What follows belongs to an exercise in optimizing a design on an open flow for small area, a short achievable clock period and few clock cycles; a production flow would make more cautious choices.
The RTL was checked by simulation tests, not by an equivalence proof against the original design.
Not every run is shown, and edits may drop behaviour that the tests do not exercise.

Run 1, selected gate families:
The bar under the picture is 50 um long.
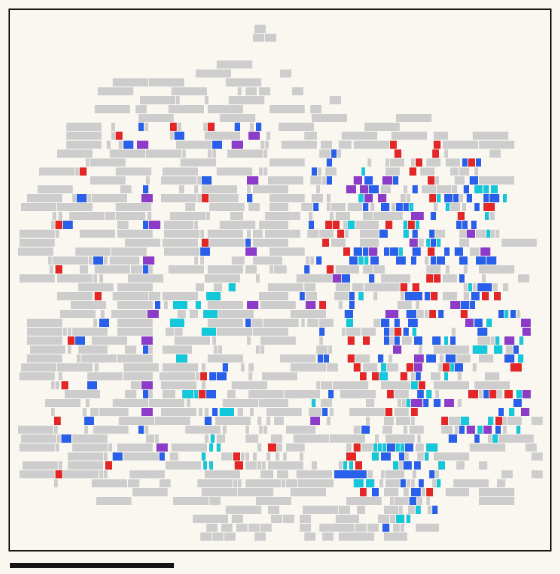
Run 1, routing view:
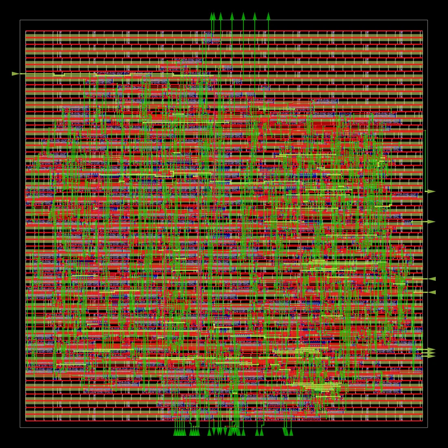
Run 1, zoomed window:
Window x 31 to 51, y 114 to 134 um. Cells in gray, sequential cells in the stronger gray; small squares are vias.
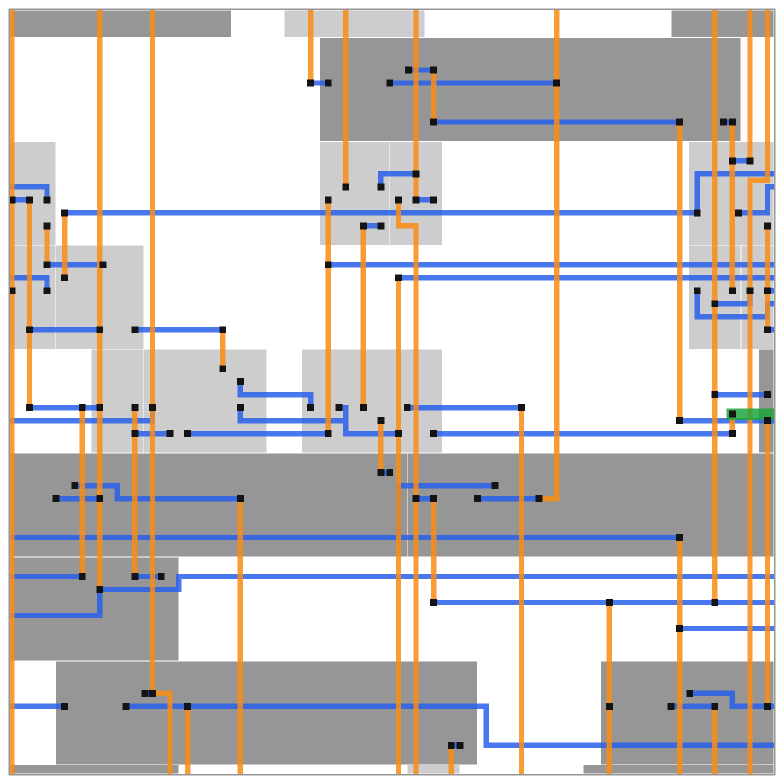
[design/flow/config.mk]
export PLATFORM = sky130hd
export DESIGN_NAME = cpu
export DESIGN_NICKNAME = cpu
export VERILOG_FILES = /design/flow/design.v
export SDC_FILE = /design/flow/constraint.sdc
export NUM_CORES = 4
export LEC_CHECK = 0
export CAP_MARGIN = 20
export CORE_MARGIN = 2
export CORE_UTILIZATION = 40
export SLEW_MARGIN = 20
[design/flow/constraint.sdc]
create_clock -name core_clock -period 5.5 [get_ports {clk}]
set_input_delay 1.1000 -clock core_clock [delete_from_list [all_inputs] [get_ports {clk}]]
set_output_delay 1.1000 -clock core_clock [all_outputs]
set_load 0.01 [all_outputs]
[design/flow/design.v]
module instruction_register(in, load, instruction, clk);
  parameter n = 16;   
  input clk, load ;
  input  [n-1:0] in ;
  output [n-1:0] instruction ;
  reg    [n-1:0] instruction ;
  wire   [n-1:0] next_out ;
  assign next_out = load ? in : instruction;
  always @(posedge clk) begin
    instruction <= next_out;  
  end
endmodule
module Instruction_Decoder(
  input [15:0] instruction,
  input [2:0] nsel,
  output [2:0] opcode,
  output [1:0] op,
  output [2:0] writenum,
  output [2:0] readnum,
  output [1:0] shift,
  output [15:0] sximm8,
  output [15:0] sximm5,
  output [1:0] ALUop
);
wire [2:0] Rn, Rd, Rm;
reg [2:0] num;
assign opcode = instruction [15:13];
assign op = instruction [12:11];
assign shift = instruction [4:3];
assign ALUop = instruction [12:11];
assign Rn = instruction [10:8];
assign Rd = instruction [7:5];
assign Rm = instruction [2:0];
Mux #(3) muxInDecoder (
  .Rn(Rn),
  .Rd(Rd),
  .Rm(Rm),
  .nsel(nsel),
  .num(num)
);
assign writenum = num;
assign readnum = num;
SignExtension #(8,16) extend8(
  .in(instruction[7:0]),
  .out(sximm8)
);
SignExtension #(5,16) extend5(
  .in(instruction[4:0]),
  .out(sximm5)
);
endmodule: Instruction_Decoder
module Mux(Rn, Rd, Rm, nsel, num);
 parameter n = 3;
  input [n-1:0] Rm, Rd, Rn ;   
  input [2:0]   nsel ; 
  output[n-1:0] num ;
  reg [n-1:0] num ;
  always_comb begin
    case(nsel) 				 
      3'b100: num = Rn ;
      3'b010: num = Rd ;
      3'b001: num = Rm ;
      default: num =  {n{1'b0}} ;
    endcase
  end
endmodule: Mux
module SignExtension #(
  parameter InputWidth  = 8,
  parameter OutputWidth = 16
) (
  input  logic signed [InputWidth-1:0]  in,
  output logic signed [OutputWidth-1:0] out
);
  assign out = { {OutputWidth-InputWidth{in[InputWidth-1]}}, in };
endmodule
module fsm_controller(reset,w,loads, s,op, opcode,clk,loada,loadb,loadc,asel,bsel,vsel,write,nsel);
input reset, s,clk;
input [1:0] op;
input [2:0] opcode;
output reg w, loada,loadb,loadc,asel,bsel,write,loads;
output reg [2:0] nsel;
output reg [1:0] vsel;
wire [3:0]  next_state_reset; 
reg [3:0] current_state;
reg [3:0] next_state;
assign next_state_reset = reset ? 4'b0000 : next_state;
always @(posedge clk) begin
	current_state <= next_state_reset;
end
always @(*) begin     
    casex({current_state,s,opcode,op})
        {4'b0000,6'b1xxxxx}: next_state = 4'b0001;
        {4'b0000,6'bxxxxxx}: next_state = 4'b0000;
        {4'b0001,6'bx11010}: next_state = 4'b0110;
        {4'b0001,6'bx11000}: next_state = 4'b0011;
        {4'b0011, 6'bx11000}: next_state = 4'b1111;
        {4'b1111, 6'bxxxxxx}: next_state = 4'b0101;
        {4'b0110,6'bxxxxxx}: next_state = 4'b0000;
        {4'b0001,6'bxxxxxx}: next_state = 4'b0011;
        {4'b0011,6'bx11000}: next_state = 4'b0111;
        {4'b0111,6'bxxxxx}: next_state = 4'b0101;
        {4'b0011,6'bx10111}: next_state = 4'b1000;
        {4'b0011,6'bx101xx}: next_state = 4'b0010;
        {4'b0010,6'bxxxx00}: next_state = 4'b1001;
        {4'b0010,6'bxxxx01}: next_state = 4'b1010;
        {4'b0010,6'bxxxx10}: next_state = 4'b1011;
        {4'b1000,6'bxxxxxx}: next_state = 4'b0101;
        {4'b1001, 6'bxxxxxx}: next_state = 4'b0111;
        {4'b1011, 6'bxxxxxx}: next_state = 4'b0111;
        {4'b1010, 6'bxxxxxx}: next_state = 4'b0000;
        default: next_state = 4'b0000;
    endcase
end
always @(*) begin
    case(current_state)  
        4'b0000: {w, loada, loadb, loadc, vsel, asel, bsel, nsel, loads, write} = 13'b1000000000000; 
        4'b0001: {w, loada, loadb, loadc, vsel, asel, bsel, nsel, loads, write} = 13'b0000000000000;
        4'b0110: {w, loada, loadb, loadc, vsel, asel, bsel, nsel, loads, write} = 13'b0000100010001;
        4'b0010: {w, loada, loadb, loadc, vsel, asel, bsel, nsel, loads, write} = 13'b0100000010000;
        4'b0011: {w, loada, loadb, loadc, vsel, asel, bsel, nsel, loads, write} = 13'b0010000000100;
        4'b1001: {w, loada, loadb, loadc, vsel, asel, bsel, nsel, loads, write} = 13'b0001000000000;
        4'b0101: {w, loada, loadb, loadc, vsel, asel, bsel, nsel, loads, write} = 13'b0000000001001;
        4'b0111: {w, loada, loadb, loadc, vsel, asel, bsel, nsel, loads, write} = 13'b0001000000000;
        4'b1111: {w, loada, loadb, loadc, vsel, asel, bsel, nsel, loads, write} = 13'b0_0_0_1_00_1_000000;
        4'b1000: {w, loada, loadb, loadc, vsel, asel, bsel, nsel, loads, write} = 13'b0001001000000; 
        4'b1010: {w, loada, loadb, loadc, vsel, asel, bsel, nsel, loads, write} = 13'b0000000000010;
        4'b1011: {w, loada, loadb, loadc, vsel, asel, bsel, nsel, loads, write} = 13'b0001000000000;
        default: {w, loada, loadb, loadc, vsel, asel, bsel, nsel, loads, write} = 13'b0000000000000;
    endcase
end
endmodule
module shifter(in, shift, sout);
input [15:0] in;
input [1:0] shift;
output [15:0] sout;
reg [15:0] sout;
always_comb begin
    case(shift)
    2'b00: sout = in;
    2'b01: sout = {in[14:0], 1'b0};
    2'b10: sout = {1'b0, in[15:1]};
    2'b11: sout = {in[15], in[15:1]};
    default: sout = in;
    endcase
end
endmodule
module ALU (
    Ain, 
    Bin,
    ALUop,
    out,
    status
);
input [15:0] Ain, Bin;
input [1:0] ALUop;
output reg [15:0] out;
output [2:0] status;
wire Z;
wire N;
wire V;
always @(*) begin
    case(ALUop)
    2'b00: out = Ain + Bin;
    2'b01: out = Ain - Bin;
    2'b10: out = Ain & Bin;
    2'b11: out = -Bin;
    default: out = Ain;
    endcase
end
assign Z = (out==16'b0) ? 1'b1 : 1'b0;
assign N = (out[15]== 1'b1) ? 1'b1 : 1'b0;
assign V = (Ain[15] == 0  && Bin[15] == 0 && out[15] == 1) ? 1'b1 :
			  (Ain[15] == 1  && Bin[15] == 1 && out[15] == 0) ? 1'b1 : 1'b0;
assign status = {N,V,Z};
endmodule
module regfile(data_in, writenum, write, readnum, clk, data_out);
  input [15:0] data_in;
  input [2:0] writenum, readnum;
  input write, clk;
  output signed [15:0] data_out;
  wire [7:0] onehotWrite;
  wire [7:0] onehotRead;
  wire [15:0] R0, R1, R2, R3, R4, R5, R6, R7;
  assign onehotWrite = 8'd1 << writenum;
  assign onehotRead = 8'd1 << readnum;
regfile_load #(16) load0(
   .clk(clk),
   .en(onehotWrite[0] & write),
   .in(data_in),
   .out(R0)
);
regfile_load #(16) load1(
   .clk(clk),
   .en(onehotWrite[1] & write),
   .in(data_in),
   .out(R1)
);
regfile_load #(16) load2(
   .clk(clk),
   .en(onehotWrite[2] & write),
   .in(data_in),
   .out(R2)
);
regfile_load #(16) load3(
   .clk(clk),
   .en(onehotWrite[3] & write),
   .in(data_in),
   .out(R3)
);
regfile_load #(16) load4(
   .clk(clk),
   .en(onehotWrite[4] & write),
   .in(data_in),
   .out(R4)
);
regfile_load #(16) load5(
   .clk(clk),
   .en(onehotWrite[5] & write),
   .in(data_in),
   .out(R5)
);
regfile_load #(16) load6(
   .clk(clk),
   .en(onehotWrite[6] & write),
   .in(data_in),
   .out(R6)
);
regfile_load #(16) load7(
   .clk(clk),
   .en(onehotWrite[7] & write),
   .in(data_in),
   .out(R7)
);
assign data_out = (onehotRead == 8'b00000001) ? R0 :
                  (onehotRead == 8'b00000010) ? R1 :
                  (onehotRead == 8'b00000100) ? R2 :
                  (onehotRead == 8'b00001000) ? R3 :
                  (onehotRead == 8'b00010000) ? R4 :
                  (onehotRead == 8'b00100000) ? R5 :
                  (onehotRead == 8'b01000000) ? R6 :
                  (onehotRead == 8'b10000000) ? R7 :
                  16'b0;
endmodule: regfile
module regfile_load(clk,en,in, out);
parameter n=16;  
input clk, en;
input [n-1:0] in;
output reg [n-1:0] out;
wire [n-1:0] next_out;
assign next_out = (en) ? in : out;
always @(posedge clk) begin
    out <= next_out;
end
endmodule
module datapath(
  input [2:0] writenum,
  input write,
  input [2:0] readnum,
  input clk,
  output signed [15:0] datapath_out,
  input [1:0] vsel,
  input asel,
  input bsel,
  input loada,
  input loadb,
  input loadc,
  input loads,
  input [15:0] sximm8,
  input [15:0] sximm5,
  input [15:0] mdata,
  input [7:0] PC,
  input [1:0] shift,
  input [1:0] ALUop,
  output N,
  output V,
  output Z
);
wire [15:0] data_in;
wire [15:0] data_out;
reg [15:0] in;
reg [15:0] sout;
reg [15:0] Ain;
reg [15:0] Bin;
reg [15:0] out;
reg [15:0] A3out;
wire [2:0] status;
reg [2:0] statusout;
assign data_in = (vsel == 2'b00) ? datapath_out :
                (vsel == 2'b01) ? {8'b0, PC} :
                (vsel == 2'b10) ? sximm8 :
                (vsel == 2'b11) ? mdata : 16'b0;  
regfile REGFILE (
  .data_in(data_in),
  .writenum(writenum),
  .write(write),
  .readnum(readnum),
  .clk(clk),
  .data_out(data_out)
);
reg_load #(16) A3(
   .clk(clk),
   .en(loada),
   .in(data_out),
   .out(A3out)
);
source_mux_a A6(
  .sel(asel),
  .in(A3out),
  .out(Ain)
);
reg_load #(16) B4(
   .clk(clk),
   .en(loadb),
   .in(data_out),
   .out(in)
);
shifter U1_inst (
  .in(in),
  .shift(shift),
  .sout(sout)
);
source_mux_b B7(
  .bsel(bsel),
  .data_input(sximm5),   
  .shifter_output(sout),
  .data_out(Bin)
);
ALU alu_inst (
    .Ain(Ain),
    .Bin(Bin),
    .ALUop(ALUop),
    .out(out),
    .status(status)
);
always_ff @ (posedge clk) begin
	if(loads)
	 statusout <= status;
	else
	statusout <= statusout;
	end
assign N = statusout[2];
assign V = statusout[1];
assign Z = statusout[0];
reg_load #(16) C5(
   .clk(clk),
   .en(loadc),
   .in(out),
   .out(datapath_out)
);
endmodule: datapath
module reg_load(clk,en,in, out);
parameter n=16;  
input clk, en;
input [n-1:0] in;
output reg [n-1:0] out;
wire [n-1:0] next_out;
assign next_out = (en) ? in : out;
always @(posedge clk) begin
    out <= next_out;  
end
endmodule
module source_mux_a(sel, in, out);
input sel;
input [15:0] in;
output [15:0] out;
assign out = (sel) ? 16'b0 : in;
endmodule
module source_mux_b(bsel, data_input,shifter_output, data_out);
input bsel;
input [15:0] data_input;
input [15:0] shifter_output;
output [15:0] data_out;
assign data_out = (bsel) ? data_input : shifter_output  ;
endmodule 
module cpu(clk,reset,s,load,in,out,N,V,Z,w);
input clk, reset, s, load;
input [15:0] in;
output [15:0] out;
output N, V, Z, w;
wire [15:0] instruction, sximm5, sximm8, mdata;  
wire [7:0] PC;
wire [2:0] opcode, writenum, readnum, nsel;
wire [1:0] op, vsel, shift, ALUop;
wire loada, loadb, loadc, loads, asel, bsel, write;
assign mdata = 16'd0;
assign PC = 8'd0;
instruction_register #(16) instructionRegister(
    .in(in),
    .load(load),
    .instruction(instruction),
    .clk(clk)
);
Instruction_Decoder instructionDecoder(
  .instruction(instruction),
  .nsel(nsel),  
  .opcode(opcode),  
  .op(op),  
  .writenum(writenum),  
  .readnum(readnum),  
  .shift(shift),  
  .sximm8(sximm8),  
  .sximm5(sximm5),  
  .ALUop(ALUop)  
);
fsm_controller FSM(
    .clk(clk),
    .s(s),
    .reset(reset),
    .opcode(opcode),
    .op(op),
    .vsel(vsel),
    .nsel(nsel),
    .w(w),
    .loada(loada),
    .loadb(loadb),
    .loadc(loadc),
    .loads(loads),
    .asel(asel),
    .bsel(bsel),
    .write(write)
);
datapath DP(
    .writenum(writenum),
    .readnum(readnum),
    .write(write),
    .clk(clk),
    .datapath_out(out),
    .vsel(vsel),
    .asel(asel),
    .bsel(bsel),
    .loada(loada),
    .loadb(loadb),
    .loadc(loadc),
    .loads(loads),
    .sximm5(sximm5),
    .sximm8(sximm8),
    .mdata(mdata),
    .PC(PC), 			 
    .shift(shift),
    .ALUop(ALUop),
    .Z(Z), 			 
	.N(N),
	.V(V)
);
endmodule
[design/flow/run.sh]
#!/bin/bash
# synth_recipe.tcl (not shown) runs the flow's synth.tcl, then flattens the netlist and writes it again
# the make line also repeats each setting of config.mk as NAME=value (left out here)
make -C /OpenROAD-flow-scripts/flow DESIGN_CONFIG=/design/flow/config.mk WORK_HOME=/design/flow/orfs CLKGATE_MAP_FILE= SYNTH_SCRIPT=/design/flow/synth_recipe.tcl finish
==> summary.md, run 1 <==
| Metric | Value |
|---|---|
| DR WL/cell | 20.19 um |
| Main combinational cell family by area after synthesis | simple AND/OR/NAND/NOR gates |
| Maxcap violations | 0 |
| Count leader, synth | edfxtp_1 |
| Commonest cells after routing, fill and taps aside | 195 x edfxtp_1, 162 x nand2_1, 48 x o21ai_0 |
| Global route overflow | 0 |
| CP Max Fanout | 13 |
| HPWL after DPL | 18410 um |
| Seq Cell Count | 199 |
| Final core occ | 0.4635 |
| Cell Rows | 58 |
| Post-Synth XOR/XNOR Area | 0.01100 |
| Placed Area | 11130 um2 |
| Footprint of the multi-input gates | 4116 um2 |
| Dpl cells | 1257 |
| CTS tree | yes |
| Max stage delay cell, worst path | dfxtp_1 |
| Total GRT Usage | 0.1970 |
| Die area | 27190 um2 |
| # resized after CTS | 0 |
| Synth Area in Compound Gates | 0.1319 |
| Vias/cell | 5.560 |
| Mux cell area share after synthesis | 0.04265 |
| Worst min path class | flop to flop |
| Mapped Avg Cell Area | 11.32 um2 |
| Final period utilization | 0.8061 |
| CP Data Arrival Time | 4.70 ns |
| Buffers excl. clock | 57 |
| Initial antenna violation count | 0 |
| Routed Antenna Nets | 0 |
| Maximum clock frequency | 225.6 MHz |
| Crit path top cell by count | ha_1 |
| Layout cells sized above 1 | 0.09072 |
| Vias in the first global route | 6807 |
| Min Tclk post-route | 4.433 ns |
| Setup violators final | 0 |
| Slew @ Worst Pin | 1.086 ns |
| Synth async-reset ratio | 0 |
| Register area share after synthesis | 0.5732 |
| Fillers | 2321 |
| Via count | 7167 |
| Post-synthesis register bit count | 199 |
| Clock buffers | 18 |
| Synth Area in Adders | 0.04737 |
| Top cells by count, synth | 195 x edfxtp_1, 162 x nand2_1, 49 x o21ai_0 |
| Seq/total area | 0.5056 |
| Synth cell types | 73 |
| Core Region | 25330 um2 |
| Critical path startpoint category | flop |
| Clock-cell share | 0.05191 |
| Largest net degree at the start of global routing | 39 |
| Synth top area share | 0.5655 |
| Starting Density | 0.4089 |
| Setup TNS | 0 ns |
| Fin area | 11740 um2 |
| CP Capture Type | flop |
| Layout Nets | 1004 |
| Overall die height | 164.9 um |
| Top FF cell, synth | edfxtp_1 |
| Count of multi-input gates | 634 |
| Status | timing/DRC/antenna clean |
| Post-Route WL | 26020 um |
| Die extent in x | 164.9 um |
| H-Tree Depth | 4 |
| Synthesis-to-layout area growth | 13.36% |
| Top post-synthesis cells by area | edfxtp_1 57%, nand2_1 5.9%, ha_1 4.3% |
| Skew final | 0.01175 ns |
| Pins Over Slew Limit | 0 |
| Post-synthesis cell count | 915 |
| RSZ-0062 raised after global routing | false |
| Hold Vio Cnt, Final | 0 |
| Cell area after synthesis | 10350 um2 |
| Non-clock inverters | 37 |
| Simple-Gate Fraction of Synth Area | 0.1593 |
| Port Buf Inserts | 39 |
| Clk sink count | 199 |
| First-pass GRT wire length | 39720 um |
| Yosys warning count | 8 |
| Cts hold-fix bufs | 0 |
| Slew headroom | 0.2759 |
| CTS clk-pin slew, worst paths | 0.08 ns |
| Crit Path Category | flop to flop |
| I/O pins | 40 |
| Pre-antenna DRT Iters | 4 |
| NonClk Buf Share | 0.04477 |
| Antenna diodes | 0 |
| DRC marker count from the first detailed-route iteration | 499 |
| Leading cell kind | sequential cells |
| # Taps | 330 |
| Critical-path cell list | ha_1 -> mux2i_1 -> nand2b_1 -> and2_1 -> nand2_1 -> ha_1 -> inv_1 -> fa_1 -> a21oi_1 -> o22ai_1 -> o21ai_1 -> o21a_1 -> mux2_2 -> o2bb2ai_1 -> o211ai_1 -> nor4_2 |
| Critical Path RT | 5.77 ns |
| Routability congestion estimate from global placement | 0.8516 |
| Root Driver | clkbuf_16 |
| DRC errors left | 0 |
| Sequential cell area | 5936 um2 |
| Yosys top cell by area | edfxtp_1 |
| EDFF count, synth | 195 |
Testbench counts for the RTL of run 1, summed over its fixed seeds: cycles 131,278.
Notes on 'selected gate families' above:
- inverting AOI/OAI gates: blue (cells 151; most used o21ai_0)
- NOR gates: cyan (cells 82; most used nor2_1)
- AND and OR gates: red (cells 74; most used and3_1)
- AND-OR and OR-AND gates: purple (cells 43; most used a221o_1)
most common cell after layout, fill and taps aside: edfxtp_1
fraction of area in multi-input gates: 0.3507
Non-Filler Instances: 1289

Notes on 'routing view' above:
top layer in use: met4
met2 WL: 12570 um

Notes on 'zoomed window' above:
- met1: blue
- met3: green
- met2: orange
- most frequent: nand2_1 (5), edfxtp_1 (4), and3_1 (2)
- cells with their middle in the window: 14
- sequential cells in the window: 4

==> run 1: critical path, delay by kind of cell (launching register included) <==
kind | cells | cell delay, ns
fa+ha+maj | 3 | 1.06
simple gates | 4 | 0.91
compound gates | 6 | 1.26
buf+inv | 1 | 0.07
flops | 1 | 0.46
mux | 2 | 0.50
==> run 1: through the flow <==
stage / setup slack, ns / hold slack, ns
floorplan: 1.606 / 0.5340
global route: 0.6464 / 0.6008
detailed placement: 1.107 / 0.5729
CTS: 1.069 / 0.5790
finish: 1.067 / 0.5825
global placement: 1.224 / 0.5624
==> run 1: metal layers <==
layer / track usage / wire length [um]
met5: 0 / 0
met4: 0.04704 / 336
met3: 0.02888 / 966
met2: 0.3286 / 12570
met1: 0.2721 / 12150
==> run 1: worst paths after layout <==
kind,startpoint,end,depth (start not counted),slack [ns]
max,FSM.current_state[1],DP.statusout[0],16,1.07
max reg2reg,FSM.current_state[1],DP.statusout[0],16,1.07
min reg2reg,DP.REGFILE.load0.out[2],DP.A3.out[2],1,0.58
min,DP.REGFILE.load0.out[2],DP.A3.out[2],1,0.58
## Run 2: files that changed since run 1, shown whole
removed: design/flow/run.sh
==> design/flow/design.v <==
module Instruction_Decoder(
  input        pend,
  input  [2:0] in_n, in_m,    
  input  [2:0] ir_n, ir_m,    
  input        en_n, en_m,    
  input  [7:0] busy,          
  output [7:0] sel_n, sel_m,  
  output       fwd_n, fwd_m   
);
wire [7:0] dn = pend ? (8'd1 << ir_n) : (8'd1 << in_n);
wire [7:0] dm = pend ? (8'd1 << ir_m) : (8'd1 << in_m);
assign sel_n = dn & ~busy & {8{en_n}};
assign sel_m = dm & ~busy & {8{en_m}};
assign fwd_n = |(dn & busy) & en_n;
assign fwd_m = |(dm & busy) & en_m;
endmodule
module ALU(
  input  [15:0] p,       
  input  [15:0] g,       
  input         inv,     
  input         a15,     
  input         is_and,  
  input         wc,      
  input         cmp,     
  input  [15:0] c,       
  input  [2:0]  nvz,     
  output [15:0] res,     
  output [15:0] out_n,   
  output [2:0]  nvz_n    
);
wire [15:0] gl [0:4];
wire [15:0] pl [0:4];
assign gl[0] = g;
assign pl[0] = p;
genvar l, i;
generate
  for (l = 0; l < 4; l = l + 1) begin : lvl
    for (i = 0; i < 16; i = i + 1) begin : bt
      if (i >= (1 << l)) begin : comb
        assign gl[l+1][i] = gl[l][i] | (pl[l][i] & gl[l][i - (1 << l)]);
        assign pl[l+1][i] = pl[l][i] & pl[l][i - (1 << l)];
      end else begin : pass
        assign gl[l+1][i] = gl[l][i];
        assign pl[l+1][i] = pl[l][i];
      end
    end
  end
endgenerate
wire [15:0] cy = {gl[4][14:0], 1'b0};
wire [15:0] r0 = is_and ? g : (p ^ {16{inv}});
wire [15:0] r1 = is_and ? g : ~(p ^ {16{inv}});
wire [15:0] o0 = wc ? r0 : c;
wire [15:0] o1 = wc ? r1 : c;
genvar k;
generate
  for (k = 0; k < 16; k = k + 1) begin : sel
    assign res[k]   = cy[k] ? r1[k] : r0[k];
    assign out_n[k] = cy[k] ? o1[k] : o0[k];
  end
endgenerate
wire r15 = ~(p[15] ^ cy[15]);
assign nvz_n = cmp ? {r15, p[15] & (r15 ^ a15), &p} : nvz;
endmodule
module cpu(clk,reset,s,load,in,out,N,V,Z,w);
input clk, reset, s, load;
input [15:0] in;
output [15:0] out;
output N, V, Z, w;
reg [15:0] ir;
reg [15:0] R [0:7];
reg pending;
always @(posedge clk) begin
  if (load) ir <= in;
  pending <= s & ~load & ~reset;
end
wire [15:0] ins = pending ? ir : in;
wire [2:0] opcode = ins[15:13];
wire [1:0] op = ins[12:11];
wire [2:0] rn = ins[10:8];
wire [2:0] rd = ins[7:5];
wire [1:0] sh = ins[4:3];
wire [2:0] rm = ins[2:0];
wire go = ((s & load) | pending) & ~reset;
wire is_movi = (opcode == 3'b110) & (op == 2'b10);
wire is_mov  = (opcode == 3'b110) & (op == 2'b00);
wire is_alu  = (opcode == 3'b101);
wire is_cmp  = is_alu & (op == 2'b01);
wire is_and  = is_alu & (op == 2'b10);
wire writes_c = is_mov | (is_alu & (op != 2'b01));
wire use_a   = is_alu & (op != 2'b11);    
wire inv     = is_alu & op[0];
reg [15:0] p2, g2;
reg a15_2, inv2, and2, wr2, wc2, cmp2;
reg [2:0] wa2;
reg [15:0] c;
reg [2:0] nvz;
wire [15:0] res, out_n;
wire [2:0] nvz_n;
wire [7:0] busy = {8{wr2}} & (8'd1 << wa2);
wire [7:0] sel_n, sel_m;
wire fwd_n, fwd_m;
Instruction_Decoder dec(.pend(pending), .in_n(in[10:8]), .in_m(in[2:0]),
  .ir_n(ir[10:8]), .ir_m(ir[2:0]), .en_n(1'b1), .en_m(~is_movi), .busy(busy),
  .sel_n(sel_n), .sel_m(sel_m), .fwd_n(fwd_n), .fwd_m(fwd_m));
reg [15:0] a, bs;
integer k;
always @(*) begin
  a  = {16{fwd_n}} & res;
  bs = {16{fwd_m}} & res;
  for (k = 0; k < 8; k = k + 1) begin
    a  = a  | ({16{sel_n[k]}} & R[k]);
    bs = bs | ({16{sel_m[k]}} & R[k]);
  end
end
reg  [15:0] b;
always @(*)
  case (sh)
    2'b00: b = bs;
    2'b01: b = {bs[14:0], 1'b0};
    2'b10: b = {1'b0, bs[15:1]};
    default: b = {bs[15], bs[15:1]};
  endcase
wire [15:0] x = is_movi ? {{8{ins[7]}}, ins[7:0]} : ((use_a ? a : 16'd0) ^ {16{inv}});
always @(posedge clk) begin
  p2    <= x ^ b;
  g2    <= x & b;
  a15_2 <= a[15];
  inv2  <= inv;
  and2  <= is_and;
  wr2   <= go & (is_movi | writes_c);
  wc2   <= go & writes_c;
  cmp2  <= go & is_cmp;
  wa2   <= is_movi ? rn : rd;
end
ALU alu(.p(p2), .g(g2), .inv(inv2), .a15(a15_2), .is_and(and2), .wc(wc2),
        .cmp(cmp2), .c(c), .nvz(nvz), .res(res), .out_n(out_n), .nvz_n(nvz_n));
always @(posedge clk) begin
  if (wr2) R[wa2] <= res;
  c   <= out_n;
  nvz <= nvz_n;
end
assign out = out_n;
assign {N, V, Z} = nvz_n;
assign w = ~pending;
endmodule
==> design/flow/flow/run.sh <==
#!/bin/bash
# The standard layout, with plain buffers (rather than the delay cells
# buffer_ports picks by default) on the input and output ports.
set -euo pipefail
bash standard.sh BUFFER_PORTS_ARGS="-buffer_cell sky130_fd_sc_hd__buf_2" finish > standard.log 2>&1
==> design/flow/standard.sh <==
#!/bin/bash
# synth_recipe.tcl (not shown) runs the flow's synth.tcl, then flattens the netlist and writes it again
# the make line also repeats each setting of config.mk as NAME=value (left out here)
make -C /OpenROAD-flow-scripts/flow DESIGN_CONFIG=/design/flow/config.mk WORK_HOME=/design/flow/orfs CLKGATE_MAP_FILE= SYNTH_SCRIPT=/design/flow/synth_recipe.tcl "${@:-finish}"
==> design/flow/config.mk <==
export PLATFORM = sky130hd
export DESIGN_NAME = cpu
export DESIGN_NICKNAME = cpu
export VERILOG_FILES = /design/flow/design.v
export SDC_FILE = /design/flow/constraint.sdc
export NUM_CORES = 4
export LEC_CHECK = 0
export CAP_MARGIN = 20
export CORE_MARGIN = 2
export CORE_UTILIZATION = 40
export CTS_BUF_LIST = sky130_fd_sc_hd__clkbuf_8
export CTS_CLUSTER_DIAMETER = 60
export CTS_CLUSTER_SIZE = 20
export SETUP_SLACK_MARGIN = 2.5
export SLEW_MARGIN = 20
export SYNTH_HIERARCHICAL = 1
export TNS_END_PERCENT = 0
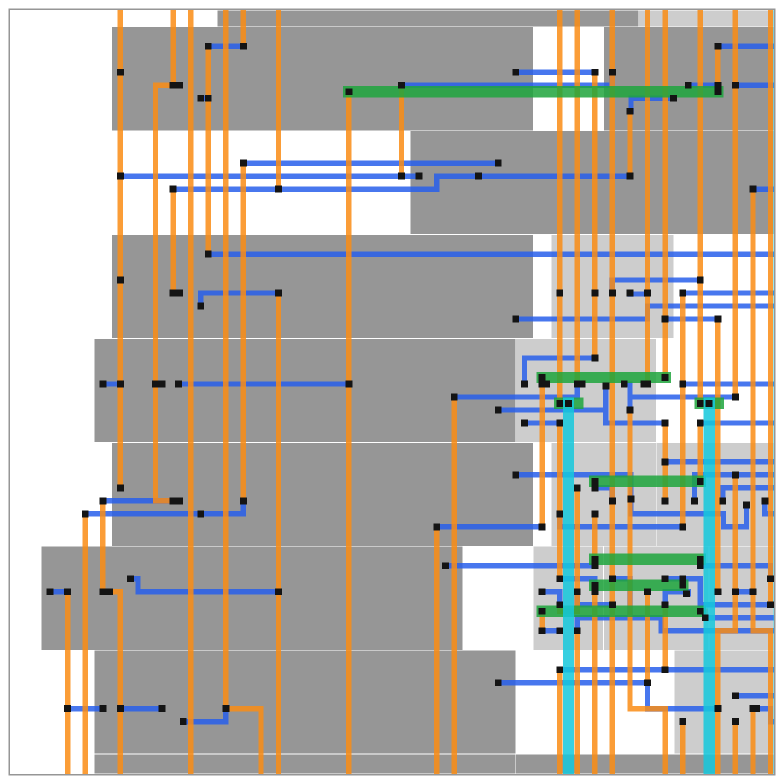
Run 2: zoomed window
Window x 30 to 50, y 111 to 131 um. Cells in gray, sequential cells in the stronger gray; small squares are vias.
- met3: green
- met4: cyan
- met1: blue
- met2: orange
- most frequent: edfxtp_1 (7), a22oi_1 (3), a222oi_1 (2)
- netlist names of flops here include: R (7)
- cells with their middle in the window: 15
- sequential cells in the window: 7

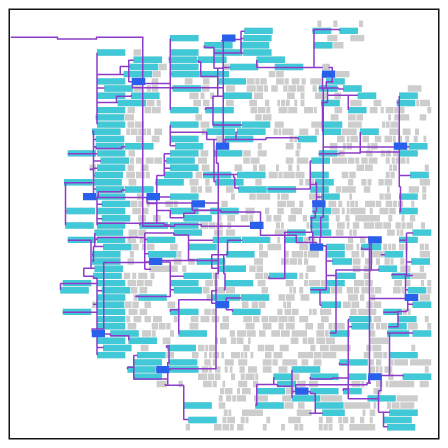
Run 2: clock network drawn from the DEF
- cells driving clock nets: blue (count 19)
- flip-flops: cyan (count 205)
- clock wires: purple (length 2370 um)
- flops lie: spread over the die

==> summary.md, run 2 <==
| Metric | Value |
|---|---|
| Status | timing/DRC/antenna clean |
| EDFF count, synth | 144 (-26%) |
| Vias in the first global route | 7216 (+6.0%) |
| RSZ-0062 raised after global routing | true |
| Endpoint of the worst register-to-register path | p2[15] |
| Mux cell area share after synthesis | 0.07181 (+0.02915) |
| Setup violators final | 0 (unchanged) |
| GR Util met3 | 0.03313 (+0.004248) |
| Flop2flop setup slack | 1.98 ns (+0.91 ns) |
| Routability congestion estimate from global placement | 0.8916 (+4.7%) |
| DR WL/cell | 23.47 um (+16%) |
| Core Region | 24320 um2 (-4.0%) |
| Cell area after synthesis | 9932 um2 (-4.1%) |
| Top layer in use | met4 |
| Layout cells sized above 1 | 0.2161 (+0.1254) |
| Top cells by count, synth | 144 x edfxtp_1, 61 x dfxtp_1, 49 x a22oi_1 |
| First-pass GRT wire length | 42680 um (+7.5%) |
| Die area | 26110 um2 (-4.0%) |
| CP Data Arrival Time | 2.54 ns (-2.16 ns) |
| Min Tclk post-route | 3.639 ns (-0.7946 ns) |
| Die extent in x | 161.6 um (-2.0%) |
| # resized after CTS | 22 (+22) |
| Clk sink count | 205 (+3.0%) |
| Main combinational cell family by area after synthesis | compound AO/OA/AOI/OAI gates |
| Final worst setup slack | 1.861 ns (+0.7946 ns) |
| Skew final | 0.05145 ns (+0.03970 ns) |
| Met2 WL | 12970 um (+3.2%) |
| Critical-path cell list | a211oi_4 -> o211ai_1 -> a221oi_2 -> xnor2_1 -> mux2i_1 -> buf_4 -> mux2_4 -> buf_6 |
| CP Capture Type | output port |
| Met2 Usage GRT | 0.3528 (+0.02412) |
| Post-synthesis register bit count | 205 (+3.0%) |
| DRC marker count from the first detailed-route iteration | 975 (+95%) |
| Cell Rows | 57 (-1.7%) |
| I/O pins | 40 (unchanged) |
| Layout Nets | 893 (-11%) |
| Worst min path class | flop to flop |
| Antenna diodes | 0 (unchanged) |
| Hold EP | c[15] |
| Synth top area share | 0.4354 (-0.1301) |
| CTS tree | yes |
| Hold-critical path depth | 2 (+1) |
| Via count | 7192 (+0.35%) |
| Crit path depth | 8 (-8) |
| Vias/cell | 6.023 (+8.3%) |
| Crit Path Category | flop to output port |
| Yosys warning count | 8 (unchanged) |
| Worst r2r path cells | 12 (-4) |
| Synth Area in Adders | 0.02016 (-0.02721) |
| Critical path origin | p2[1] |
| Pre-CTS setup slack | 1.083 ns (-0.02373 ns) |
| Pre-antenna DRT Iters | 8 (+4) |
| Worst hold slack | 0.4733 ns (-0.1092 ns) |
| Count leader, synth | edfxtp_1 |
| Non-Filler Instances | 1194 (-7.4%) |
| Simple-Gate Fraction of Synth Area | 0.08352 (-0.07573) |
| Dpl cells | 1153 (-8.3%) |
| Slew headroom | 0.3559 (+0.08003) |
| HPWL after DPL | 18280 um (-0.68%) |
| Register area share after synthesis | 0.5583 (-0.01490) |
| Max stage delay cell, worst path | dfxtp_4 |
| Post-Synth XOR/XNOR Area | 0.03968 (+0.02869) |
| Most common cell after layout, fill and taps aside | edfxtp_1 |
| Cts hold-fix bufs | 0 (unchanged) |
| Synthesis-to-layout area growth | 13.09% |
| Setup TNS | 0 ns (unchanged) |
| Port Buf Inserts | 39 (unchanged) |
| Post-synthesis cell count | 813 (-11%) |
| Worst Min Path Start | c[15] |
| Launch point of the worst reg-to-reg path | pending |
| CTS clk-pin slew, worst paths | 0.10 ns (+0.02 ns) |
| Pins Over Slew Limit | 0 (unchanged) |
| Yosys top cell by area | edfxtp_1 |
| Placed Area | 10640 um2 (-4.4%) |
| DRC errors left | 0 (unchanged) |
| Buf+Inv Stages, Crit Path | 2 (+1) |
Testbench counts for the RTL of run 2, summed over its fixed seeds: cycles 24,064.
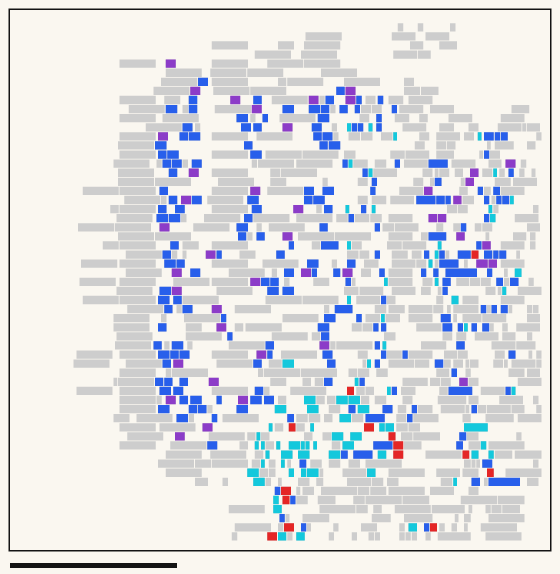
Run 2: selected gate families
The bar under the picture is 50 um long.
- NOR gates: cyan (cells 75; most used nor2_1)
- inverting AOI/OAI gates: blue (cells 210; most used a22oi_1)
- AND-OR and OR-AND gates: purple (cells 43; most used a22o_1)
- AND and OR gates: red (cells 14; most used and3b_1)

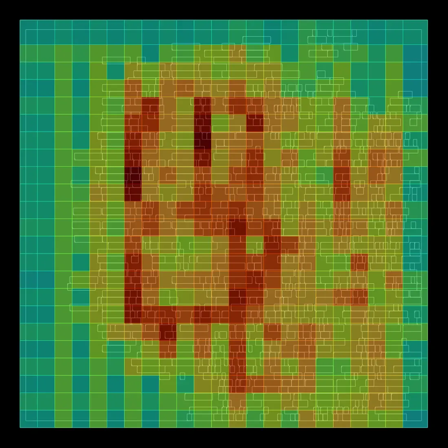
Run 2: congestion heat map
met1 usage: 0.2917
final core occ: 0.4619
grt peak-use layer: met2
Total GRT Usage: 0.2147

==> run 2: cell count changes after synthesis, sizes merged, moves of 27 or more <==
cell    before  now
nand2      162   19
a222oi       0   32
and3        40    3
a22o         3   30
dfxtp        4   61
edfxtp     195  144
a22oi        0   49
==> run 2: cell type report <==
type	count	area [um2]	area share
clock buffers	19	261.5	0.02328
well taps	324	405.4	0.03609
clock inverters	15	173.9	0.01548
multi-input cells	537	4259	0.3792
flip-flops and latches	205	5564	0.4954
inverters	18	68.82	0.006127
repair buffers	76	499.2	0.04445
==> run 2: kinds of logic after synthesis <==
group,after synthesis
buffers and inverters,74
adders and majority gates,16
other,1
muxes,62
DFF,205
xor gates and xnor gates,45
AOI/OAI and AO/OA,253
and+or+nand+nor,157
==> run 3: changes to the inputs <==
--- a/design/flow/design.v
+++ b/design/flow/design.v
@@ -100,7 +100,7 @@
 wire [7:0] sel_n, sel_m;
 wire fwd_n, fwd_m;
 Instruction_Decoder dec(.pend(pending), .in_n(in[10:8]), .in_m(in[2:0]),
-  .ir_n(ir[10:8]), .ir_m(ir[2:0]), .en_n(1'b1), .en_m(~is_movi), .busy(busy),
+  .ir_n(ir[10:8]), .ir_m(ir[2:0]), .en_n(1'b1), .en_m(1'b1), .busy(busy),
   .sel_n(sel_n), .sel_m(sel_m), .fwd_n(fwd_n), .fwd_m(fwd_m));
 reg [15:0] a, bs;
 integer k;
@@ -112,15 +112,19 @@
     bs = bs | ({16{sel_m[k]}} & R[k]);
   end
 end
-reg  [15:0] b;
+wire sh_n = ~is_movi & (sh == 2'b00);    
+wire sh_l = ~is_movi & (sh == 2'b01);    
+wire sh_r = ~is_movi & sh[1];            
+wire sh_a = ~is_movi & (sh == 2'b11);    
+wire [15:0] b = ({16{sh_n}} & bs) | ({16{sh_l}} & {bs[14:0], 1'b0}) |
+                ({16{sh_r}} & {1'b0, bs[15:1]}) | {sh_a & bs[15], 15'd0};
+wire [15:0] imm = {{8{ins[7]}}, ins[7:0]};
+wire [15:0] x0 = is_movi ? imm : {16{inv}};
+wire [15:0] x1 = is_movi ? imm : {16{use_a ^ inv}};
+reg  [15:0] x;
 always @(*)
-  case (sh)
-    2'b00: b = bs;
-    2'b01: b = {bs[14:0], 1'b0};
-    2'b10: b = {1'b0, bs[15:1]};
-    default: b = {bs[15], bs[15:1]};
-  endcase
-wire [15:0] x = is_movi ? {{8{ins[7]}}, ins[7:0]} : ((use_a ? a : 16'd0) ^ {16{inv}});
+  for (k = 0; k < 16; k = k + 1)
+    x[k] = a[k] ? x1[k] : x0[k];
 always @(posedge clk) begin
   p2    <= x ^ b;
   g2    <= x & b;
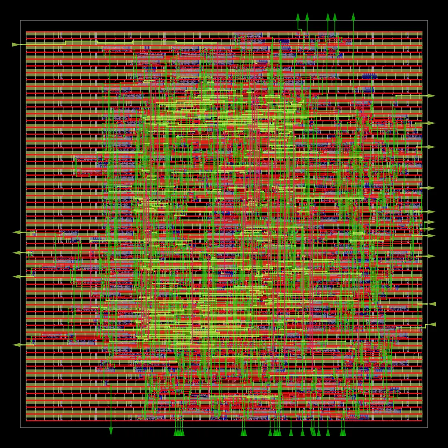
Run 3: routing view
Post-Route WL: 29380 um
Detail Route met3 WL: 3012 um

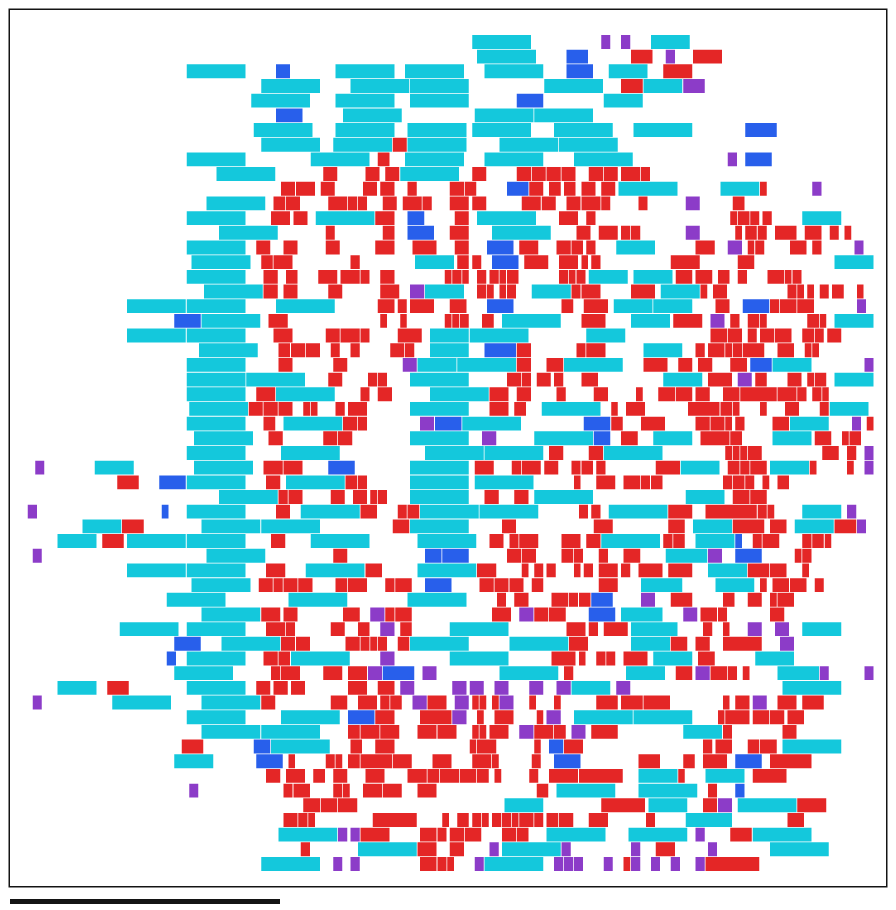
Run 3: cells colored by class
The bar under the picture is 50 um long.
- all other logic: red (cells 588; share of their area 40%)
- other buffers and delay cells: purple (cells 77; share of their area 4.5%)
- clock drivers and dummy loads: blue (cells 40; share of their area 4.4%)
- flops: cyan (cells 205; share of their area 51%)
Cell Rows: 57
final core occ: 0.4634
fin area: 11340 um2
Seq/total area: 0.4903

==> summary.md, run 3 <==
| Metric | Value |
|---|---|
| Top cells by count, synth | 144 x edfxtp_1, 90 x a22oi_1, 61 x dfxtp_1 |
| Root Driver | clkbuf_8 |
| Die extent in x | 162.3 um (+0.46%) |
| CTS tree | yes |
| Maxcap violations | 0 |
| Pre-CTS setup slack | 1.669 ns (+0.5862 ns) |
| Worst-case clock buffer depth | 3 |
| GR Util met3 | 0.04928 (+0.01616) |
| Most common cell after layout, fill and taps aside | edfxtp_1 |
| Register area share after synthesis | 0.5531 (-0.005226) |
| Synthesis-to-layout area growth | 13.07% (about the same) |
| Slew @ Worst Pin | 1.076 ns |
| Slew headroom | 0.2789 (-0.07704) |
| DRC marker count from the first detailed-route iteration | 1095 (+12%) |
| Port Buf Inserts | 39 (unchanged) |
| Total GRT Usage | 0.2217 (+0.006994) |
| Vias in the first global route | 7477 (+3.6%) |
| Worst min path class | flop to flop |
| Met2 Usage GRT | 0.3482 (-0.004596) |
| Met2 WL | 12930 um (-0.33%) |
| Reg with most FFs | R |
| RSZ-0062 raised after global routing | true |
| Post-synthesis register bit count | 205 (unchanged) |
| DR WL/cell | 23.81 um (+1.4%) |
| Post-CTS setup buffer count | 4 |
| Starting Density | 0.4099 |
| CP Capture Type | output port |
| Placed Area | 10760 um2 (+1.1%) |
| HPWL after DPL | 19490 um (+6.6%) |
| Cts hold-fix bufs | 0 (unchanged) |
| Simple-Gate Fraction of Synth Area | 0.1045 (+0.02093) |
| Top layer in use | met4 |
| Non-Filler Instances | 1234 (+3.4%) |
| Initial antenna violation count | 0 |
| Post-synthesis cell count | 839 (+3.2%) |
| Post-Route M1 WL | 12070 um |
| Core Region | 24460 um2 (+0.59%) |
| Yosys top cell by area | edfxtp_1 |
| Pre-antenna DRT Iters | 8 (unchanged) |
| Main combinational cell family by area after synthesis | compound AO/OA/AOI/OAI gates |
| Synth async-reset ratio | 0 |
| Die area | 26350 um2 (+0.92%) |
| Via count | 7670 (+6.6%) |
| Antenna diodes | 0 (unchanged) |
| DRC errors left | 0 (unchanged) |
| Synth Area in Adders | 0.01997 (-0.0001887) |
| Critical Path RT | 4.40 ns |
| Top post-synthesis cells by area | edfxtp_1 43%, dfxtp_1 12%, a22oi_1 6.7% |
| Post-Synth XOR/XNOR Area | 0.02795 (-0.01173) |
| Grt peak-use layer | met2 |
| Worst hold slack | 0.4676 ns (-0.005721 ns) |
| Crit Path Category | flop to output port |
| CP Max Fanout | 11 |
| # resized after CTS | 10 (-55%) |
| Maximum clock frequency | 270.8 MHz |
| Routed Antenna Nets | 0 |
| CP Data Arrival Time | 2.59 ns (+0.05 ns) |
| Final worst setup slack | 1.807 ns (-0.05387 ns) |
| Pins Over Slew Limit | 0 (unchanged) |
| CTS buffer count | 22 |
| Synth top area share | 0.4313 (-0.004075) |
| Synth Area in Compound Gates | 0.2055 |
| Layout Nets | 930 (+4.1%) |
| Cell area after synthesis | 10030 um2 (+0.94%) |
| Dpl cells | 1188 (+3.0%) |
| Vias/cell | 6.216 (+3.2%) |
| CTS clk-pin slew, worst paths | 0.12 ns (+0.02 ns) |
| Final period utilization | 0.6714 |
| Yosys warning count | 8 (unchanged) |
| Mux cell area share after synthesis | 0.05766 (-0.01415) |
| Clk sink count | 205 (unchanged) |
| Min Tclk post-route | 3.693 ns (+0.05387 ns) |
| Layout cells sized above 1 | 0.2066 (-0.009499) |
| I/O pins | 40 (unchanged) |
| Met1 usage | 0.2963 (+0.004638) |
| Routability congestion estimate from global placement | 0.8987 (+0.80%) |
| Status | timing/DRC/antenna clean |
| EDFF count, synth | 144 (unchanged) |
| Setup violators final | 0 (unchanged) |
| Setup TNS | 0 ns (unchanged) |
| First-pass GRT wire length | 44440 um (+4.1%) |
| Count leader, synth | edfxtp_1 |
Testbench counts for the RTL of run 3, summed over its fixed seeds: cycles 24,064.
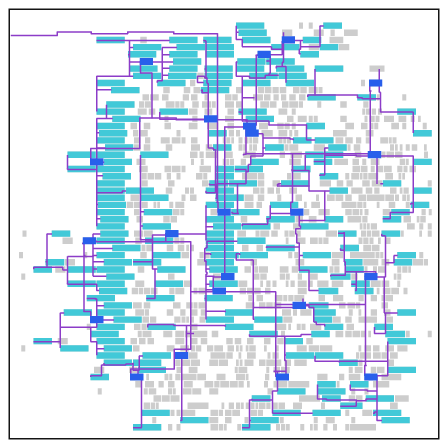
Run 3: clock network drawn from the DEF
- flip-flops: cyan (count 205)
- cells driving clock nets: blue (count 22)
- clock wires: purple (length 2570 um)
- routed clock nets: 23
skew final: 0.02263 ns
Worst-Skew Late Latency: 0.56 ns

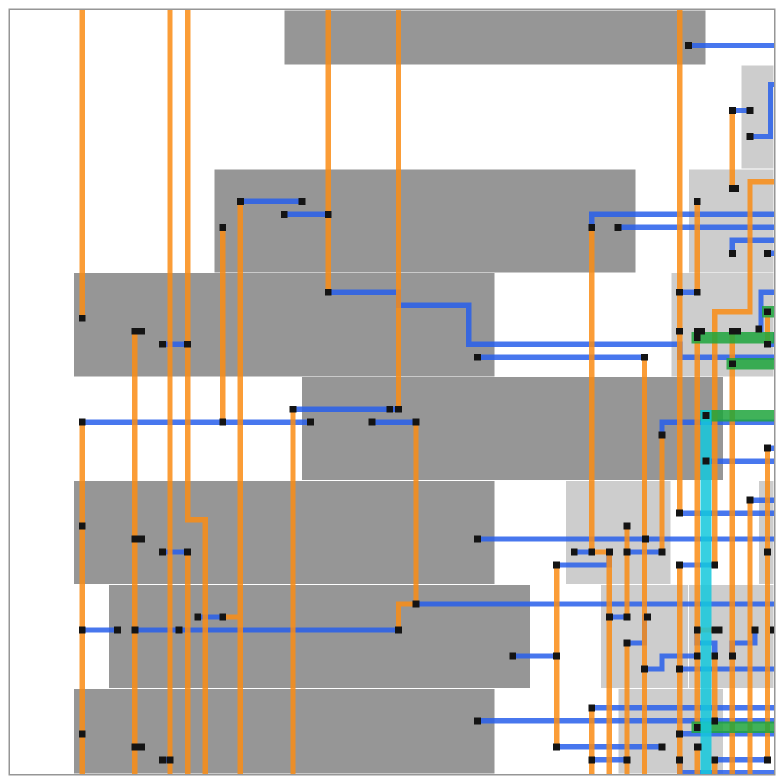
Run 3: zoomed window
Window x 31 to 51, y 112 to 132 um. Cells in gray, sequential cells in the stronger gray; small squares are vias.
- met3: green
- met4: cyan
- met2: orange
- met1: blue
- most frequent: edfxtp_1 (7)
- netlist names of flops here include: R (7)
- sequential cells in the window: 7
- cells with their middle in the window: 13

[run 3: cell types whose count changed in the layout (fill, tap and decap cells not counted), moves of 14 or more]
cell and delta:
xor2_1 -14, nand2_1 +17, a22o_1 -22, nor2_1 -15
a221oi_1 -16, a22oi_1 +41
[run 3: final cells by class]
type	count	area [um2]	share of cell area
Timing Repair Buffer	77	486.7	0.04294
Tap cell	324	405.4	0.03576
Multi-Input combinational cell	572	4347	0.3834
Sequential cell	205	5558	0.4903
Inverter	16	61.31	0.005408
Clock buffer	23	316.6	0.02792
Clock inverter	17	161.4	0.01424
[run 3: worst paths after layout]
path,startpoint,to,slack [ns],depth (start not counted)
worst max-delay path,p2[4],out[9],1.81,8
worst min-delay path,c[4],c[4],0.47,2
worst min register to register,c[4],c[4],0.47,2
worst max register to register,g2[2],p2[11],1.97,13
[run 3: critical path: stages (launching register included)]
cell and delay [ns]:
dfxtp_2 0.40, o211ai_1 0.10, buf_4 0.17, o2111ai_4 0.26, a41oi_2 0.15, xnor2_1 0.17
mux2_4 0.35, mux2_2 0.30, buf_2 0.14
==> run 4: changes to the inputs <==
--- a/design/flow/config.mk
+++ b/design/flow/config.mk
@@ -11,7 +11,7 @@
 export CTS_BUF_LIST = sky130_fd_sc_hd__clkbuf_8
 export CTS_CLUSTER_DIAMETER = 60
 export CTS_CLUSTER_SIZE = 20
-export SETUP_SLACK_MARGIN = 2.5
+export SETUP_SLACK_MARGIN = 3.0
 export SLEW_MARGIN = 20
 export SYNTH_HIERARCHICAL = 1
 export TNS_END_PERCENT = 0
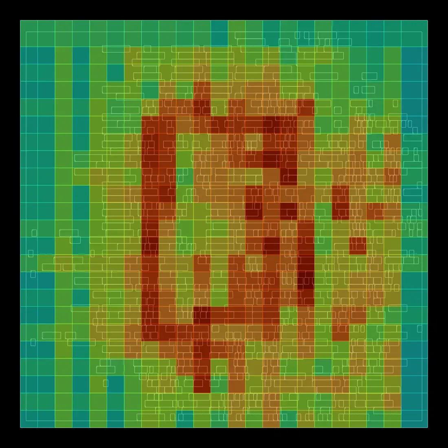
Run 4: congestion heat map
DR WL/cell: 23.81 um
GR Util met3: 0.04928
met2 Usage GRT: 0.3482
Total GRT Usage: 0.2217

==> summary.md, run 4 <==
| Metric | Value |
|---|---|
| Clk sink count | 205 (unchanged) |
| Min Tclk post-route | 3.693 ns (unchanged) |
| # Taps | 324 (unchanged) |
| Grt peak-use layer | met2 |
| Pins Over Slew Limit | 0 (unchanged) |
| Buffers excl. clock | 77 (unchanged) |
| DRC errors left | 0 (unchanged) |
| Layout Nets | 930 (unchanged) |
| Footprint of the multi-input gates | 4347 um2 (unchanged) |
| Die extent in x | 162.3 um (unchanged) |
| Worst min path class | flop to flop |
| Post-synthesis register bit count | 205 (unchanged) |
| DRC marker count from the first detailed-route iteration | 1095 (unchanged) |
| CTS clk-pin slew, worst paths | 0.12 ns (about the same) |
| Post-Synth XOR/XNOR Area | 0.02795 (unchanged) |
| Slew @ Worst Pin | 1.076 ns (unchanged) |
| Yosys top cell by area | edfxtp_1 |
| Antenna diodes | 0 (unchanged) |
| RSZ-0062 raised after global routing | true |
| Initial antenna violation count | 0 (unchanged) |
| Top cells by count, synth | 144 x edfxtp_1, 90 x a22oi_1, 61 x dfxtp_1 |
| Critical-path cell list | o211ai_1 -> buf_4 -> o2111ai_4 -> a41oi_2 -> xnor2_1 -> mux2_4 -> mux2_2 -> buf_2 |
| Pre-CTS setup slack | 1.669 ns (unchanged) |
| Seq/total area | 0.4903 (unchanged) |
| Worst-Skew Late Latency | 0.56 ns (about the same) |
| Routability congestion estimate from global placement | 0.8987 (unchanged) |
| Skew final | 0.02263 ns (unchanged) |
| Crit Path Category | flop to output port |
| I/O pins | 40 (unchanged) |
| Via count | 7670 (unchanged) |
| Sequential cell area | 5558 um2 (unchanged) |
| Status | timing/DRC/antenna clean |
| Main combinational cell family by area after synthesis | compound AO/OA/AOI/OAI gates |
| Slew headroom | 0.2789 (unchanged) |
| Clock-cell share | 0.04216 (unchanged) |
| HPWL after DPL | 19490 um (unchanged) |
| Routed Antenna Nets | 0 (unchanged) |
| Final worst setup slack | 1.807 ns (unchanged) |
| Worst-case clock buffer depth | 3 (unchanged) |
| Cell area after synthesis | 10030 um2 (unchanged) |
| Count of multi-input gates | 572 (unchanged) |
| Vias/cell | 6.216 (unchanged) |
| First-pass GRT wire length | 44440 um (unchanged) |
| Flop2flop setup slack | 1.97 ns (about the same) |
| NonClk Buf Share | 0.04294 (unchanged) |
| Critical Path RT | 4.40 ns (about the same) |
| Port Buf Inserts | 39 (unchanged) |
| Final core occ | 0.4634 (unchanged) |
| Fin area | 11340 um2 (unchanged) |
| CP Capture Type | output port |
| Clock buffers | 23 (unchanged) |
| Seq Cell Count | 205 (unchanged) |
| Die area | 26350 um2 (unchanged) |
| Final period utilization | 0.6714 (unchanged) |
| CP Data Arrival Time | 2.59 ns (about the same) |
| Most common cell after layout, fill and taps aside | edfxtp_1 |
| Post-synthesis cell count | 839 (unchanged) |
| Setup violators final | 0 (unchanged) |
| Vias in the first global route | 7477 (unchanged) |
| Register area share after synthesis | 0.5531 (unchanged) |
| Met1 usage | 0.2963 (unchanged) |
| Maximum clock frequency | 270.8 MHz (unchanged) |
| Worst hold slack | 0.4676 ns (unchanged) |
| Cts hold-fix bufs | 0 (unchanged) |
| Non-clock inverters | 16 (unchanged) |
| Cell Rows | 57 (unchanged) |
| Root Driver | clkbuf_8 |
| Dpl cells | 1188 (unchanged) |
| Reg with most FFs | R |
| Simple-Gate Fraction of Synth Area | 0.1045 (unchanged) |
| CP Max Fanout | 11 (unchanged) |
| Global route overflow | 0 |
| Synth Area in Compound Gates | 0.2055 (unchanged) |
| CTS tree | yes |
| Pre-antenna DRT Iters | 8 (unchanged) |
| Max stage delay cell, worst path | dfxtp_2 |
| Synth Area in Adders | 0.01997 (unchanged) |
| Synthesis-to-layout area growth | 13.07% (unchanged) |
| Core Region | 24460 um2 (unchanged) |
| Maxcap violations | 0 (unchanged) |
| Starting Density | 0.4099 (unchanged) |
| Count leader, synth | edfxtp_1 |
| Critical path startpoint category | flop |
| EDFF count, synth | 144 (unchanged) |
| Layout cells sized above 1 | 0.2066 (unchanged) |
| Setup TNS | 0 ns (unchanged) |
| Synth async-reset ratio | 0 (unchanged) |
| Synth top area share | 0.4313 (unchanged) |
| CTS buffer count | 22 (unchanged) |
| Top post-synthesis cells by area | edfxtp_1 43%, dfxtp_1 12%, a22oi_1 6.7% |
| Yosys warning count | 8 (unchanged) |
| Placed Area | 10760 um2 (unchanged) |
| Post-Route WL | 29380 um (unchanged) |
| CP max stage delay | 0.40 ns (about the same) |
| Mux cell area share after synthesis | 0.05766 (unchanged) |
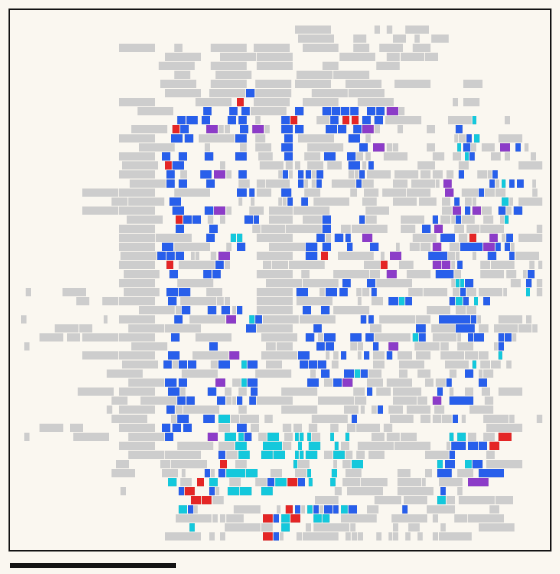
Run 4: selected gate families
The bar under the picture is 50 um long.
- inverting AOI/OAI gates: blue (cells 242; most used a22oi_1)
- AND-OR and OR-AND gates: purple (cells 30; most used a22o_1)
- NOR gates: cyan (cells 70; most used nor2_1)
- AND and OR gates: red (cells 23; most used and3_1)
fraction of area in multi-input gates: 0.3834
Non-Filler Instances: 1234

## run 4: final timing paths
check | from | to | depth (start not counted)
setup / recovery | p2[4] | out[9] | 8
hold reg to reg | c[4] | c[4] | 2
setup reg to reg | g2[2] | p2[11] | 13
hold / removal | c[4] | c[4] | 2
## run 4: per-layer routing
metal  wire length, um  share of wire
met1             12070           0.41
met2             12930           0.44
met3              3012           0.10
met4              1368          0.047
met5                 0              0
## run 4: repair_timing
item,4_1_cts,5_1_grt
endpoints found under the setup margin,73,87
setup buffers,4,2
gates resized for setup,10,6
pin swaps,4,3
## run 4: critical path, delay by kind of cell (launching register included)
kind	cells	cell delay [ns]
muxes	2	0.65
AOI/OAI and AO/OA	3	0.51
DFF	1	0.40
buffers and inverters	2	0.31
xor gates and xnor gates	1	0.17
==> run 5: changes to the inputs <==
--- a/design/flow/design.v
+++ b/design/flow/design.v
@@ -13,6 +13,14 @@
 assign sel_m = dm & ~busy & {8{en_m}};
 assign fwd_n = |(dn & busy) & en_n;
 assign fwd_m = |(dm & busy) & en_m;
+endmodule
+module shifter(
+  input  [15:0] cy,
+  input         t,
+  input  [15:0] d,
+  output [15:0] y
+);
+assign y = d ^ (cy & {16{t}});
 endmodule
 module ALU(
   input  [15:0] p,       
@@ -48,18 +56,12 @@
 endgenerate
 wire [15:0] cy = {gl[4][14:0], 1'b0};
 wire [15:0] r0 = is_and ? g : (p ^ {16{inv}});
-wire [15:0] r1 = is_and ? g : ~(p ^ {16{inv}});
 wire [15:0] o0 = wc ? r0 : c;
-wire [15:0] o1 = wc ? r1 : c;
-genvar k;
-generate
-  for (k = 0; k < 16; k = k + 1) begin : sel
-    assign res[k]   = cy[k] ? r1[k] : r0[k];
-    assign out_n[k] = cy[k] ? o1[k] : o0[k];
-  end
-endgenerate
-wire r15 = ~(p[15] ^ cy[15]);
-assign nvz_n = cmp ? {r15, p[15] & (r15 ^ a15), &p} : nvz;
+shifter fr(.cy(cy), .t(~is_and), .d(r0), .y(res));
+shifter fo(.cy(cy), .t(wc & ~is_and), .d(o0), .y(out_n));
+wire [1:0] nv0 = cmp ? {~p[15], p[15] & (~p[15] ^ a15)} : nvz[2:1];
+wire [1:0] nv1 = cmp ? {p[15], p[15] & (p[15] ^ a15)} : nvz[2:1];
+assign nvz_n = {cy[15] ? nv1 : nv0, cmp ? &p : nvz[0]};
 endmodule
 module cpu(clk,reset,s,load,in,out,N,V,Z,w);
 input clk, reset, s, load;
--- a/design/flow/config.mk
+++ b/design/flow/config.mk
@@ -11,7 +11,7 @@
 export CTS_BUF_LIST = sky130_fd_sc_hd__clkbuf_8
 export CTS_CLUSTER_DIAMETER = 60
 export CTS_CLUSTER_SIZE = 20
-export SETUP_SLACK_MARGIN = 3.0
+export SETUP_SLACK_MARGIN = 2.5
 export SLEW_MARGIN = 20
 export SYNTH_HIERARCHICAL = 1
 export TNS_END_PERCENT = 0
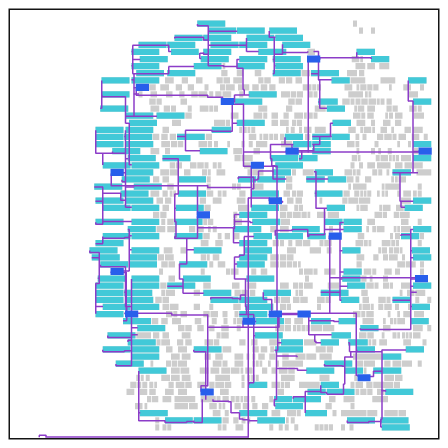
Run 5: clock network drawn from the DEF
- clock wires: purple (length 2420 um)
- flip-flops: cyan (count 205)
- cells driving clock nets: blue (count 18)
- flops lie: spread over the die
- routed clock nets: 19

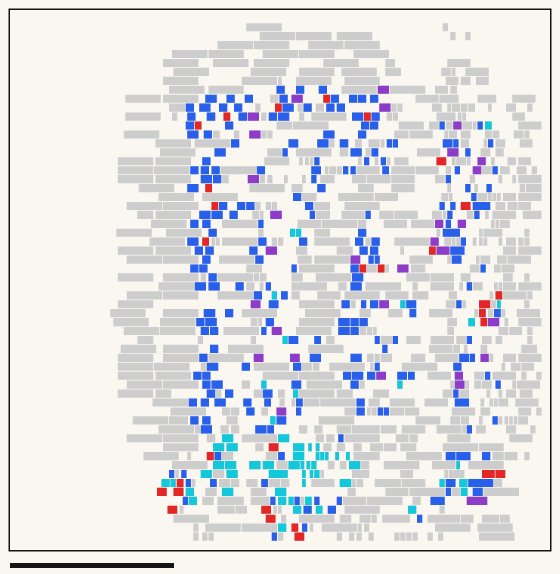
Run 5: selected gate families
The bar under the picture is 50 um long.
- NOR gates: cyan (cells 59; most used nor3_2)
- AND-OR and OR-AND gates: purple (cells 30; most used a22o_1)
- inverting AOI/OAI gates: blue (cells 229; most used a22oi_1)
- AND and OR gates: red (cells 29; most used and3_1)
Non-Filler Instances: 1268
fraction of area in multi-input gates: 0.3994

==> summary.md, run 5 <==
| Metric | Value |
|---|---|
| Pre-antenna DRT Iters | 10 (+2) |
| DRC errors left | 0 (unchanged) |
| Critical-path cell list | a211oi_2 -> o21ai_2 -> a221o_2 -> a221o_1 -> a21o_1 -> nand2_2 -> xnor2_2 -> buf_2 |
| Vias in the first global route | 7615 (+1.8%) |
| Final period utilization | 0.6519 (-0.01952) |
| Pins Over Slew Limit | 0 (unchanged) |
| Dpl cells | 1231 (+3.6%) |
| Routability congestion estimate from global placement | 0.8989 (about the same) |
| Worst Min Path Start | nvz[0] |
| Placed Area | 10940 um2 (+1.7%) |
| Initial antenna violation count | 0 (unchanged) |
| Final core occ | 0.4545 (-0.008867) |
| Top layer in use | met4 |
| Starting Density | 0.4085 (-0.001375) |
| Cts hold-fix bufs | 0 (unchanged) |
| Max stage delay cell, worst path | dfxtp_4 |
| Global route overflow | 0 (unchanged) |
| Maximum clock frequency | 278.9 MHz (+3.0%) |
| CP Data Arrival Time | 2.49 ns (-0.10 ns) |
| Layout cells sized above 1 | 0.2068 (+0.0002296) |
| Cell Rows | 58 (+1.8%) |
| Routed Antenna Nets | 0 (unchanged) |
| Setup violators final | 0 (unchanged) |
| Synth async-reset ratio | 0 (unchanged) |
| Port Buf Inserts | 39 (unchanged) |
| CTS tree | yes |
| Yosys top cell by area | edfxtp_1 |
| Synthesis-to-layout area growth | 11.28% |
| Slew @ Worst Pin | 1.215 ns (+0.1393 ns) |
| Status | timing/DRC/antenna clean |
| Main combinational cell family by area after synthesis | compound AO/OA/AOI/OAI gates |
| Post-Synth XOR/XNOR Area | 0.04172 (+0.01377) |
| Maxcap violations | 0 (unchanged) |
| Buf+Inv Stages, Crit Path | 1 (-1) |
| Root Driver | clkbuf_8 |
| Layout Nets | 962 (+3.4%) |
| Skew final | 0.02426 ns (+0.001634 ns) |
| Synth Area in Adders | 0.01946 (-0.0005052) |
| Critical Path RT | 4.40 ns (about the same) |
| Worst-case clock buffer depth | 3 (unchanged) |
| CTS buffer count | 18 (-18%) |
| Top cells by count, synth | 144 x edfxtp_1, 90 x a22oi_1, 72 x nand2_1 |
| Critical path startpoint category | flop |
| CP Max Fanout | 2 (-9) |
| Post-synthesis cell count | 882 (+5.1%) |
Testbench counts for the RTL of run 5, summed over its fixed seeds: cycles 24,064.
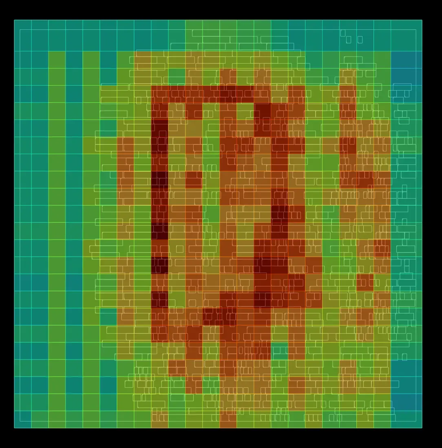
Run 5: congestion heat map
met1 usage: 0.2991
DR WL/cell: 23.30 um

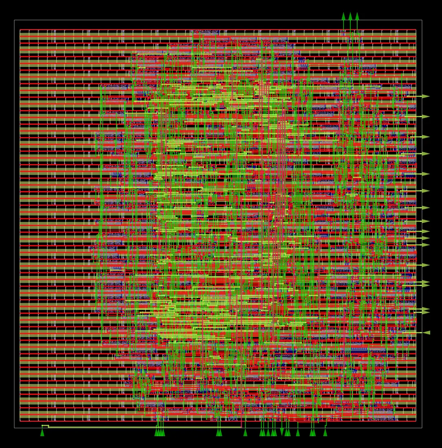
Run 5: routing view
Total GRT Usage: 0.2198
Detail Route met3 WL: 2780 um
Post-Route WL: 29540 um

[run 5: area by class of cell]
class / instances / area (um2)
clock inverter: 13 / 147.6
timing repair buffer: 74 / 457.9
fill: 2305 / 13740
inverter: 9 / 33.78
tap: 330 / 412.9
sequential: 205 / 5560
multi-input combinational: 618 / 4572
clock buffer: 19 / 261.5
[run 5: Yosys stat by module (local to each module, per instance)]
module | cells | flops+latches
shifter | 34 | 0
ALU | 144 | 0
cpu | 610 | 205
Instruction_Decoder | 60 | 0
[run 5: final timing paths]
check,endpoint,slack [ns],cells after the start
worst min-delay path,nvz[0],0.49,2
worst max register to register,p2[11],2.06,13
worst min register to register,nvz[0],0.49,2
worst max-delay path,out[13],1.91,8
[run 5: timing repair]
action                                  in CTS  in global routing
setup buffers                                5                  0
endpoints found under the setup margin      51                 52
resized for setup                            8                  9
pin swaps                                    5                  1
[run 5: layer usage]
layer | global-route usage | vias to the layer above
met4 | 0.08174 | 0
met1 | 0.2991 | 3748
li1 | - | 3554
met5 | 0 | -
met3 | 0.04192 | 74
met2 | 0.3484 | 417
==> run 6: changes to the inputs <==
--- a/design/flow/design.v
+++ b/design/flow/design.v
@@ -36,25 +36,15 @@
   output [15:0] out_n,   
   output [2:0]  nvz_n    
 );
-wire [15:0] gl [0:4];
-wire [15:0] pl [0:4];
-assign gl[0] = g;
-assign pl[0] = p;
-genvar l, i;
-generate
-  for (l = 0; l < 4; l = l + 1) begin : lvl
-    for (i = 0; i < 16; i = i + 1) begin : bt
-      if (i >= (1 << l)) begin : comb
-        assign gl[l+1][i] = gl[l][i] | (pl[l][i] & gl[l][i - (1 << l)]);
-        assign pl[l+1][i] = pl[l][i] & pl[l][i - (1 << l)];
-      end else begin : pass
-        assign gl[l+1][i] = gl[l][i];
-        assign pl[l+1][i] = pl[l][i];
-      end
-    end
-  end
-endgenerate
-wire [15:0] cy = {gl[4][14:0], 1'b0};
+wire [14:0] ng1, g2, ng3, g4;
+wire [14:2] np1;
+wire [14:4] p2;
+wire [14:8] np3;
+ks_l0 l0(.g(g[14:0]), .p(p[14:0]), .ng(ng1), .np(np1));
+ks_l1 l1(.ng(ng1), .np(np1), .g(g2), .p(p2));
+ks_l2 l2(.g(g2), .p(p2), .ng(ng3), .np(np3));
+ks_l3 l3(.ng(ng3), .np(np3), .g(g4));
+wire [15:0] cy = {g4, 1'b0};
 wire [15:0] r0 = is_and ? g : (p ^ {16{inv}});
 wire [15:0] o0 = wc ? r0 : c;
 shifter fr(.cy(cy), .t(~is_and), .d(r0), .y(res));
@@ -62,6 +52,39 @@
 wire [1:0] nv0 = cmp ? {~p[15], p[15] & (~p[15] ^ a15)} : nvz[2:1];
 wire [1:0] nv1 = cmp ? {p[15], p[15] & (p[15] ^ a15)} : nvz[2:1];
 assign nvz_n = {cy[15] ? nv1 : nv0, cmp ? &p : nvz[0]};
+endmodule
+module ks_l0(
+  input  [14:0] g, p,
+  output [14:0] ng,    
+  output [14:2] np     
+);
+assign ng = {~(g[14:1] | (p[14:1] & g[13:0])), ~g[0]};
+assign np = ~(p[14:2] & p[13:1]);
+endmodule
+module ks_l1(
+  input  [14:0] ng,
+  input  [14:2] np,
+  output [14:0] g,
+  output [14:4] p
+);
+assign g = {~(ng[14:2] & (np[14:2] | ng[12:0])), ~ng[1:0]};
+assign p = ~(np[14:4] | np[12:2]);
+endmodule
+module ks_l2(
+  input  [14:0] g,
+  input  [14:4] p,
+  output [14:0] ng,
+  output [14:8] np
+);
+assign ng = {~(g[14:4] | (p[14:4] & g[10:0])), ~g[3:0]};
+assign np = ~(p[14:8] & p[10:4]);
+endmodule
+module ks_l3(
+  input  [14:0] ng,
+  input  [14:8] np,
+  output [14:0] g
+);
+assign g = {~(ng[14:8] & (np[14:8] | ng[6:0])), ~ng[7:0]};
 endmodule
 module cpu(clk,reset,s,load,in,out,N,V,Z,w);
 input clk, reset, s, load;
--- a/design/flow/config.mk
+++ b/design/flow/config.mk
@@ -9,8 +9,8 @@
 export CORE_MARGIN = 2
 export CORE_UTILIZATION = 40
 export CTS_BUF_LIST = sky130_fd_sc_hd__clkbuf_8
-export CTS_CLUSTER_DIAMETER = 60
-export CTS_CLUSTER_SIZE = 20
+export CTS_CLUSTER_DIAMETER = 50
+export CTS_CLUSTER_SIZE = 16
 export SETUP_SLACK_MARGIN = 2.5
 export SLEW_MARGIN = 20
 export SYNTH_HIERARCHICAL = 1
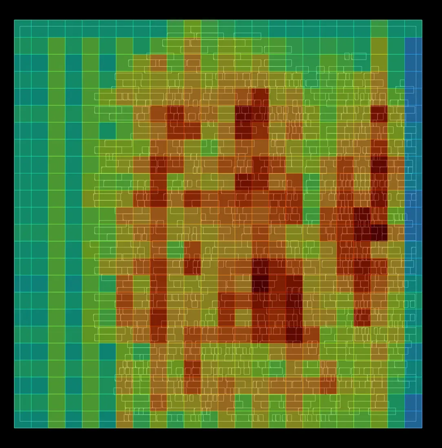
Run 6: congestion heat map
met2 Usage GRT: 0.3655
Total GRT Usage: 0.2219
DR WL/cell: 23.56 um
final core occ: 0.4750
GR Util met3: 0.03861

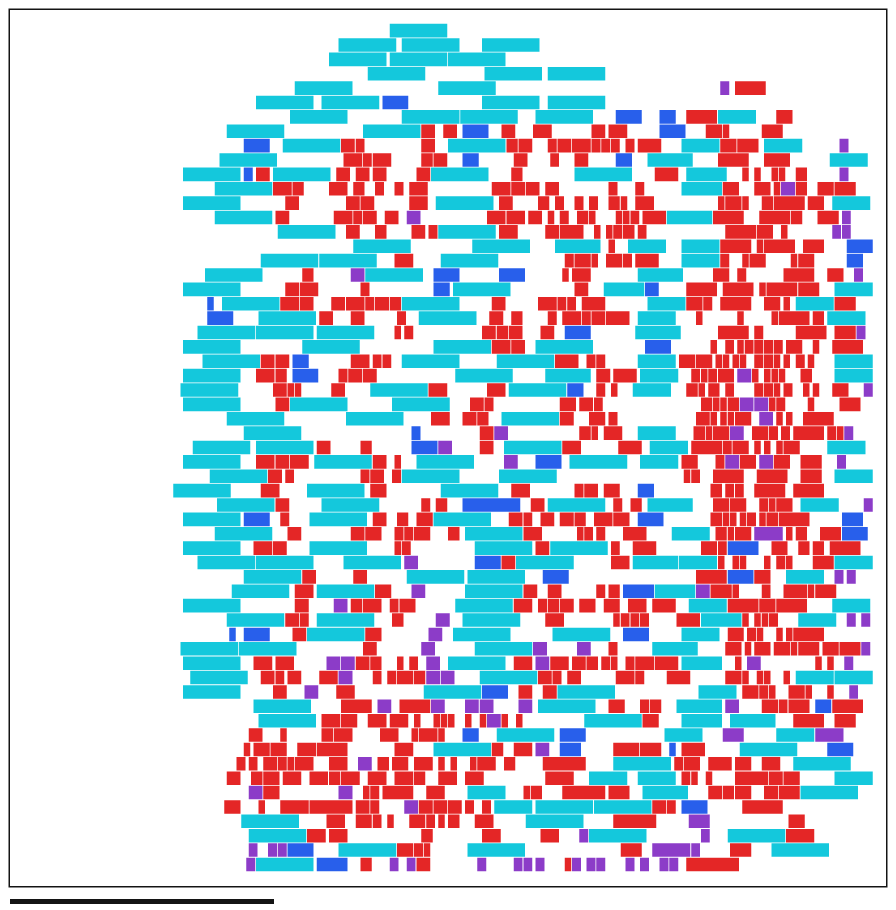
Run 6: cells colored by class
The bar under the picture is 50 um long.
- all other logic: red (cells 665; share of their area 43%)
- other buffers and delay cells: purple (cells 87; share of their area 5.0%)
- clock drivers and dummy loads: blue (cells 49; share of their area 5.0%)
- flops: cyan (cells 205; share of their area 47%)
Seq/total area: 0.4562
Cell Rows: 59

==> summary.md, run 6 <==
| Metric | Value |
|---|---|
| Critical path's top delay family | simple AND/OR/NAND/NOR gates |
| Critical path startpoint category | flop |
| Routability congestion estimate from global placement | 0.9145 (+1.7%) |
| Top layer in use | met4 |
| Clk sink count | 205 |
| Synth cell types | 60 |
| Pre-antenna DRT Iters | 9 (-1) |
| Dpl cells | 1275 (+3.6%) |
| Fin area | 12270 um2 |
| Synthesis-to-layout area growth | 17.29% |
| CP Max Fanout | 5 (+3) |
| Overall die height | 165.7 um |
| Critical Path RT | 4.40 ns (about the same) |
| Initial antenna violation count | 0 (unchanged) |
| Placed Area | 11120 um2 (+1.6%) |
| Cts hold-fix bufs | 0 (unchanged) |
| Routed Antenna Nets | 0 (unchanged) |
| Launch point of the worst reg-to-reg path | wa2[2] |
| Reg with most FFs | R |
| Most common cell after layout, fill and taps aside | edfxtp_1 |
| Worst r2r path cells | 9 (-4) |
| Root Driver | clkbuf_8 |
| Layout cells sized above 1 | 0.2893 (+0.08244) |
| Maximum clock frequency | 313.5 MHz (+12%) |
| Worst Min Path Start | nvz[1] |
| Yosys warning count | 7 |
| Status | timing/DRC/antenna clean |
| Via count | 8227 |
| Crit path top cell by count | nand2_1 |
| Fillers | 2326 (+0.91%) |
| Max stage delay cell, worst path | dfxtp_4 |
| Worst-case clock buffer depth | 3 (unchanged) |
| Skew final | 0.02051 ns (-0.003755 ns) |
| Post-CTS setup buffer count | 10 (+5) |
| Starting Density | 0.4050 (-0.003489) |
| Global route overflow | 0 (unchanged) |
| Min Tclk post-route | 3.190 ns |
| Synth top area share | 0.4132 |
| Yosys top cell by area | edfxtp_1 |
| Layout Nets | 1022 (+6.2%) |
| Buf+Inv Stages, Crit Path | 1 (unchanged) |
| Top cells by count, synth | 144 x edfxtp_1, 90 x a22oi_1, 83 x nand2_1 |
| CP Capture Type | output port |
| Setup violators final | 0 (unchanged) |
| Maxcap violations | 0 (unchanged) |
| Final period utilization | 0.5799 (-0.07191) |
| Pins Over Slew Limit | 0 (unchanged) |
| Hold-critical path depth | 2 (unchanged) |
| Endpoint of the worst register-to-register path | p2[11] |
| DRC errors left | 0 (unchanged) |
| CTS buffer count | 27 (+9) |
| CTS tree | yes |
| Flop2flop setup slack | 2.40 ns (+0.34 ns) |
| Top post-synthesis cells by area | edfxtp_1 41%, dfxtp_1 12%, a22oi_1 6.5% |
| Critical-path cell list | nand2_1 -> nor2_2 -> nand2_1 -> o21ai_2 -> nand2_1 -> xnor2_1 -> buf_2 |
| Vias in the first global route | 8048 (+5.7%) |
| Commonest cells after routing, fill and taps aside | 144 x edfxtp_1, 90 x a22oi_1, 80 x nand2_1 |
| Top FF cell, synth | edfxtp_1 |
| Port Buf Inserts | 39 (unchanged) |
| CP Data Arrival Time | 2.09 ns (-0.40 ns) |
| EDFF count, synth | 144 |
| Synth async-reset ratio | 0 (unchanged) |
| Register area share after synthesis | 0.5300 |
| HPWL after DPL | 21250 um |
| Count leader, synth | edfxtp_1 |
| Non-Filler Instances | 1341 (+5.8%) |
| Hold EP | nvz[1] |
| # resized after CTS | 74 (+66) |
| Grt peak-use layer | met2 |
| Met1 usage | 0.2945 (-0.004583) |
| Slew @ Worst Pin | 1.140 ns (-0.07492 ns) |
| Post-synthesis register bit count | 205 |
| Critical path origin | p2[8] |
| Post-synthesis cell count | 917 (+4.0%) |
Testbench counts for the RTL of run 6, summed over its fixed seeds: cycles 24,064.
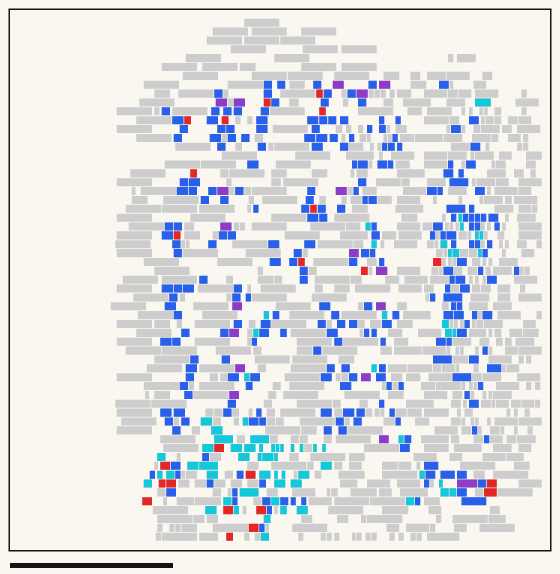
Run 6: selected gate families
The bar under the picture is 50 um long.
- inverting AOI/OAI gates: blue (cells 256; most used a22oi_1)
- NOR gates: cyan (cells 68; most used nor2_1)
- AND-OR and OR-AND gates: purple (cells 18; most used a22o_1)
- AND and OR gates: red (cells 23; most used and3_1)

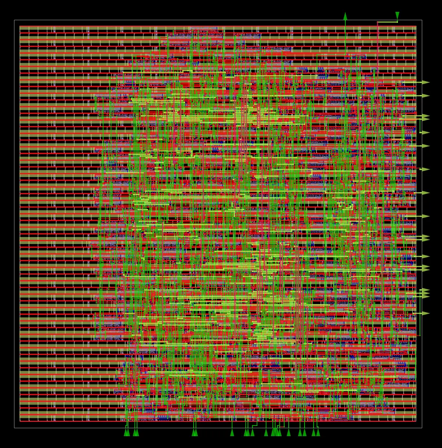
Run 6: routing view
met2 WL: 14780 um
Post-Route M1 WL: 12890 um
Post-Route WL: 31590 um
Detail Route met3 WL: 2728 um

[run 6: cell type report]
type | count | area, um2 | area share
flip-flops and latches | 205 | 5599 | 0.4562
repair buffers | 87 | 590.6 | 0.04812
inverters | 19 | 71.32 | 0.005811
multi-input cells | 646 | 5004 | 0.4077
clock inverters | 22 | 217.7 | 0.01774
well taps | 335 | 419.2 | 0.03415
clock buffers | 27 | 371.6 | 0.03028
[run 6: logic make-up (layout without fill, tap and decap cells)]
| logic type | count (synthesis) | count (layout) | share of synthesized area |
|---|---|---|---|
| other | 2 | 10 | 0.0007177 |
| and+or+nand+nor | 245 | 245 | 0.1195 |
| xor gates and xnor gates | 51 | 51 | 0.04699 |
| buffers and inverters | 74 | 155 | 0.03874 |
| adders and majority gates | 16 | 16 | 0.01913 |
| muxes | 50 | 50 | 0.05465 |
| DFF | 205 | 205 | 0.5300 |
| AOI/OAI and AO/OA | 274 | 274 | 0.1904 |
[run 6: how the worst max path moves through the flow]
stage                          to  slack [ns]  cells after the start
final                      out[9]        2.31                      7
after floorplan            p2[12]        2.41                     10
after detailed placement   p2[12]        1.62                     10
after CTS                       N        2.34                      7
after global routing      out[15]        2.24                      8
after global placement     p2[13]        1.67                     10
==> run 7: changes to the inputs <==
--- a/design/flow/config.mk
+++ b/design/flow/config.mk
@@ -8,9 +8,6 @@
 export CAP_MARGIN = 20
 export CORE_MARGIN = 2
 export CORE_UTILIZATION = 40
-export CTS_BUF_LIST = sky130_fd_sc_hd__clkbuf_8
-export CTS_CLUSTER_DIAMETER = 50
-export CTS_CLUSTER_SIZE = 16
 export SETUP_SLACK_MARGIN = 2.5
 export SLEW_MARGIN = 20
 export SYNTH_HIERARCHICAL = 1
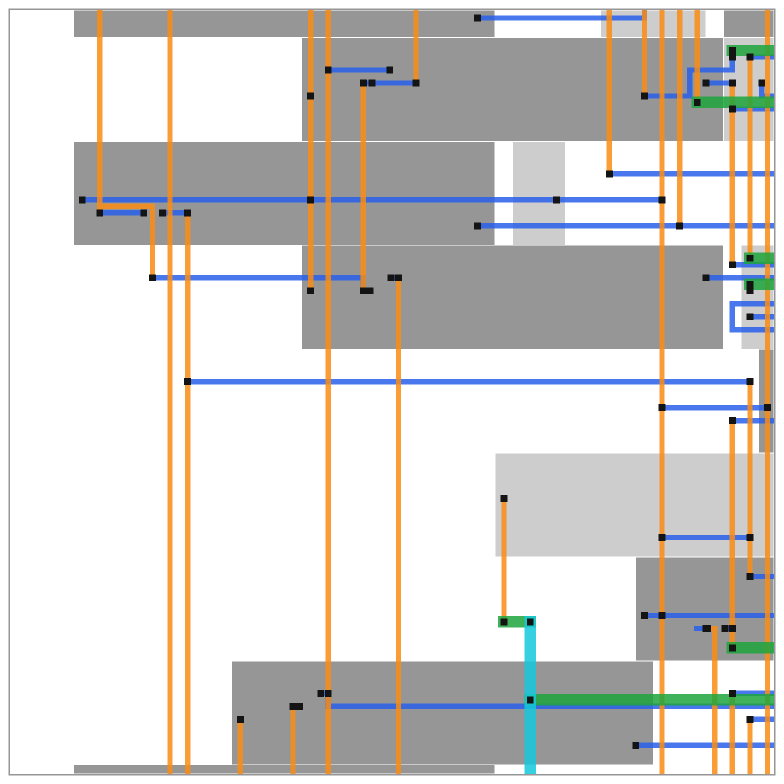
Run 7: zoomed window
Window x 31 to 51, y 114 to 134 um. Cells in gray, sequential cells in the stronger gray; small squares are vias.
- met3: green
- met4: cyan
- met2: orange
- met1: blue
- most frequent: edfxtp_1 (4), clkbuf_16 (1), clkbuf_1 (1)
- sequential cells in the window: 4
- cells with their middle in the window: 6
- netlist names of flops here include: R (4)

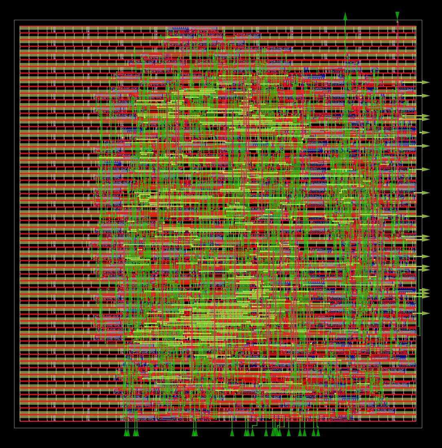
Run 7: routing view
DR WL/cell: 23.82 um
Post-Route WL: 31820 um
Detail Route met3 WL: 3077 um
Total GRT Usage: 0.2211
met2 WL: 14820 um

==> summary.md, run 7 <==
| Metric | Value |
|---|---|
| Layout cells sized above 1 | 0.2917 (+0.002444) |
| H-Tree Depth | 1 |
| Clock buffers | 26 (-3.7%) |
| Yosys top cell by area | edfxtp_1 |
| Sequential cell area | 5602 um2 (about the same) |
| Clk sink count | 205 (unchanged) |
| Buffers excl. clock | 90 (+3.4%) |
| CP Data Arrival Time | 3.55 ns (+1.46 ns) |
| Most common cell after layout, fill and taps aside | edfxtp_1 |
| CTS clk-pin slew, worst paths | 0.07 ns |
| Min Tclk post-route | 3.138 ns (-0.05201 ns) |
| Count of multi-input gates | 646 (unchanged) |
| CTS buffer count | 23 (-15%) |
| Fraction of area in multi-input gates | 0.4048 (-0.002875) |
| Post-CTS setup buffer count | 8 (-2) |
| # resized after CTS | 70 (-5.4%) |
| Overall die height | 165.7 um (unchanged) |
| Maxcap violations | 0 (unchanged) |
| Starting Density | 0.4050 (unchanged) |
| Worst r2r path cells | 11 (+2) |
| Status | timing/DRC/antenna clean |
| Commonest cells after routing, fill and taps aside | 144 x edfxtp_1, 89 x a22oi_1, 79 x nand2_1 |
| Synth cell types | 60 (unchanged) |
| Reg with most FFs | R |
| Critical path's top delay family | multiplexers |
| Root Driver | clkbuf_16 |
| HPWL after DPL | 21250 um (unchanged) |
| Global route overflow | 0 (unchanged) |
| Slew @ Worst Pin | 1.100 ns (-0.04006 ns) |
| Non-clock inverters | 19 (unchanged) |
| Count leader, synth | edfxtp_1 |
| Synth Area in Compound Gates | 0.1904 (unchanged) |
| Register area share after synthesis | 0.5300 (unchanged) |
| Post-synthesis cell count | 917 (unchanged) |
| Leading cell kind | sequential cells |
| Placed Area | 11120 um2 (unchanged) |
| Vias in the first global route | 7989 (-0.73%) |
| Fin area | 12580 um2 (+2.5%) |
| Port Buf Inserts | 39 (unchanged) |
| Cts hold-fix bufs | 0 (unchanged) |
| Post-synthesis register bit count | 205 (unchanged) |
| Top cells by count, synth | 144 x edfxtp_1, 90 x a22oi_1, 83 x nand2_1 |
| Fillers | 2260 (-2.8%) |
| Hold-critical path depth | 2 (unchanged) |
| DRC errors left | 0 (unchanged) |
| Maximum clock frequency | 318.7 MHz (+1.7%) |
| Mux cell area share after synthesis | 0.05465 (unchanged) |
| Synth top area share | 0.4132 (unchanged) |
| # Taps | 335 (unchanged) |
| Top FF cell, synth | edfxtp_1 |
| Buf+Inv Stages, Crit Path | 2 (+1) |
| Seq Cell Count | 205 (unchanged) |
| CTS tree | yes |
| Simple-Gate Fraction of Synth Area | 0.1195 (unchanged) |
| Yosys warning count | 7 (unchanged) |
| Worst Min Path Start | nvz[1] |
| Top post-synthesis cells by area | edfxtp_1 41%, dfxtp_1 12%, a22oi_1 6.5% |
| Synthesis-to-layout area growth | 20.22% |
| Crit path top cell by count | mux2i_1 |
| Clock-cell share | 0.05888 (+0.01086) |
| Post-Synth XOR/XNOR Area | 0.04699 (unchanged) |
| Flop2flop setup slack | 2.45 ns (+0.05 ns) |
| Launch point of the worst reg-to-reg path | pending |
| Die extent in x | 165.7 um |
| Main combinational cell family by area after synthesis | compound AO/OA/AOI/OAI gates |
| Synth Area in Adders | 0.01913 (unchanged) |
| Pre-antenna DRT Iters | 7 (-2) |
| CP Max Fanout | 5 (unchanged) |
| Slew headroom | 0.2666 |
| Max stage delay cell, worst path | a222oi_1 |
| Critical Path RT | 5.91 ns (+1.51 ns) |
| Endpoint of the worst register-to-register path | p2[3] |
| CP max stage delay | 0.48 ns |
| Footprint of the multi-input gates | 5092 um2 (+1.8%) |
| CP Capture Type | flop |
| EDFF count, synth | 144 (unchanged) |
| Hold EP | nvz[1] |
| Dpl cells | 1275 (unchanged) |
| Final period utilization | 0.5705 (-0.009456) |
| Seq/total area | 0.4453 (-0.01092) |
| Layout Nets | 1021 (-0.098%) |
| Via count | 8242 (+0.18%) |
| Initial antenna violation count | 0 (unchanged) |
| Cell Rows | 59 (unchanged) |
| Routed Antenna Nets | 0 (unchanged) |
| Synth async-reset ratio | 0 (unchanged) |
| Routability congestion estimate from global placement | 0.9145 (unchanged) |
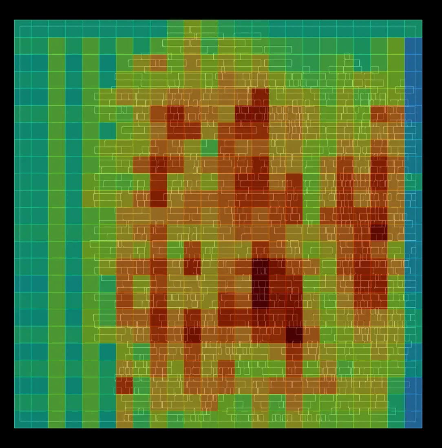
Run 7: congestion heat map
met1 usage: 0.2904
final core occ: 0.4869
GR Util met3: 0.04004
met2 Usage GRT: 0.3623

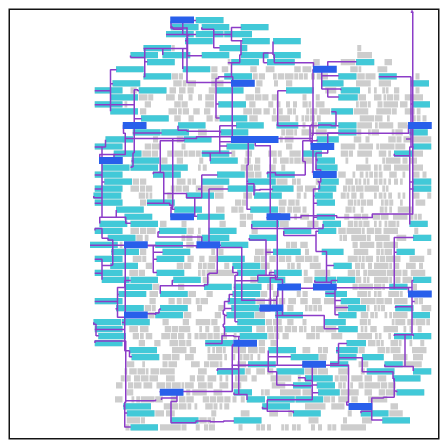
Run 7: clock network drawn from the DEF
- clock wires: purple (length 2660 um)
- flip-flops: cyan (count 205)
- cells driving clock nets: blue (count 23)
- routed clock nets: 24
skew final: 0.01336 ns
Worst-Skew Late Latency: 0.52 ns

==> run 7: worst max path at each step <==
stage | start | endpoint | cells past startpoint | slack [ns]
6_report | in[2] | p2[3] | 11 | 2.36
5_1_grt | in[2] | p2[4] | 11 | 2.24
4_1_cts | and2 | p2[2] | 9 | 2.40
3_5_place_dp | in[2] | p2[12] | 10 | 1.62
3_3_place_gp | in[1] | p2[13] | 10 | 1.67
2_1_floorplan | in[10] | p2[12] | 10 | 2.41
==> run 7: routing by layer <==
layer  vias up  wire length (um)  GRT usage
met4         0              1354    0.09149
met1      3955             12570     0.2904
met5         -                 0          0
met2       471             14820     0.3623
met3       105              3077    0.04004
li1       3711                 -          -
==> run 7: kinds of logic (layout without fill, tap and decap cells) <==
kind of cell | Yosys count | in the layout
XOR/XNOR | 51 | 51
multiplexers | 50 | 50
flip-flops | 205 | 205
buffers and inverters | 74 | 150
adder cells (fa/ha/maj) | 16 | 16
AND/OR/NAND/NOR | 245 | 245
other | 2 | 10
AO/OA/AOI/OAI | 274 | 274
==> run 8: changes to the inputs <==
--- a/design/flow/config.mk
+++ b/design/flow/config.mk
@@ -8,6 +8,9 @@
 export CAP_MARGIN = 20
 export CORE_MARGIN = 2
 export CORE_UTILIZATION = 40
+export CTS_BUF_LIST = sky130_fd_sc_hd__clkbuf_4
+export CTS_CLUSTER_DIAMETER = 40
+export CTS_CLUSTER_SIZE = 10
 export SETUP_SLACK_MARGIN = 2.5
 export SLEW_MARGIN = 20
 export SYNTH_HIERARCHICAL = 1
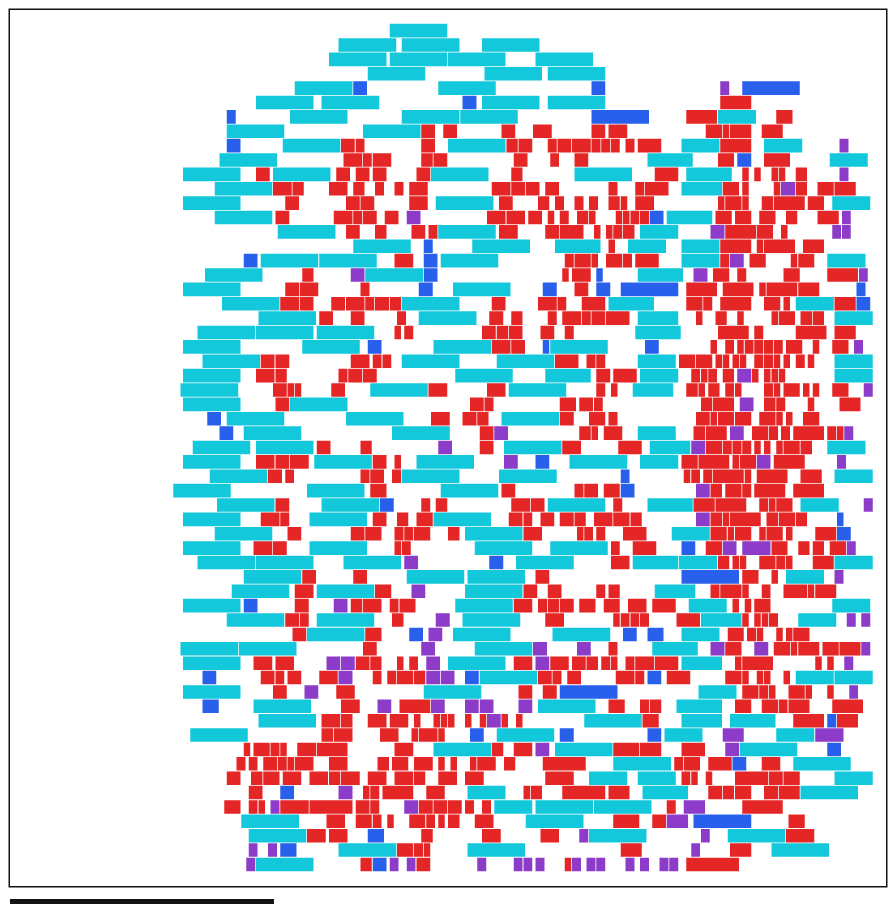
Run 8: cells colored by class
The bar under the picture is 50 um long.
- flops: cyan (cells 205; share of their area 48%)
- clock drivers and dummy loads: blue (cells 54; share of their area 4.4%)
- other buffers and delay cells: purple (cells 89; share of their area 5.1%)
- all other logic: red (cells 665; share of their area 43%)
Core Region: 25840 um2
fin area: 12180 um2

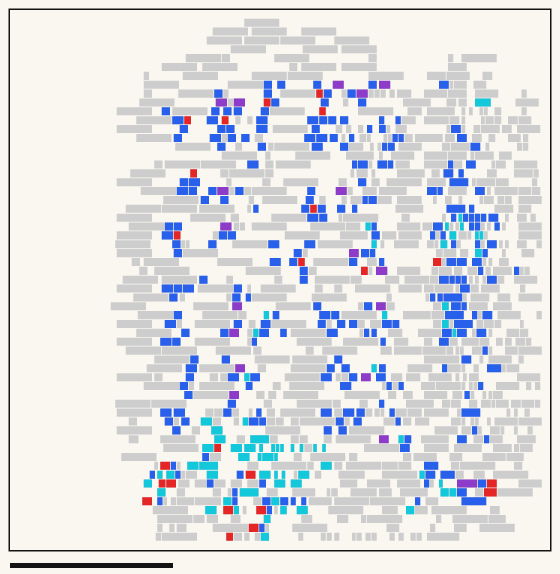
Run 8: selected gate families
The bar under the picture is 50 um long.
- AND and OR gates: red (cells 23; most used and3_1)
- NOR gates: cyan (cells 68; most used nor2_1)
- inverting AOI/OAI gates: blue (cells 256; most used a22oi_1)
- AND-OR and OR-AND gates: purple (cells 18; most used a22o_1)

==> summary.md, run 8 <==
| Metric | Value |
|---|---|
| Count of multi-input gates | 646 (unchanged) |
| Post-synthesis register bit count | 205 (unchanged) |
| CTS tree | yes |
| Top layer in use | met4 |
| Commonest cells after routing, fill and taps aside | 144 x edfxtp_1, 90 x a22oi_1, 76 x nand2_1 |
| Cts hold-fix bufs | 0 (unchanged) |
| Footprint of the multi-input gates | 4956 um2 (-2.7%) |
| Yosys top cell by area | edfxtp_1 |
| Slew @ Worst Pin | 1.143 ns (+0.04247 ns) |
| Hold-critical path depth | 2 (unchanged) |
| Maximum clock frequency | 308.6 MHz (-3.2%) |
| Critical path's top delay family | compound AO/OA/AOI/OAI gates |
| Max stage delay cell, worst path | dfxtp_1 |
| Count leader, synth | edfxtp_1 |
| Synth async-reset ratio | 0 (unchanged) |
| Critical Path RT | 4.40 ns (-1.51 ns) |
| Buffers excl. clock | 89 (-1.1%) |
| Maxcap violations | 0 (unchanged) |
| Flop2flop setup slack | 2.31 ns (-0.14 ns) |
| NonClk Buf Share | 0.04902 |
| Top FF cell, synth | edfxtp_1 |
| Synthesis-to-layout area growth | 16.36% |
| Register area share after synthesis | 0.5300 (unchanged) |
| Via count | 8228 (-0.17%) |
| CP Capture Type | output port |
| Pre-antenna DRT Iters | 7 (unchanged) |
| Reg with most FFs | R |
| Crit path depth | 7 (-4) |
| Top cells by count, synth | 144 x edfxtp_1, 90 x a22oi_1, 83 x nand2_1 |
| HPWL after DPL | 21250 um (unchanged) |
| Clk sink count | 205 (unchanged) |
| Critical path origin | g2[1] |
| Cell Rows | 59 (unchanged) |
| EDFF count, synth | 144 (unchanged) |
| Yosys warning count | 7 (unchanged) |
| Root Driver | clkbuf_4 |
| CTS clk-pin slew, worst paths | 0.09 ns (+0.02 ns) |
| Buf+Inv Stages, Crit Path | 1 (-1) |
| Initial antenna violation count | 1 (+1) |
| Top post-synthesis cells by area | edfxtp_1 41%, dfxtp_1 12%, a22oi_1 6.5% |
| Most common cell after layout, fill and taps aside | edfxtp_1 |
| CTS buffer count | 34 (+48%) |
| Vias in the first global route | 8207 (+2.7%) |
| Clock-cell share | 0.04285 (-0.01603) |
| Final period utilization | 0.5892 (+0.01866) |
| Worst r2r path cells | 9 (-2) |
| Global route overflow | 0 (unchanged) |
| Status | timing/DRC/antenna clean |
| Hold EP | nvz[1] |
| Overall die height | 165.7 um (unchanged) |
| Placed Area | 11120 um2 (unchanged) |
| Launch point of the worst reg-to-reg path | wa2[2] |
| Endpoint of the worst register-to-register path | p2[13] |
| DRC errors left | 0 (unchanged) |
| Met2 WL | 15050 um (+1.6%) |
| Slew headroom | 0.2341 (-0.03247) |
| Starting Density | 0.4050 (unchanged) |
| GR Util met3 | 0.04933 (+0.009295) |
| Synth cell types | 60 (unchanged) |
| Routability congestion estimate from global placement | 0.9145 (unchanged) |
| Worst-Skew Late Latency | 0.67 ns (+0.15 ns) |
| CP max stage delay | 0.37 ns (-0.11 ns) |
| Port Buf Inserts | 39 (unchanged) |
| Layout cells sized above 1 | 0.2952 (+0.003455) |
| # Taps | 335 (unchanged) |
| CP Max Fanout | 3 (-2) |
| Grt peak-use layer | met2 |
| Fraction of area in multi-input gates | 0.4071 (+0.002238) |
| Post-Route M1 WL | 12730 um (+1.3%) |
| Detail Route met3 WL | 2947 um (-4.2%) |
| Seq Cell Count | 205 (unchanged) |
| Crit path top cell by count | o21ai_2 |
| Worst Min Path Start | nvz[1] |
| Vias/cell | 6.099 |
| Die extent in x | 165.7 um (unchanged) |
| Dpl cells | 1275 (unchanged) |
| Seq/total area | 0.4606 (+0.01530) |
| Fillers | 2326 (+2.9%) |
| Non-clock inverters | 19 (unchanged) |
| Sequential cell area | 5608 um2 (+0.11%) |
| Leading cell kind | sequential cells |
| Min Tclk post-route | 3.240 ns (+0.1026 ns) |
| Clock buffers | 36 (+38%) |
| CP Data Arrival Time | 2.14 ns (-1.41 ns) |
| Post-Route WL | 31850 um (about the same) |
| Synth top area share | 0.4132 (unchanged) |
| Routed Antenna Nets | 0 (unchanged) |
| Worst min path class | flop to flop |
| Met1 usage | 0.2907 (+0.0003549) |
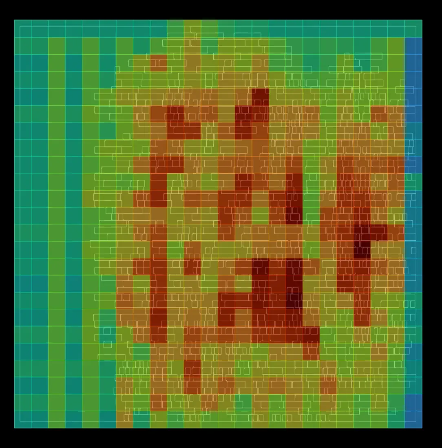
Run 8: congestion heat map
DR WL/cell: 23.61 um
Total GRT Usage: 0.2256
final core occ: 0.4712
met2 Usage GRT: 0.3709

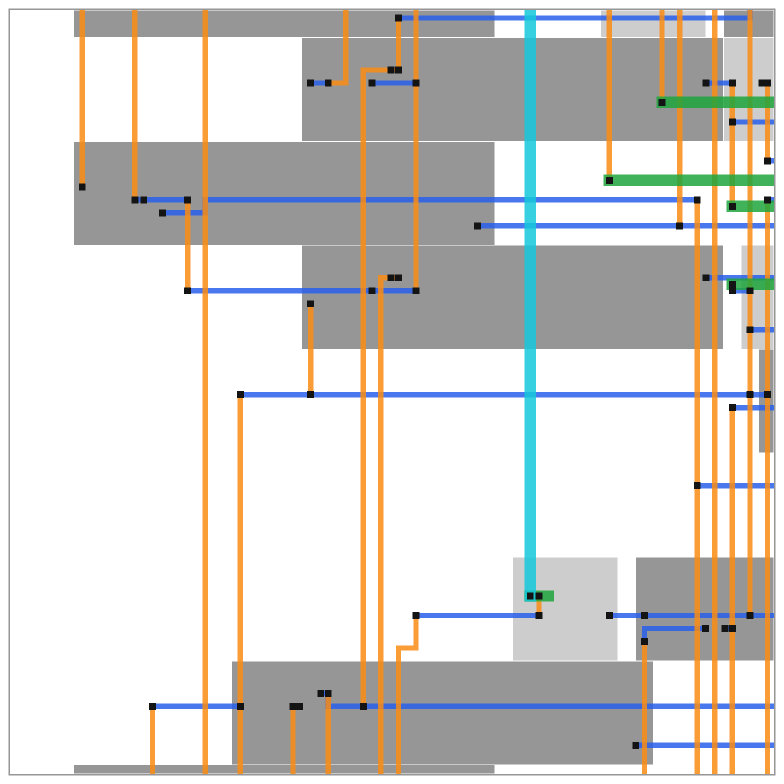
Run 8: zoomed window
Window x 31 to 51, y 114 to 134 um. Cells in gray, sequential cells in the stronger gray; small squares are vias.
- met4: cyan
- met2: orange
- met1: blue
- met3: green
- most frequent: edfxtp_1 (4), clkbuf_4 (1)
- cells with their middle in the window: 5
- netlist names of flops here include: R (4)
- sequential cells in the window: 4

[run 8: changes by cell type in the layout (fill, tap and decap cells not counted), sizes merged]
| cell | before | now |
|---|---|---|
| diode | 0 | 1 |
| inv | 20 | 22 |
| clkbuf | 26 | 36 |
| bufinv | 3 | 6 |
| buf | 90 | 89 |
| clkinvlp | 3 | 0 |
| clkinv | 8 | 9 |
[run 8: cell families (layout without fill, tap and decap cells)]
family / after synthesis / count (layout) / share of synthesized area
fa+ha+maj: 16 / 16 / 0.01913
simple gates: 245 / 245 / 0.1195
xor+xnor: 51 / 51 / 0.04699
compound gates: 274 / 274 / 0.1904
flops: 205 / 205 / 0.5300
other cells: 2 / 11 / 0.0007177
mux: 50 / 50 / 0.05465
buf+inv: 74 / 162 / 0.03874
[run 8: repair_timing]
action                                  in CTS  in global routing
resized for setup                           92                 17
pin swaps                                   11                  7
endpoints found under the setup margin      52                 51
buffers inserted                            16                  3
[run 8: per-module statistics from Yosys (local to each module, per instance)]
module | flip-flops and latches | cells inside
ks_l2 | 0 | 22
ks_l3 | 0 | 15
ALU | 0 | 88
ks_l1 | 0 | 26
Instruction_Decoder | 0 | 60
shifter | 0 | 34
cpu | 205 | 610
ks_l0 | 0 | 28
==> run 9: changes to the inputs <==
==> design/flow/config.mk (replaced) <==
export PLATFORM = sky130hd
export DESIGN_NAME = cpu
export DESIGN_NICKNAME = cpu
export VERILOG_FILES = /design/flow/design.v
export SDC_FILE = /design/flow/constraint.sdc
export NUM_CORES = 4
export LEC_CHECK = 0
export CAP_MARGIN = 20
export CORE_MARGIN = 2
export CORE_UTILIZATION = 40
export CTS_BUF_LIST = sky130_fd_sc_hd__clkbuf_8
export CTS_CLUSTER_DIAMETER = 50
export CTS_CLUSTER_SIZE = 16
export SETUP_SLACK_MARGIN = 2.1
export SLEW_MARGIN = 20
export SYNTH_HIERARCHICAL = 1
export TNS_END_PERCENT = 0
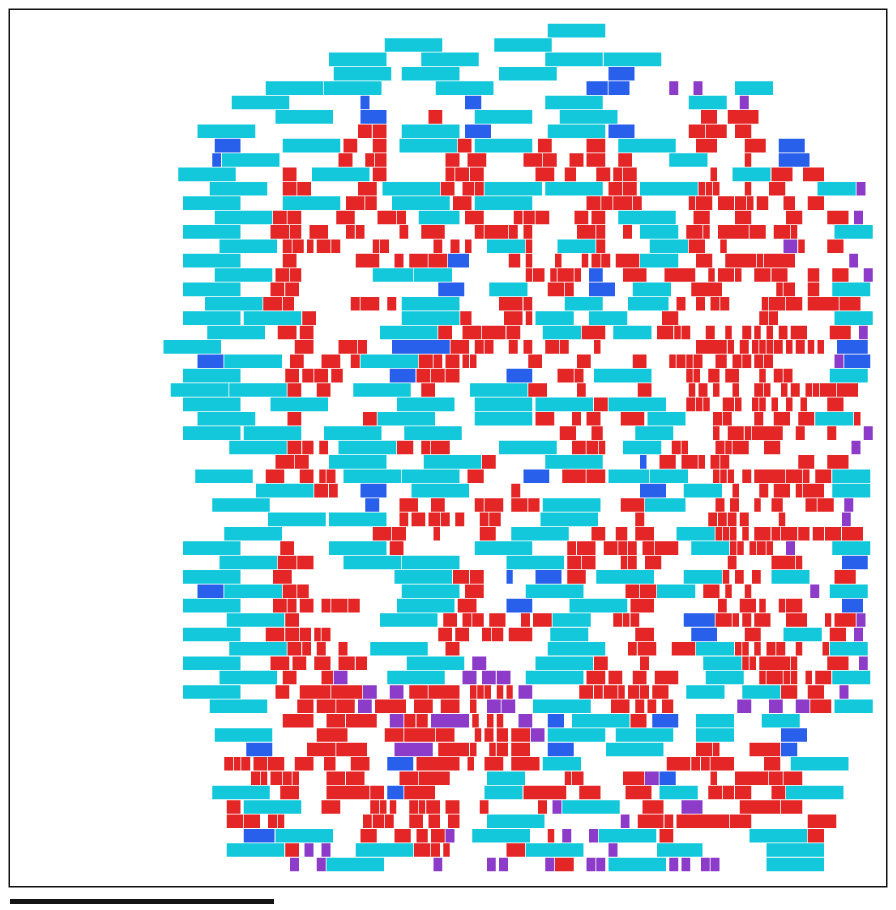
Run 9: cells colored by class
The bar under the picture is 50 um long.
- other buffers and delay cells: purple (cells 61; share of their area 3.4%)
- all other logic: red (cells 665; share of their area 43%)
- flops: cyan (cells 205; share of their area 49%)
- clock drivers and dummy loads: blue (cells 45; share of their area 4.9%)
fin area: 11780 um2
final core occ: 0.4559

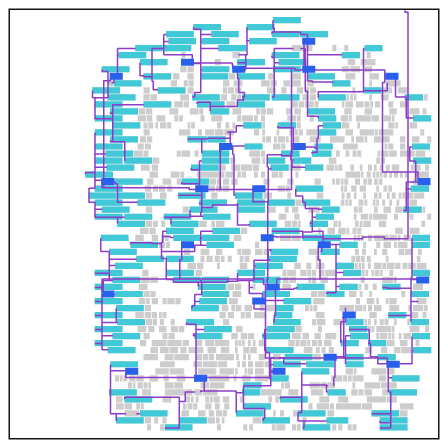
Run 9: clock network drawn from the DEF
- clock wires: purple (length 2600 um)
- cells driving clock nets: blue (count 25)
- flip-flops: cyan (count 205)
- flops lie: spread over the die
- routed clock nets: 26
skew final: 0.01945 ns

==> summary.md, run 9 <==
| Metric | Value |
|---|---|
| Clock-cell share | 0.04759 (+0.004736) |
| Synth top area share | 0.4132 (unchanged) |
| Critical Path RT | 4.40 ns (about the same) |
| Clk sink count | 205 (unchanged) |
| Slew @ Worst Pin | 1.157 ns (+0.01446 ns) |
| Root Driver | clkbuf_8 |
| Yosys top cell by area | edfxtp_1 |
| Commonest cells after routing, fill and taps aside | 144 x edfxtp_1, 90 x a22oi_1, 83 x nand2_1 |
| CTS tree | yes |
| EDFF count, synth | 144 (unchanged) |
| Clock buffers | 25 (-31%) |
| Seq Cell Count | 205 (unchanged) |
| Core Region | 25840 um2 (unchanged) |
| Register area share after synthesis | 0.5300 (unchanged) |
| Fillers | 2365 (+1.7%) |
| Seq/total area | 0.4716 (+0.01105) |
| Status | timing/DRC/antenna clean |
| Synthesis-to-layout area growth | 12.57% |
| Min Tclk post-route | 3.381 ns (+0.1402 ns) |
| # Taps | 335 (unchanged) |
| Reg with most FFs | R |
| Worst min path class | flop to flop |
| Starting Density | 0.4050 (unchanged) |
| Most common cell after layout, fill and taps aside | edfxtp_1 |
| CTS buffer count | 25 (-26%) |
| Port Buf Inserts | 39 (unchanged) |
| Top post-synthesis cells by area | edfxtp_1 41%, dfxtp_1 12%, a22oi_1 6.5% |
| CP Capture Type | output port |
| Routability congestion estimate from global placement | 0.9200 (+0.60%) |
| Post-Route WL | 31770 um (-0.27%) |
| DRC errors left | 0 (unchanged) |
| Fraction of area in multi-input gates | 0.4061 (-0.0009529) |
| NonClk Buf Share | 0.03304 (-0.01598) |
| Count leader, synth | edfxtp_1 |
| Overall die height | 165.7 um (unchanged) |
| Vias/cell | 6.191 (+1.5%) |
| Grt peak-use layer | met2 |
| Non-clock inverters | 19 (unchanged) |
| Hold-critical path depth | 2 (unchanged) |
| Endpoint of the worst register-to-register path | p2[2] |
| Sequential cell area | 5555 um2 (-0.94%) |
| Placed Area | 11080 um2 (-0.36%) |
| Flop2flop setup slack | 2.17 ns (-0.14 ns) |
| CTS clk-pin slew, worst paths | 0.08 ns (about the same) |
| Worst-Skew Late Latency | 0.56 ns (-0.11 ns) |
| Slew headroom | 0.2261 (-0.007996) |
| Yosys warning count | 7 (unchanged) |
| # resized after CTS | 5 (-95%) |
| Die extent in x | 165.7 um (unchanged) |
| Layout cells sized above 1 | 0.2111 (-0.08410) |
| Top FF cell, synth | edfxtp_1 |
| Dpl cells | 1262 (-1.0%) |
| Launch point of the worst reg-to-reg path | pending |
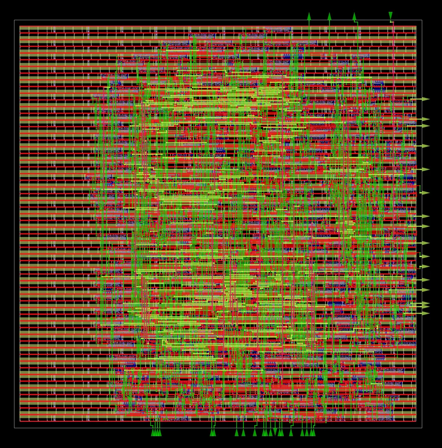
Run 9: routing view
Post-Route M1 WL: 12740 um
met2 WL: 14440 um
Detail Route met3 WL: 3544 um

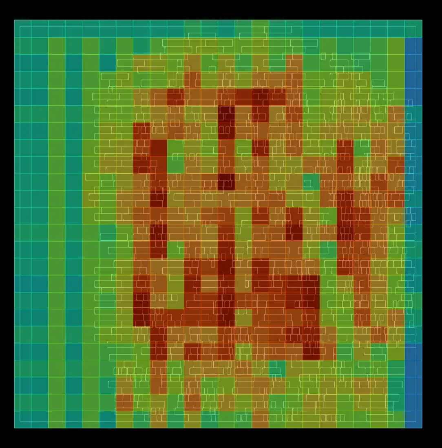
Run 9: congestion heat map
Total GRT Usage: 0.2241
met2 Usage GRT: 0.3532
met1 usage: 0.2981
DR WL/cell: 24.23 um
GR Util met3: 0.05219

==> run 9: cell counts after synthesis <==
Identical to the previous run, type by type.
==> run 9: logic make-up (layout without fill, tap and decap cells) <==
logic type,Yosys count,count (layout),share of synthesized area
AOI/OAI and AO/OA,274,274,0.1904
xor gates and xnor gates,51,51,0.04699
adders and majority gates,16,16,0.01913
buffers and inverters,74,125,0.03874
DFF,205,205,0.5300
muxes,50,50,0.05465
other,2,10,0.0007177
and+or+nand+nor,245,245,0.1195
==> run 9: worst max-delay path, stage by stage, from the launching register on <==
cell     delay (ns)
dfxtp_1        0.37
a21oi_1        0.25
o21ai_1        0.12
a21oi_1        0.27
o21ai_4        0.14
xnor2_1        0.16
mux2_2         0.28
buf_2          0.14
==> run 9: Yosys stat by module, one instance, submodules excluded <==
module / area (um2) / copies in the design / flip-flops and latches
ks_l0: 122.6 / 1 / 0
shifter: 244.0 / 2 / 0
cpu: 8423 / 1 / 205
ks_l3: 65.06 / 1 / 0
ks_l2: 96.34 / 1 / 0
ks_l1: 113.9 / 1 / 0
Instruction_Decoder: 446.7 / 1 / 0
ALU: 708.2 / 1 / 0
==> run 10: changes to the inputs <==
--- a/design/flow/design.v
+++ b/design/flow/design.v
@@ -14,13 +14,13 @@
 assign fwd_n = |(dn & busy) & en_n;
 assign fwd_m = |(dm & busy) & en_m;
 endmodule
-module shifter(
-  input  [15:0] cy,
-  input         t,
-  input  [15:0] d,
-  output [15:0] y
+module shifter #(parameter W = 16) (
+  input  [W-1:0] cy,
+  input  [W-1:0] t,
+  input  [W-1:0] d,
+  output [W-1:0] y
 );
-assign y = d ^ (cy & {16{t}});
+assign y = d ^ (cy & t);
 endmodule
 module ALU(
   input  [15:0] p,       
@@ -47,11 +47,13 @@
 wire [15:0] cy = {g4, 1'b0};
 wire [15:0] r0 = is_and ? g : (p ^ {16{inv}});
 wire [15:0] o0 = wc ? r0 : c;
-shifter fr(.cy(cy), .t(~is_and), .d(r0), .y(res));
-shifter fo(.cy(cy), .t(wc & ~is_and), .d(o0), .y(out_n));
-wire [1:0] nv0 = cmp ? {~p[15], p[15] & (~p[15] ^ a15)} : nvz[2:1];
-wire [1:0] nv1 = cmp ? {p[15], p[15] & (p[15] ^ a15)} : nvz[2:1];
-assign nvz_n = {cy[15] ? nv1 : nv0, cmp ? &p : nvz[0]};
+shifter fr(.cy(cy), .t({16{~is_and}}), .d(r0), .y(res));
+shifter fo(.cy(cy), .t({16{wc & ~is_and}}), .d(o0), .y(out_n));
+wire n0 = cmp ? ~p[15] : nvz[2];
+wire v0 = cmp ? p[15] & (~p[15] ^ a15) : nvz[1];
+shifter #(2) fnv(.cy({2{cy[15]}}), .t({cmp, cmp & p[15]}), .d({n0, v0}),
+                 .y(nvz_n[2:1]));
+assign nvz_n[0] = cmp ? &p : nvz[0];
 endmodule
 module ks_l0(
   input  [14:0] g, p,
--- a/design/flow/config.mk
+++ b/design/flow/config.mk
@@ -11,7 +11,7 @@
 export CTS_BUF_LIST = sky130_fd_sc_hd__clkbuf_8
 export CTS_CLUSTER_DIAMETER = 50
 export CTS_CLUSTER_SIZE = 16
-export SETUP_SLACK_MARGIN = 2.1
+export SETUP_SLACK_MARGIN = 2.5
 export SLEW_MARGIN = 20
 export SYNTH_HIERARCHICAL = 1
 export TNS_END_PERCENT = 0
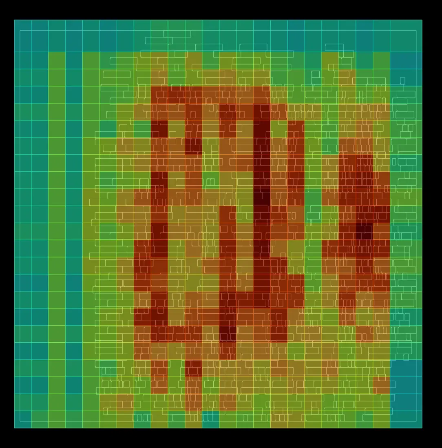
Run 10: congestion heat map
GR Util met3: 0.04495
DR WL/cell: 24.02 um
met1 usage: 0.3030
Total GRT Usage: 0.2292

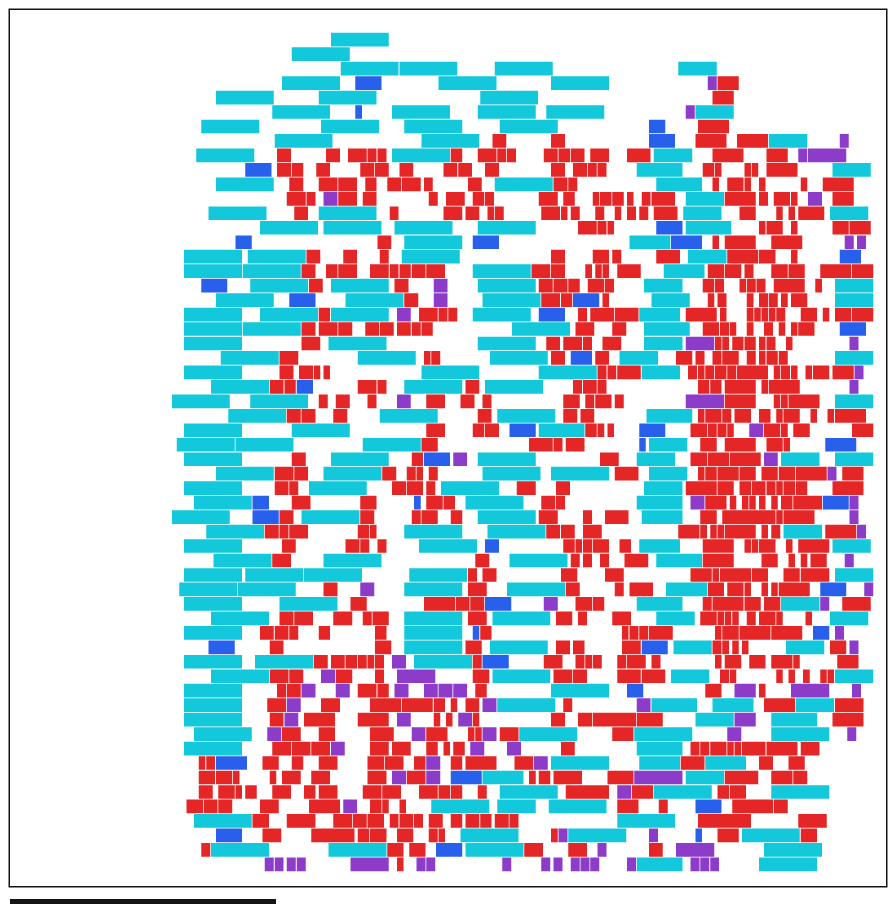
Run 10: cells colored by class
The bar under the picture is 50 um long.
- all other logic: red (cells 668; share of their area 44%)
- other buffers and delay cells: purple (cells 88; share of their area 5.6%)
- flops: cyan (cells 205; share of their area 47%)
- clock drivers and dummy loads: blue (cells 41; share of their area 4.0%)

==> summary.md, run 10 <==
| Metric | Value |
|---|---|
| Min Tclk post-route | 3.101 ns (-0.2796 ns) |
| Placed Area | 11010 um2 (-0.60%) |
| Yosys warning count | 7 (unchanged) |
| Count leader, synth | edfxtp_1 |
| Clock-cell share | 0.03892 (-0.008674) |
| Status | timing/DRC/antenna clean |
| Seq/total area | 0.4518 (-0.01988) |
| CTS tree | yes |
| Post-Route WL | 32000 um (+0.73%) |
| Most common cell after layout, fill and taps aside | edfxtp_1 |
Testbench counts for the RTL of run 10, summed over its fixed seeds: cycles 24,064.
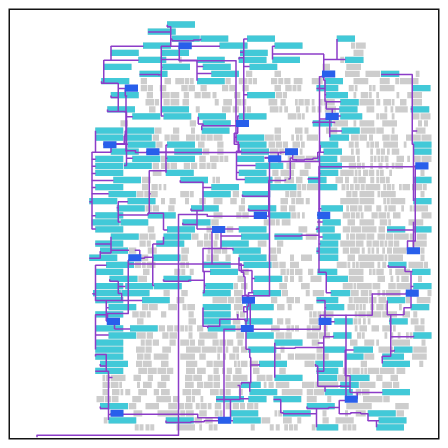
Run 10: clock network drawn from the DEF
- clock wires: purple (length 2510 um)
- flip-flops: cyan (count 205)
- cells driving clock nets: blue (count 23)
- flops lie: spread over the die
skew final: 0.03778 ns

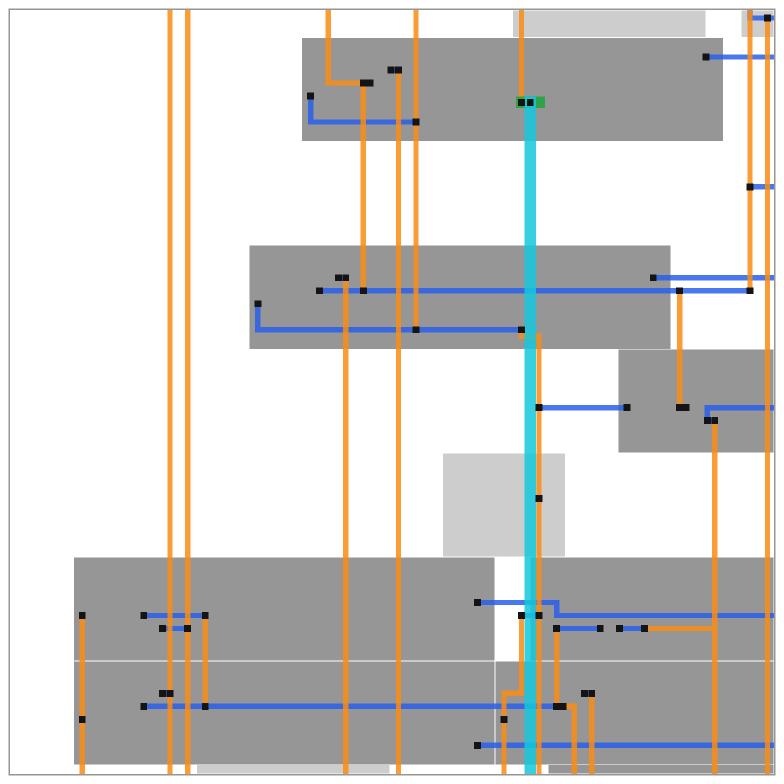
Run 10: zoomed window
Window x 31 to 51, y 114 to 134 um. Cells in gray, sequential cells in the stronger gray; small squares are vias.
- met4: cyan
- met1: blue
- met3: green
- met2: orange
- netlist names of flops here include: R (6)
- cells with their middle in the window: 7
- most frequent: edfxtp_1 (6), clkinv_4 (1)
- sequential cells in the window: 6

==> run 10: kinds of logic (layout without fill, tap and decap cells) <==
logic type / count (synthesis) / after routing / synth area share
and+or+nand+nor: 247 / 248 / 0.1192
AOI/OAI and AO/OA: 275 / 275 / 0.1926
adders and majority gates: 16 / 16 / 0.01938
DFF: 205 / 205 / 0.5368
xor gates and xnor gates: 51 / 51 / 0.04324
muxes: 49 / 49 / 0.05463
other: 2 / 10 / 0.0007270
buffers and inverters: 70 / 148 / 0.03343

==> gallery <==
Clock network drawn from the DEF.
(a)
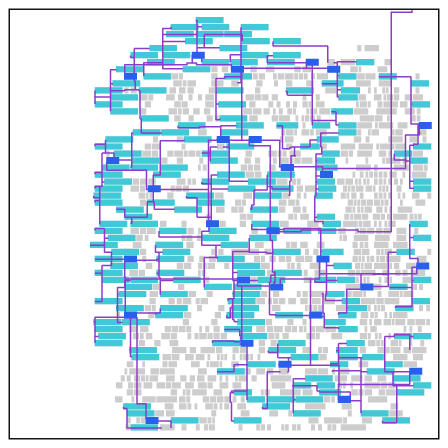
(b)
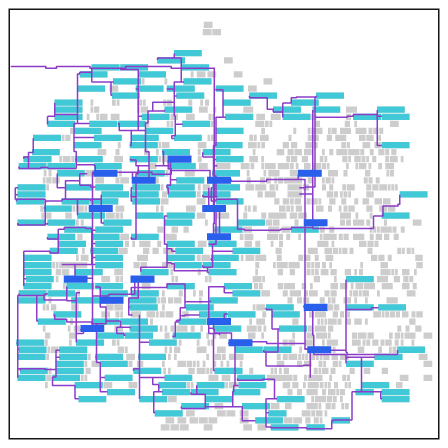
(b) is run 1.
(a) is run 6.

Key to (a):
- flip-flops: cyan (count 205)
- cells driving clock nets: blue (count 27)
- clock wires: purple (length 2680 um)
- flops lie: spread over the die
- routed clock nets: 28

[port drivers added, routing unchanged]
How much do the figures lean on ideal ports? The routed layouts below were timed once more, with nothing changed but the port constraints. Step 1 (the two cells are an assumption about what drives the block):
set clk [get_ports {clk}]
set_driving_cell -lib_cell sky130_fd_sc_hd__clkbuf_16 $clk
set_driving_cell -lib_cell sky130_fd_sc_hd__buf_2 [delete_from_list [all_inputs] $clk]
Step 2 times the ports against the registers' clock, not the clock port: input delays grow and output delays shrink by t, the midpoint of the rising clock arrivals with the driver on. Slacks: ideal ports / drivers / drivers and shift; pairs: ideal ports / drivers.
run	shift t [ns]	setup WS [ns]	pins driven straight from the clock port
run 1	0.482	1.067 / 1.067 / 1.067	1
run 2	0.585	1.861 / 1.814 / 1.366	1
run 3	0.587	1.807 / 1.766 / 1.527	1
run 4	0.587	1.807 / 1.766 / 1.527	1
run 5	0.583	1.915 / 1.868 / 1.657	1
run 6	0.603	2.310 / 2.267 / 1.767	1
run 7	0.556	2.362 / 2.354 / 1.814	1
run 8	0.678	2.260 / 2.218 / 1.659	1
run 9	0.597	2.119 / 2.075 / 1.628	1
run 10	0.607	2.399 / 2.353 / 1.828	1
After both steps setup and hold are still met in every run listed. For run 8, which loses most, drivers alone change the setup slack by -0.042 ns; drivers and shift together by -0.601 ns.
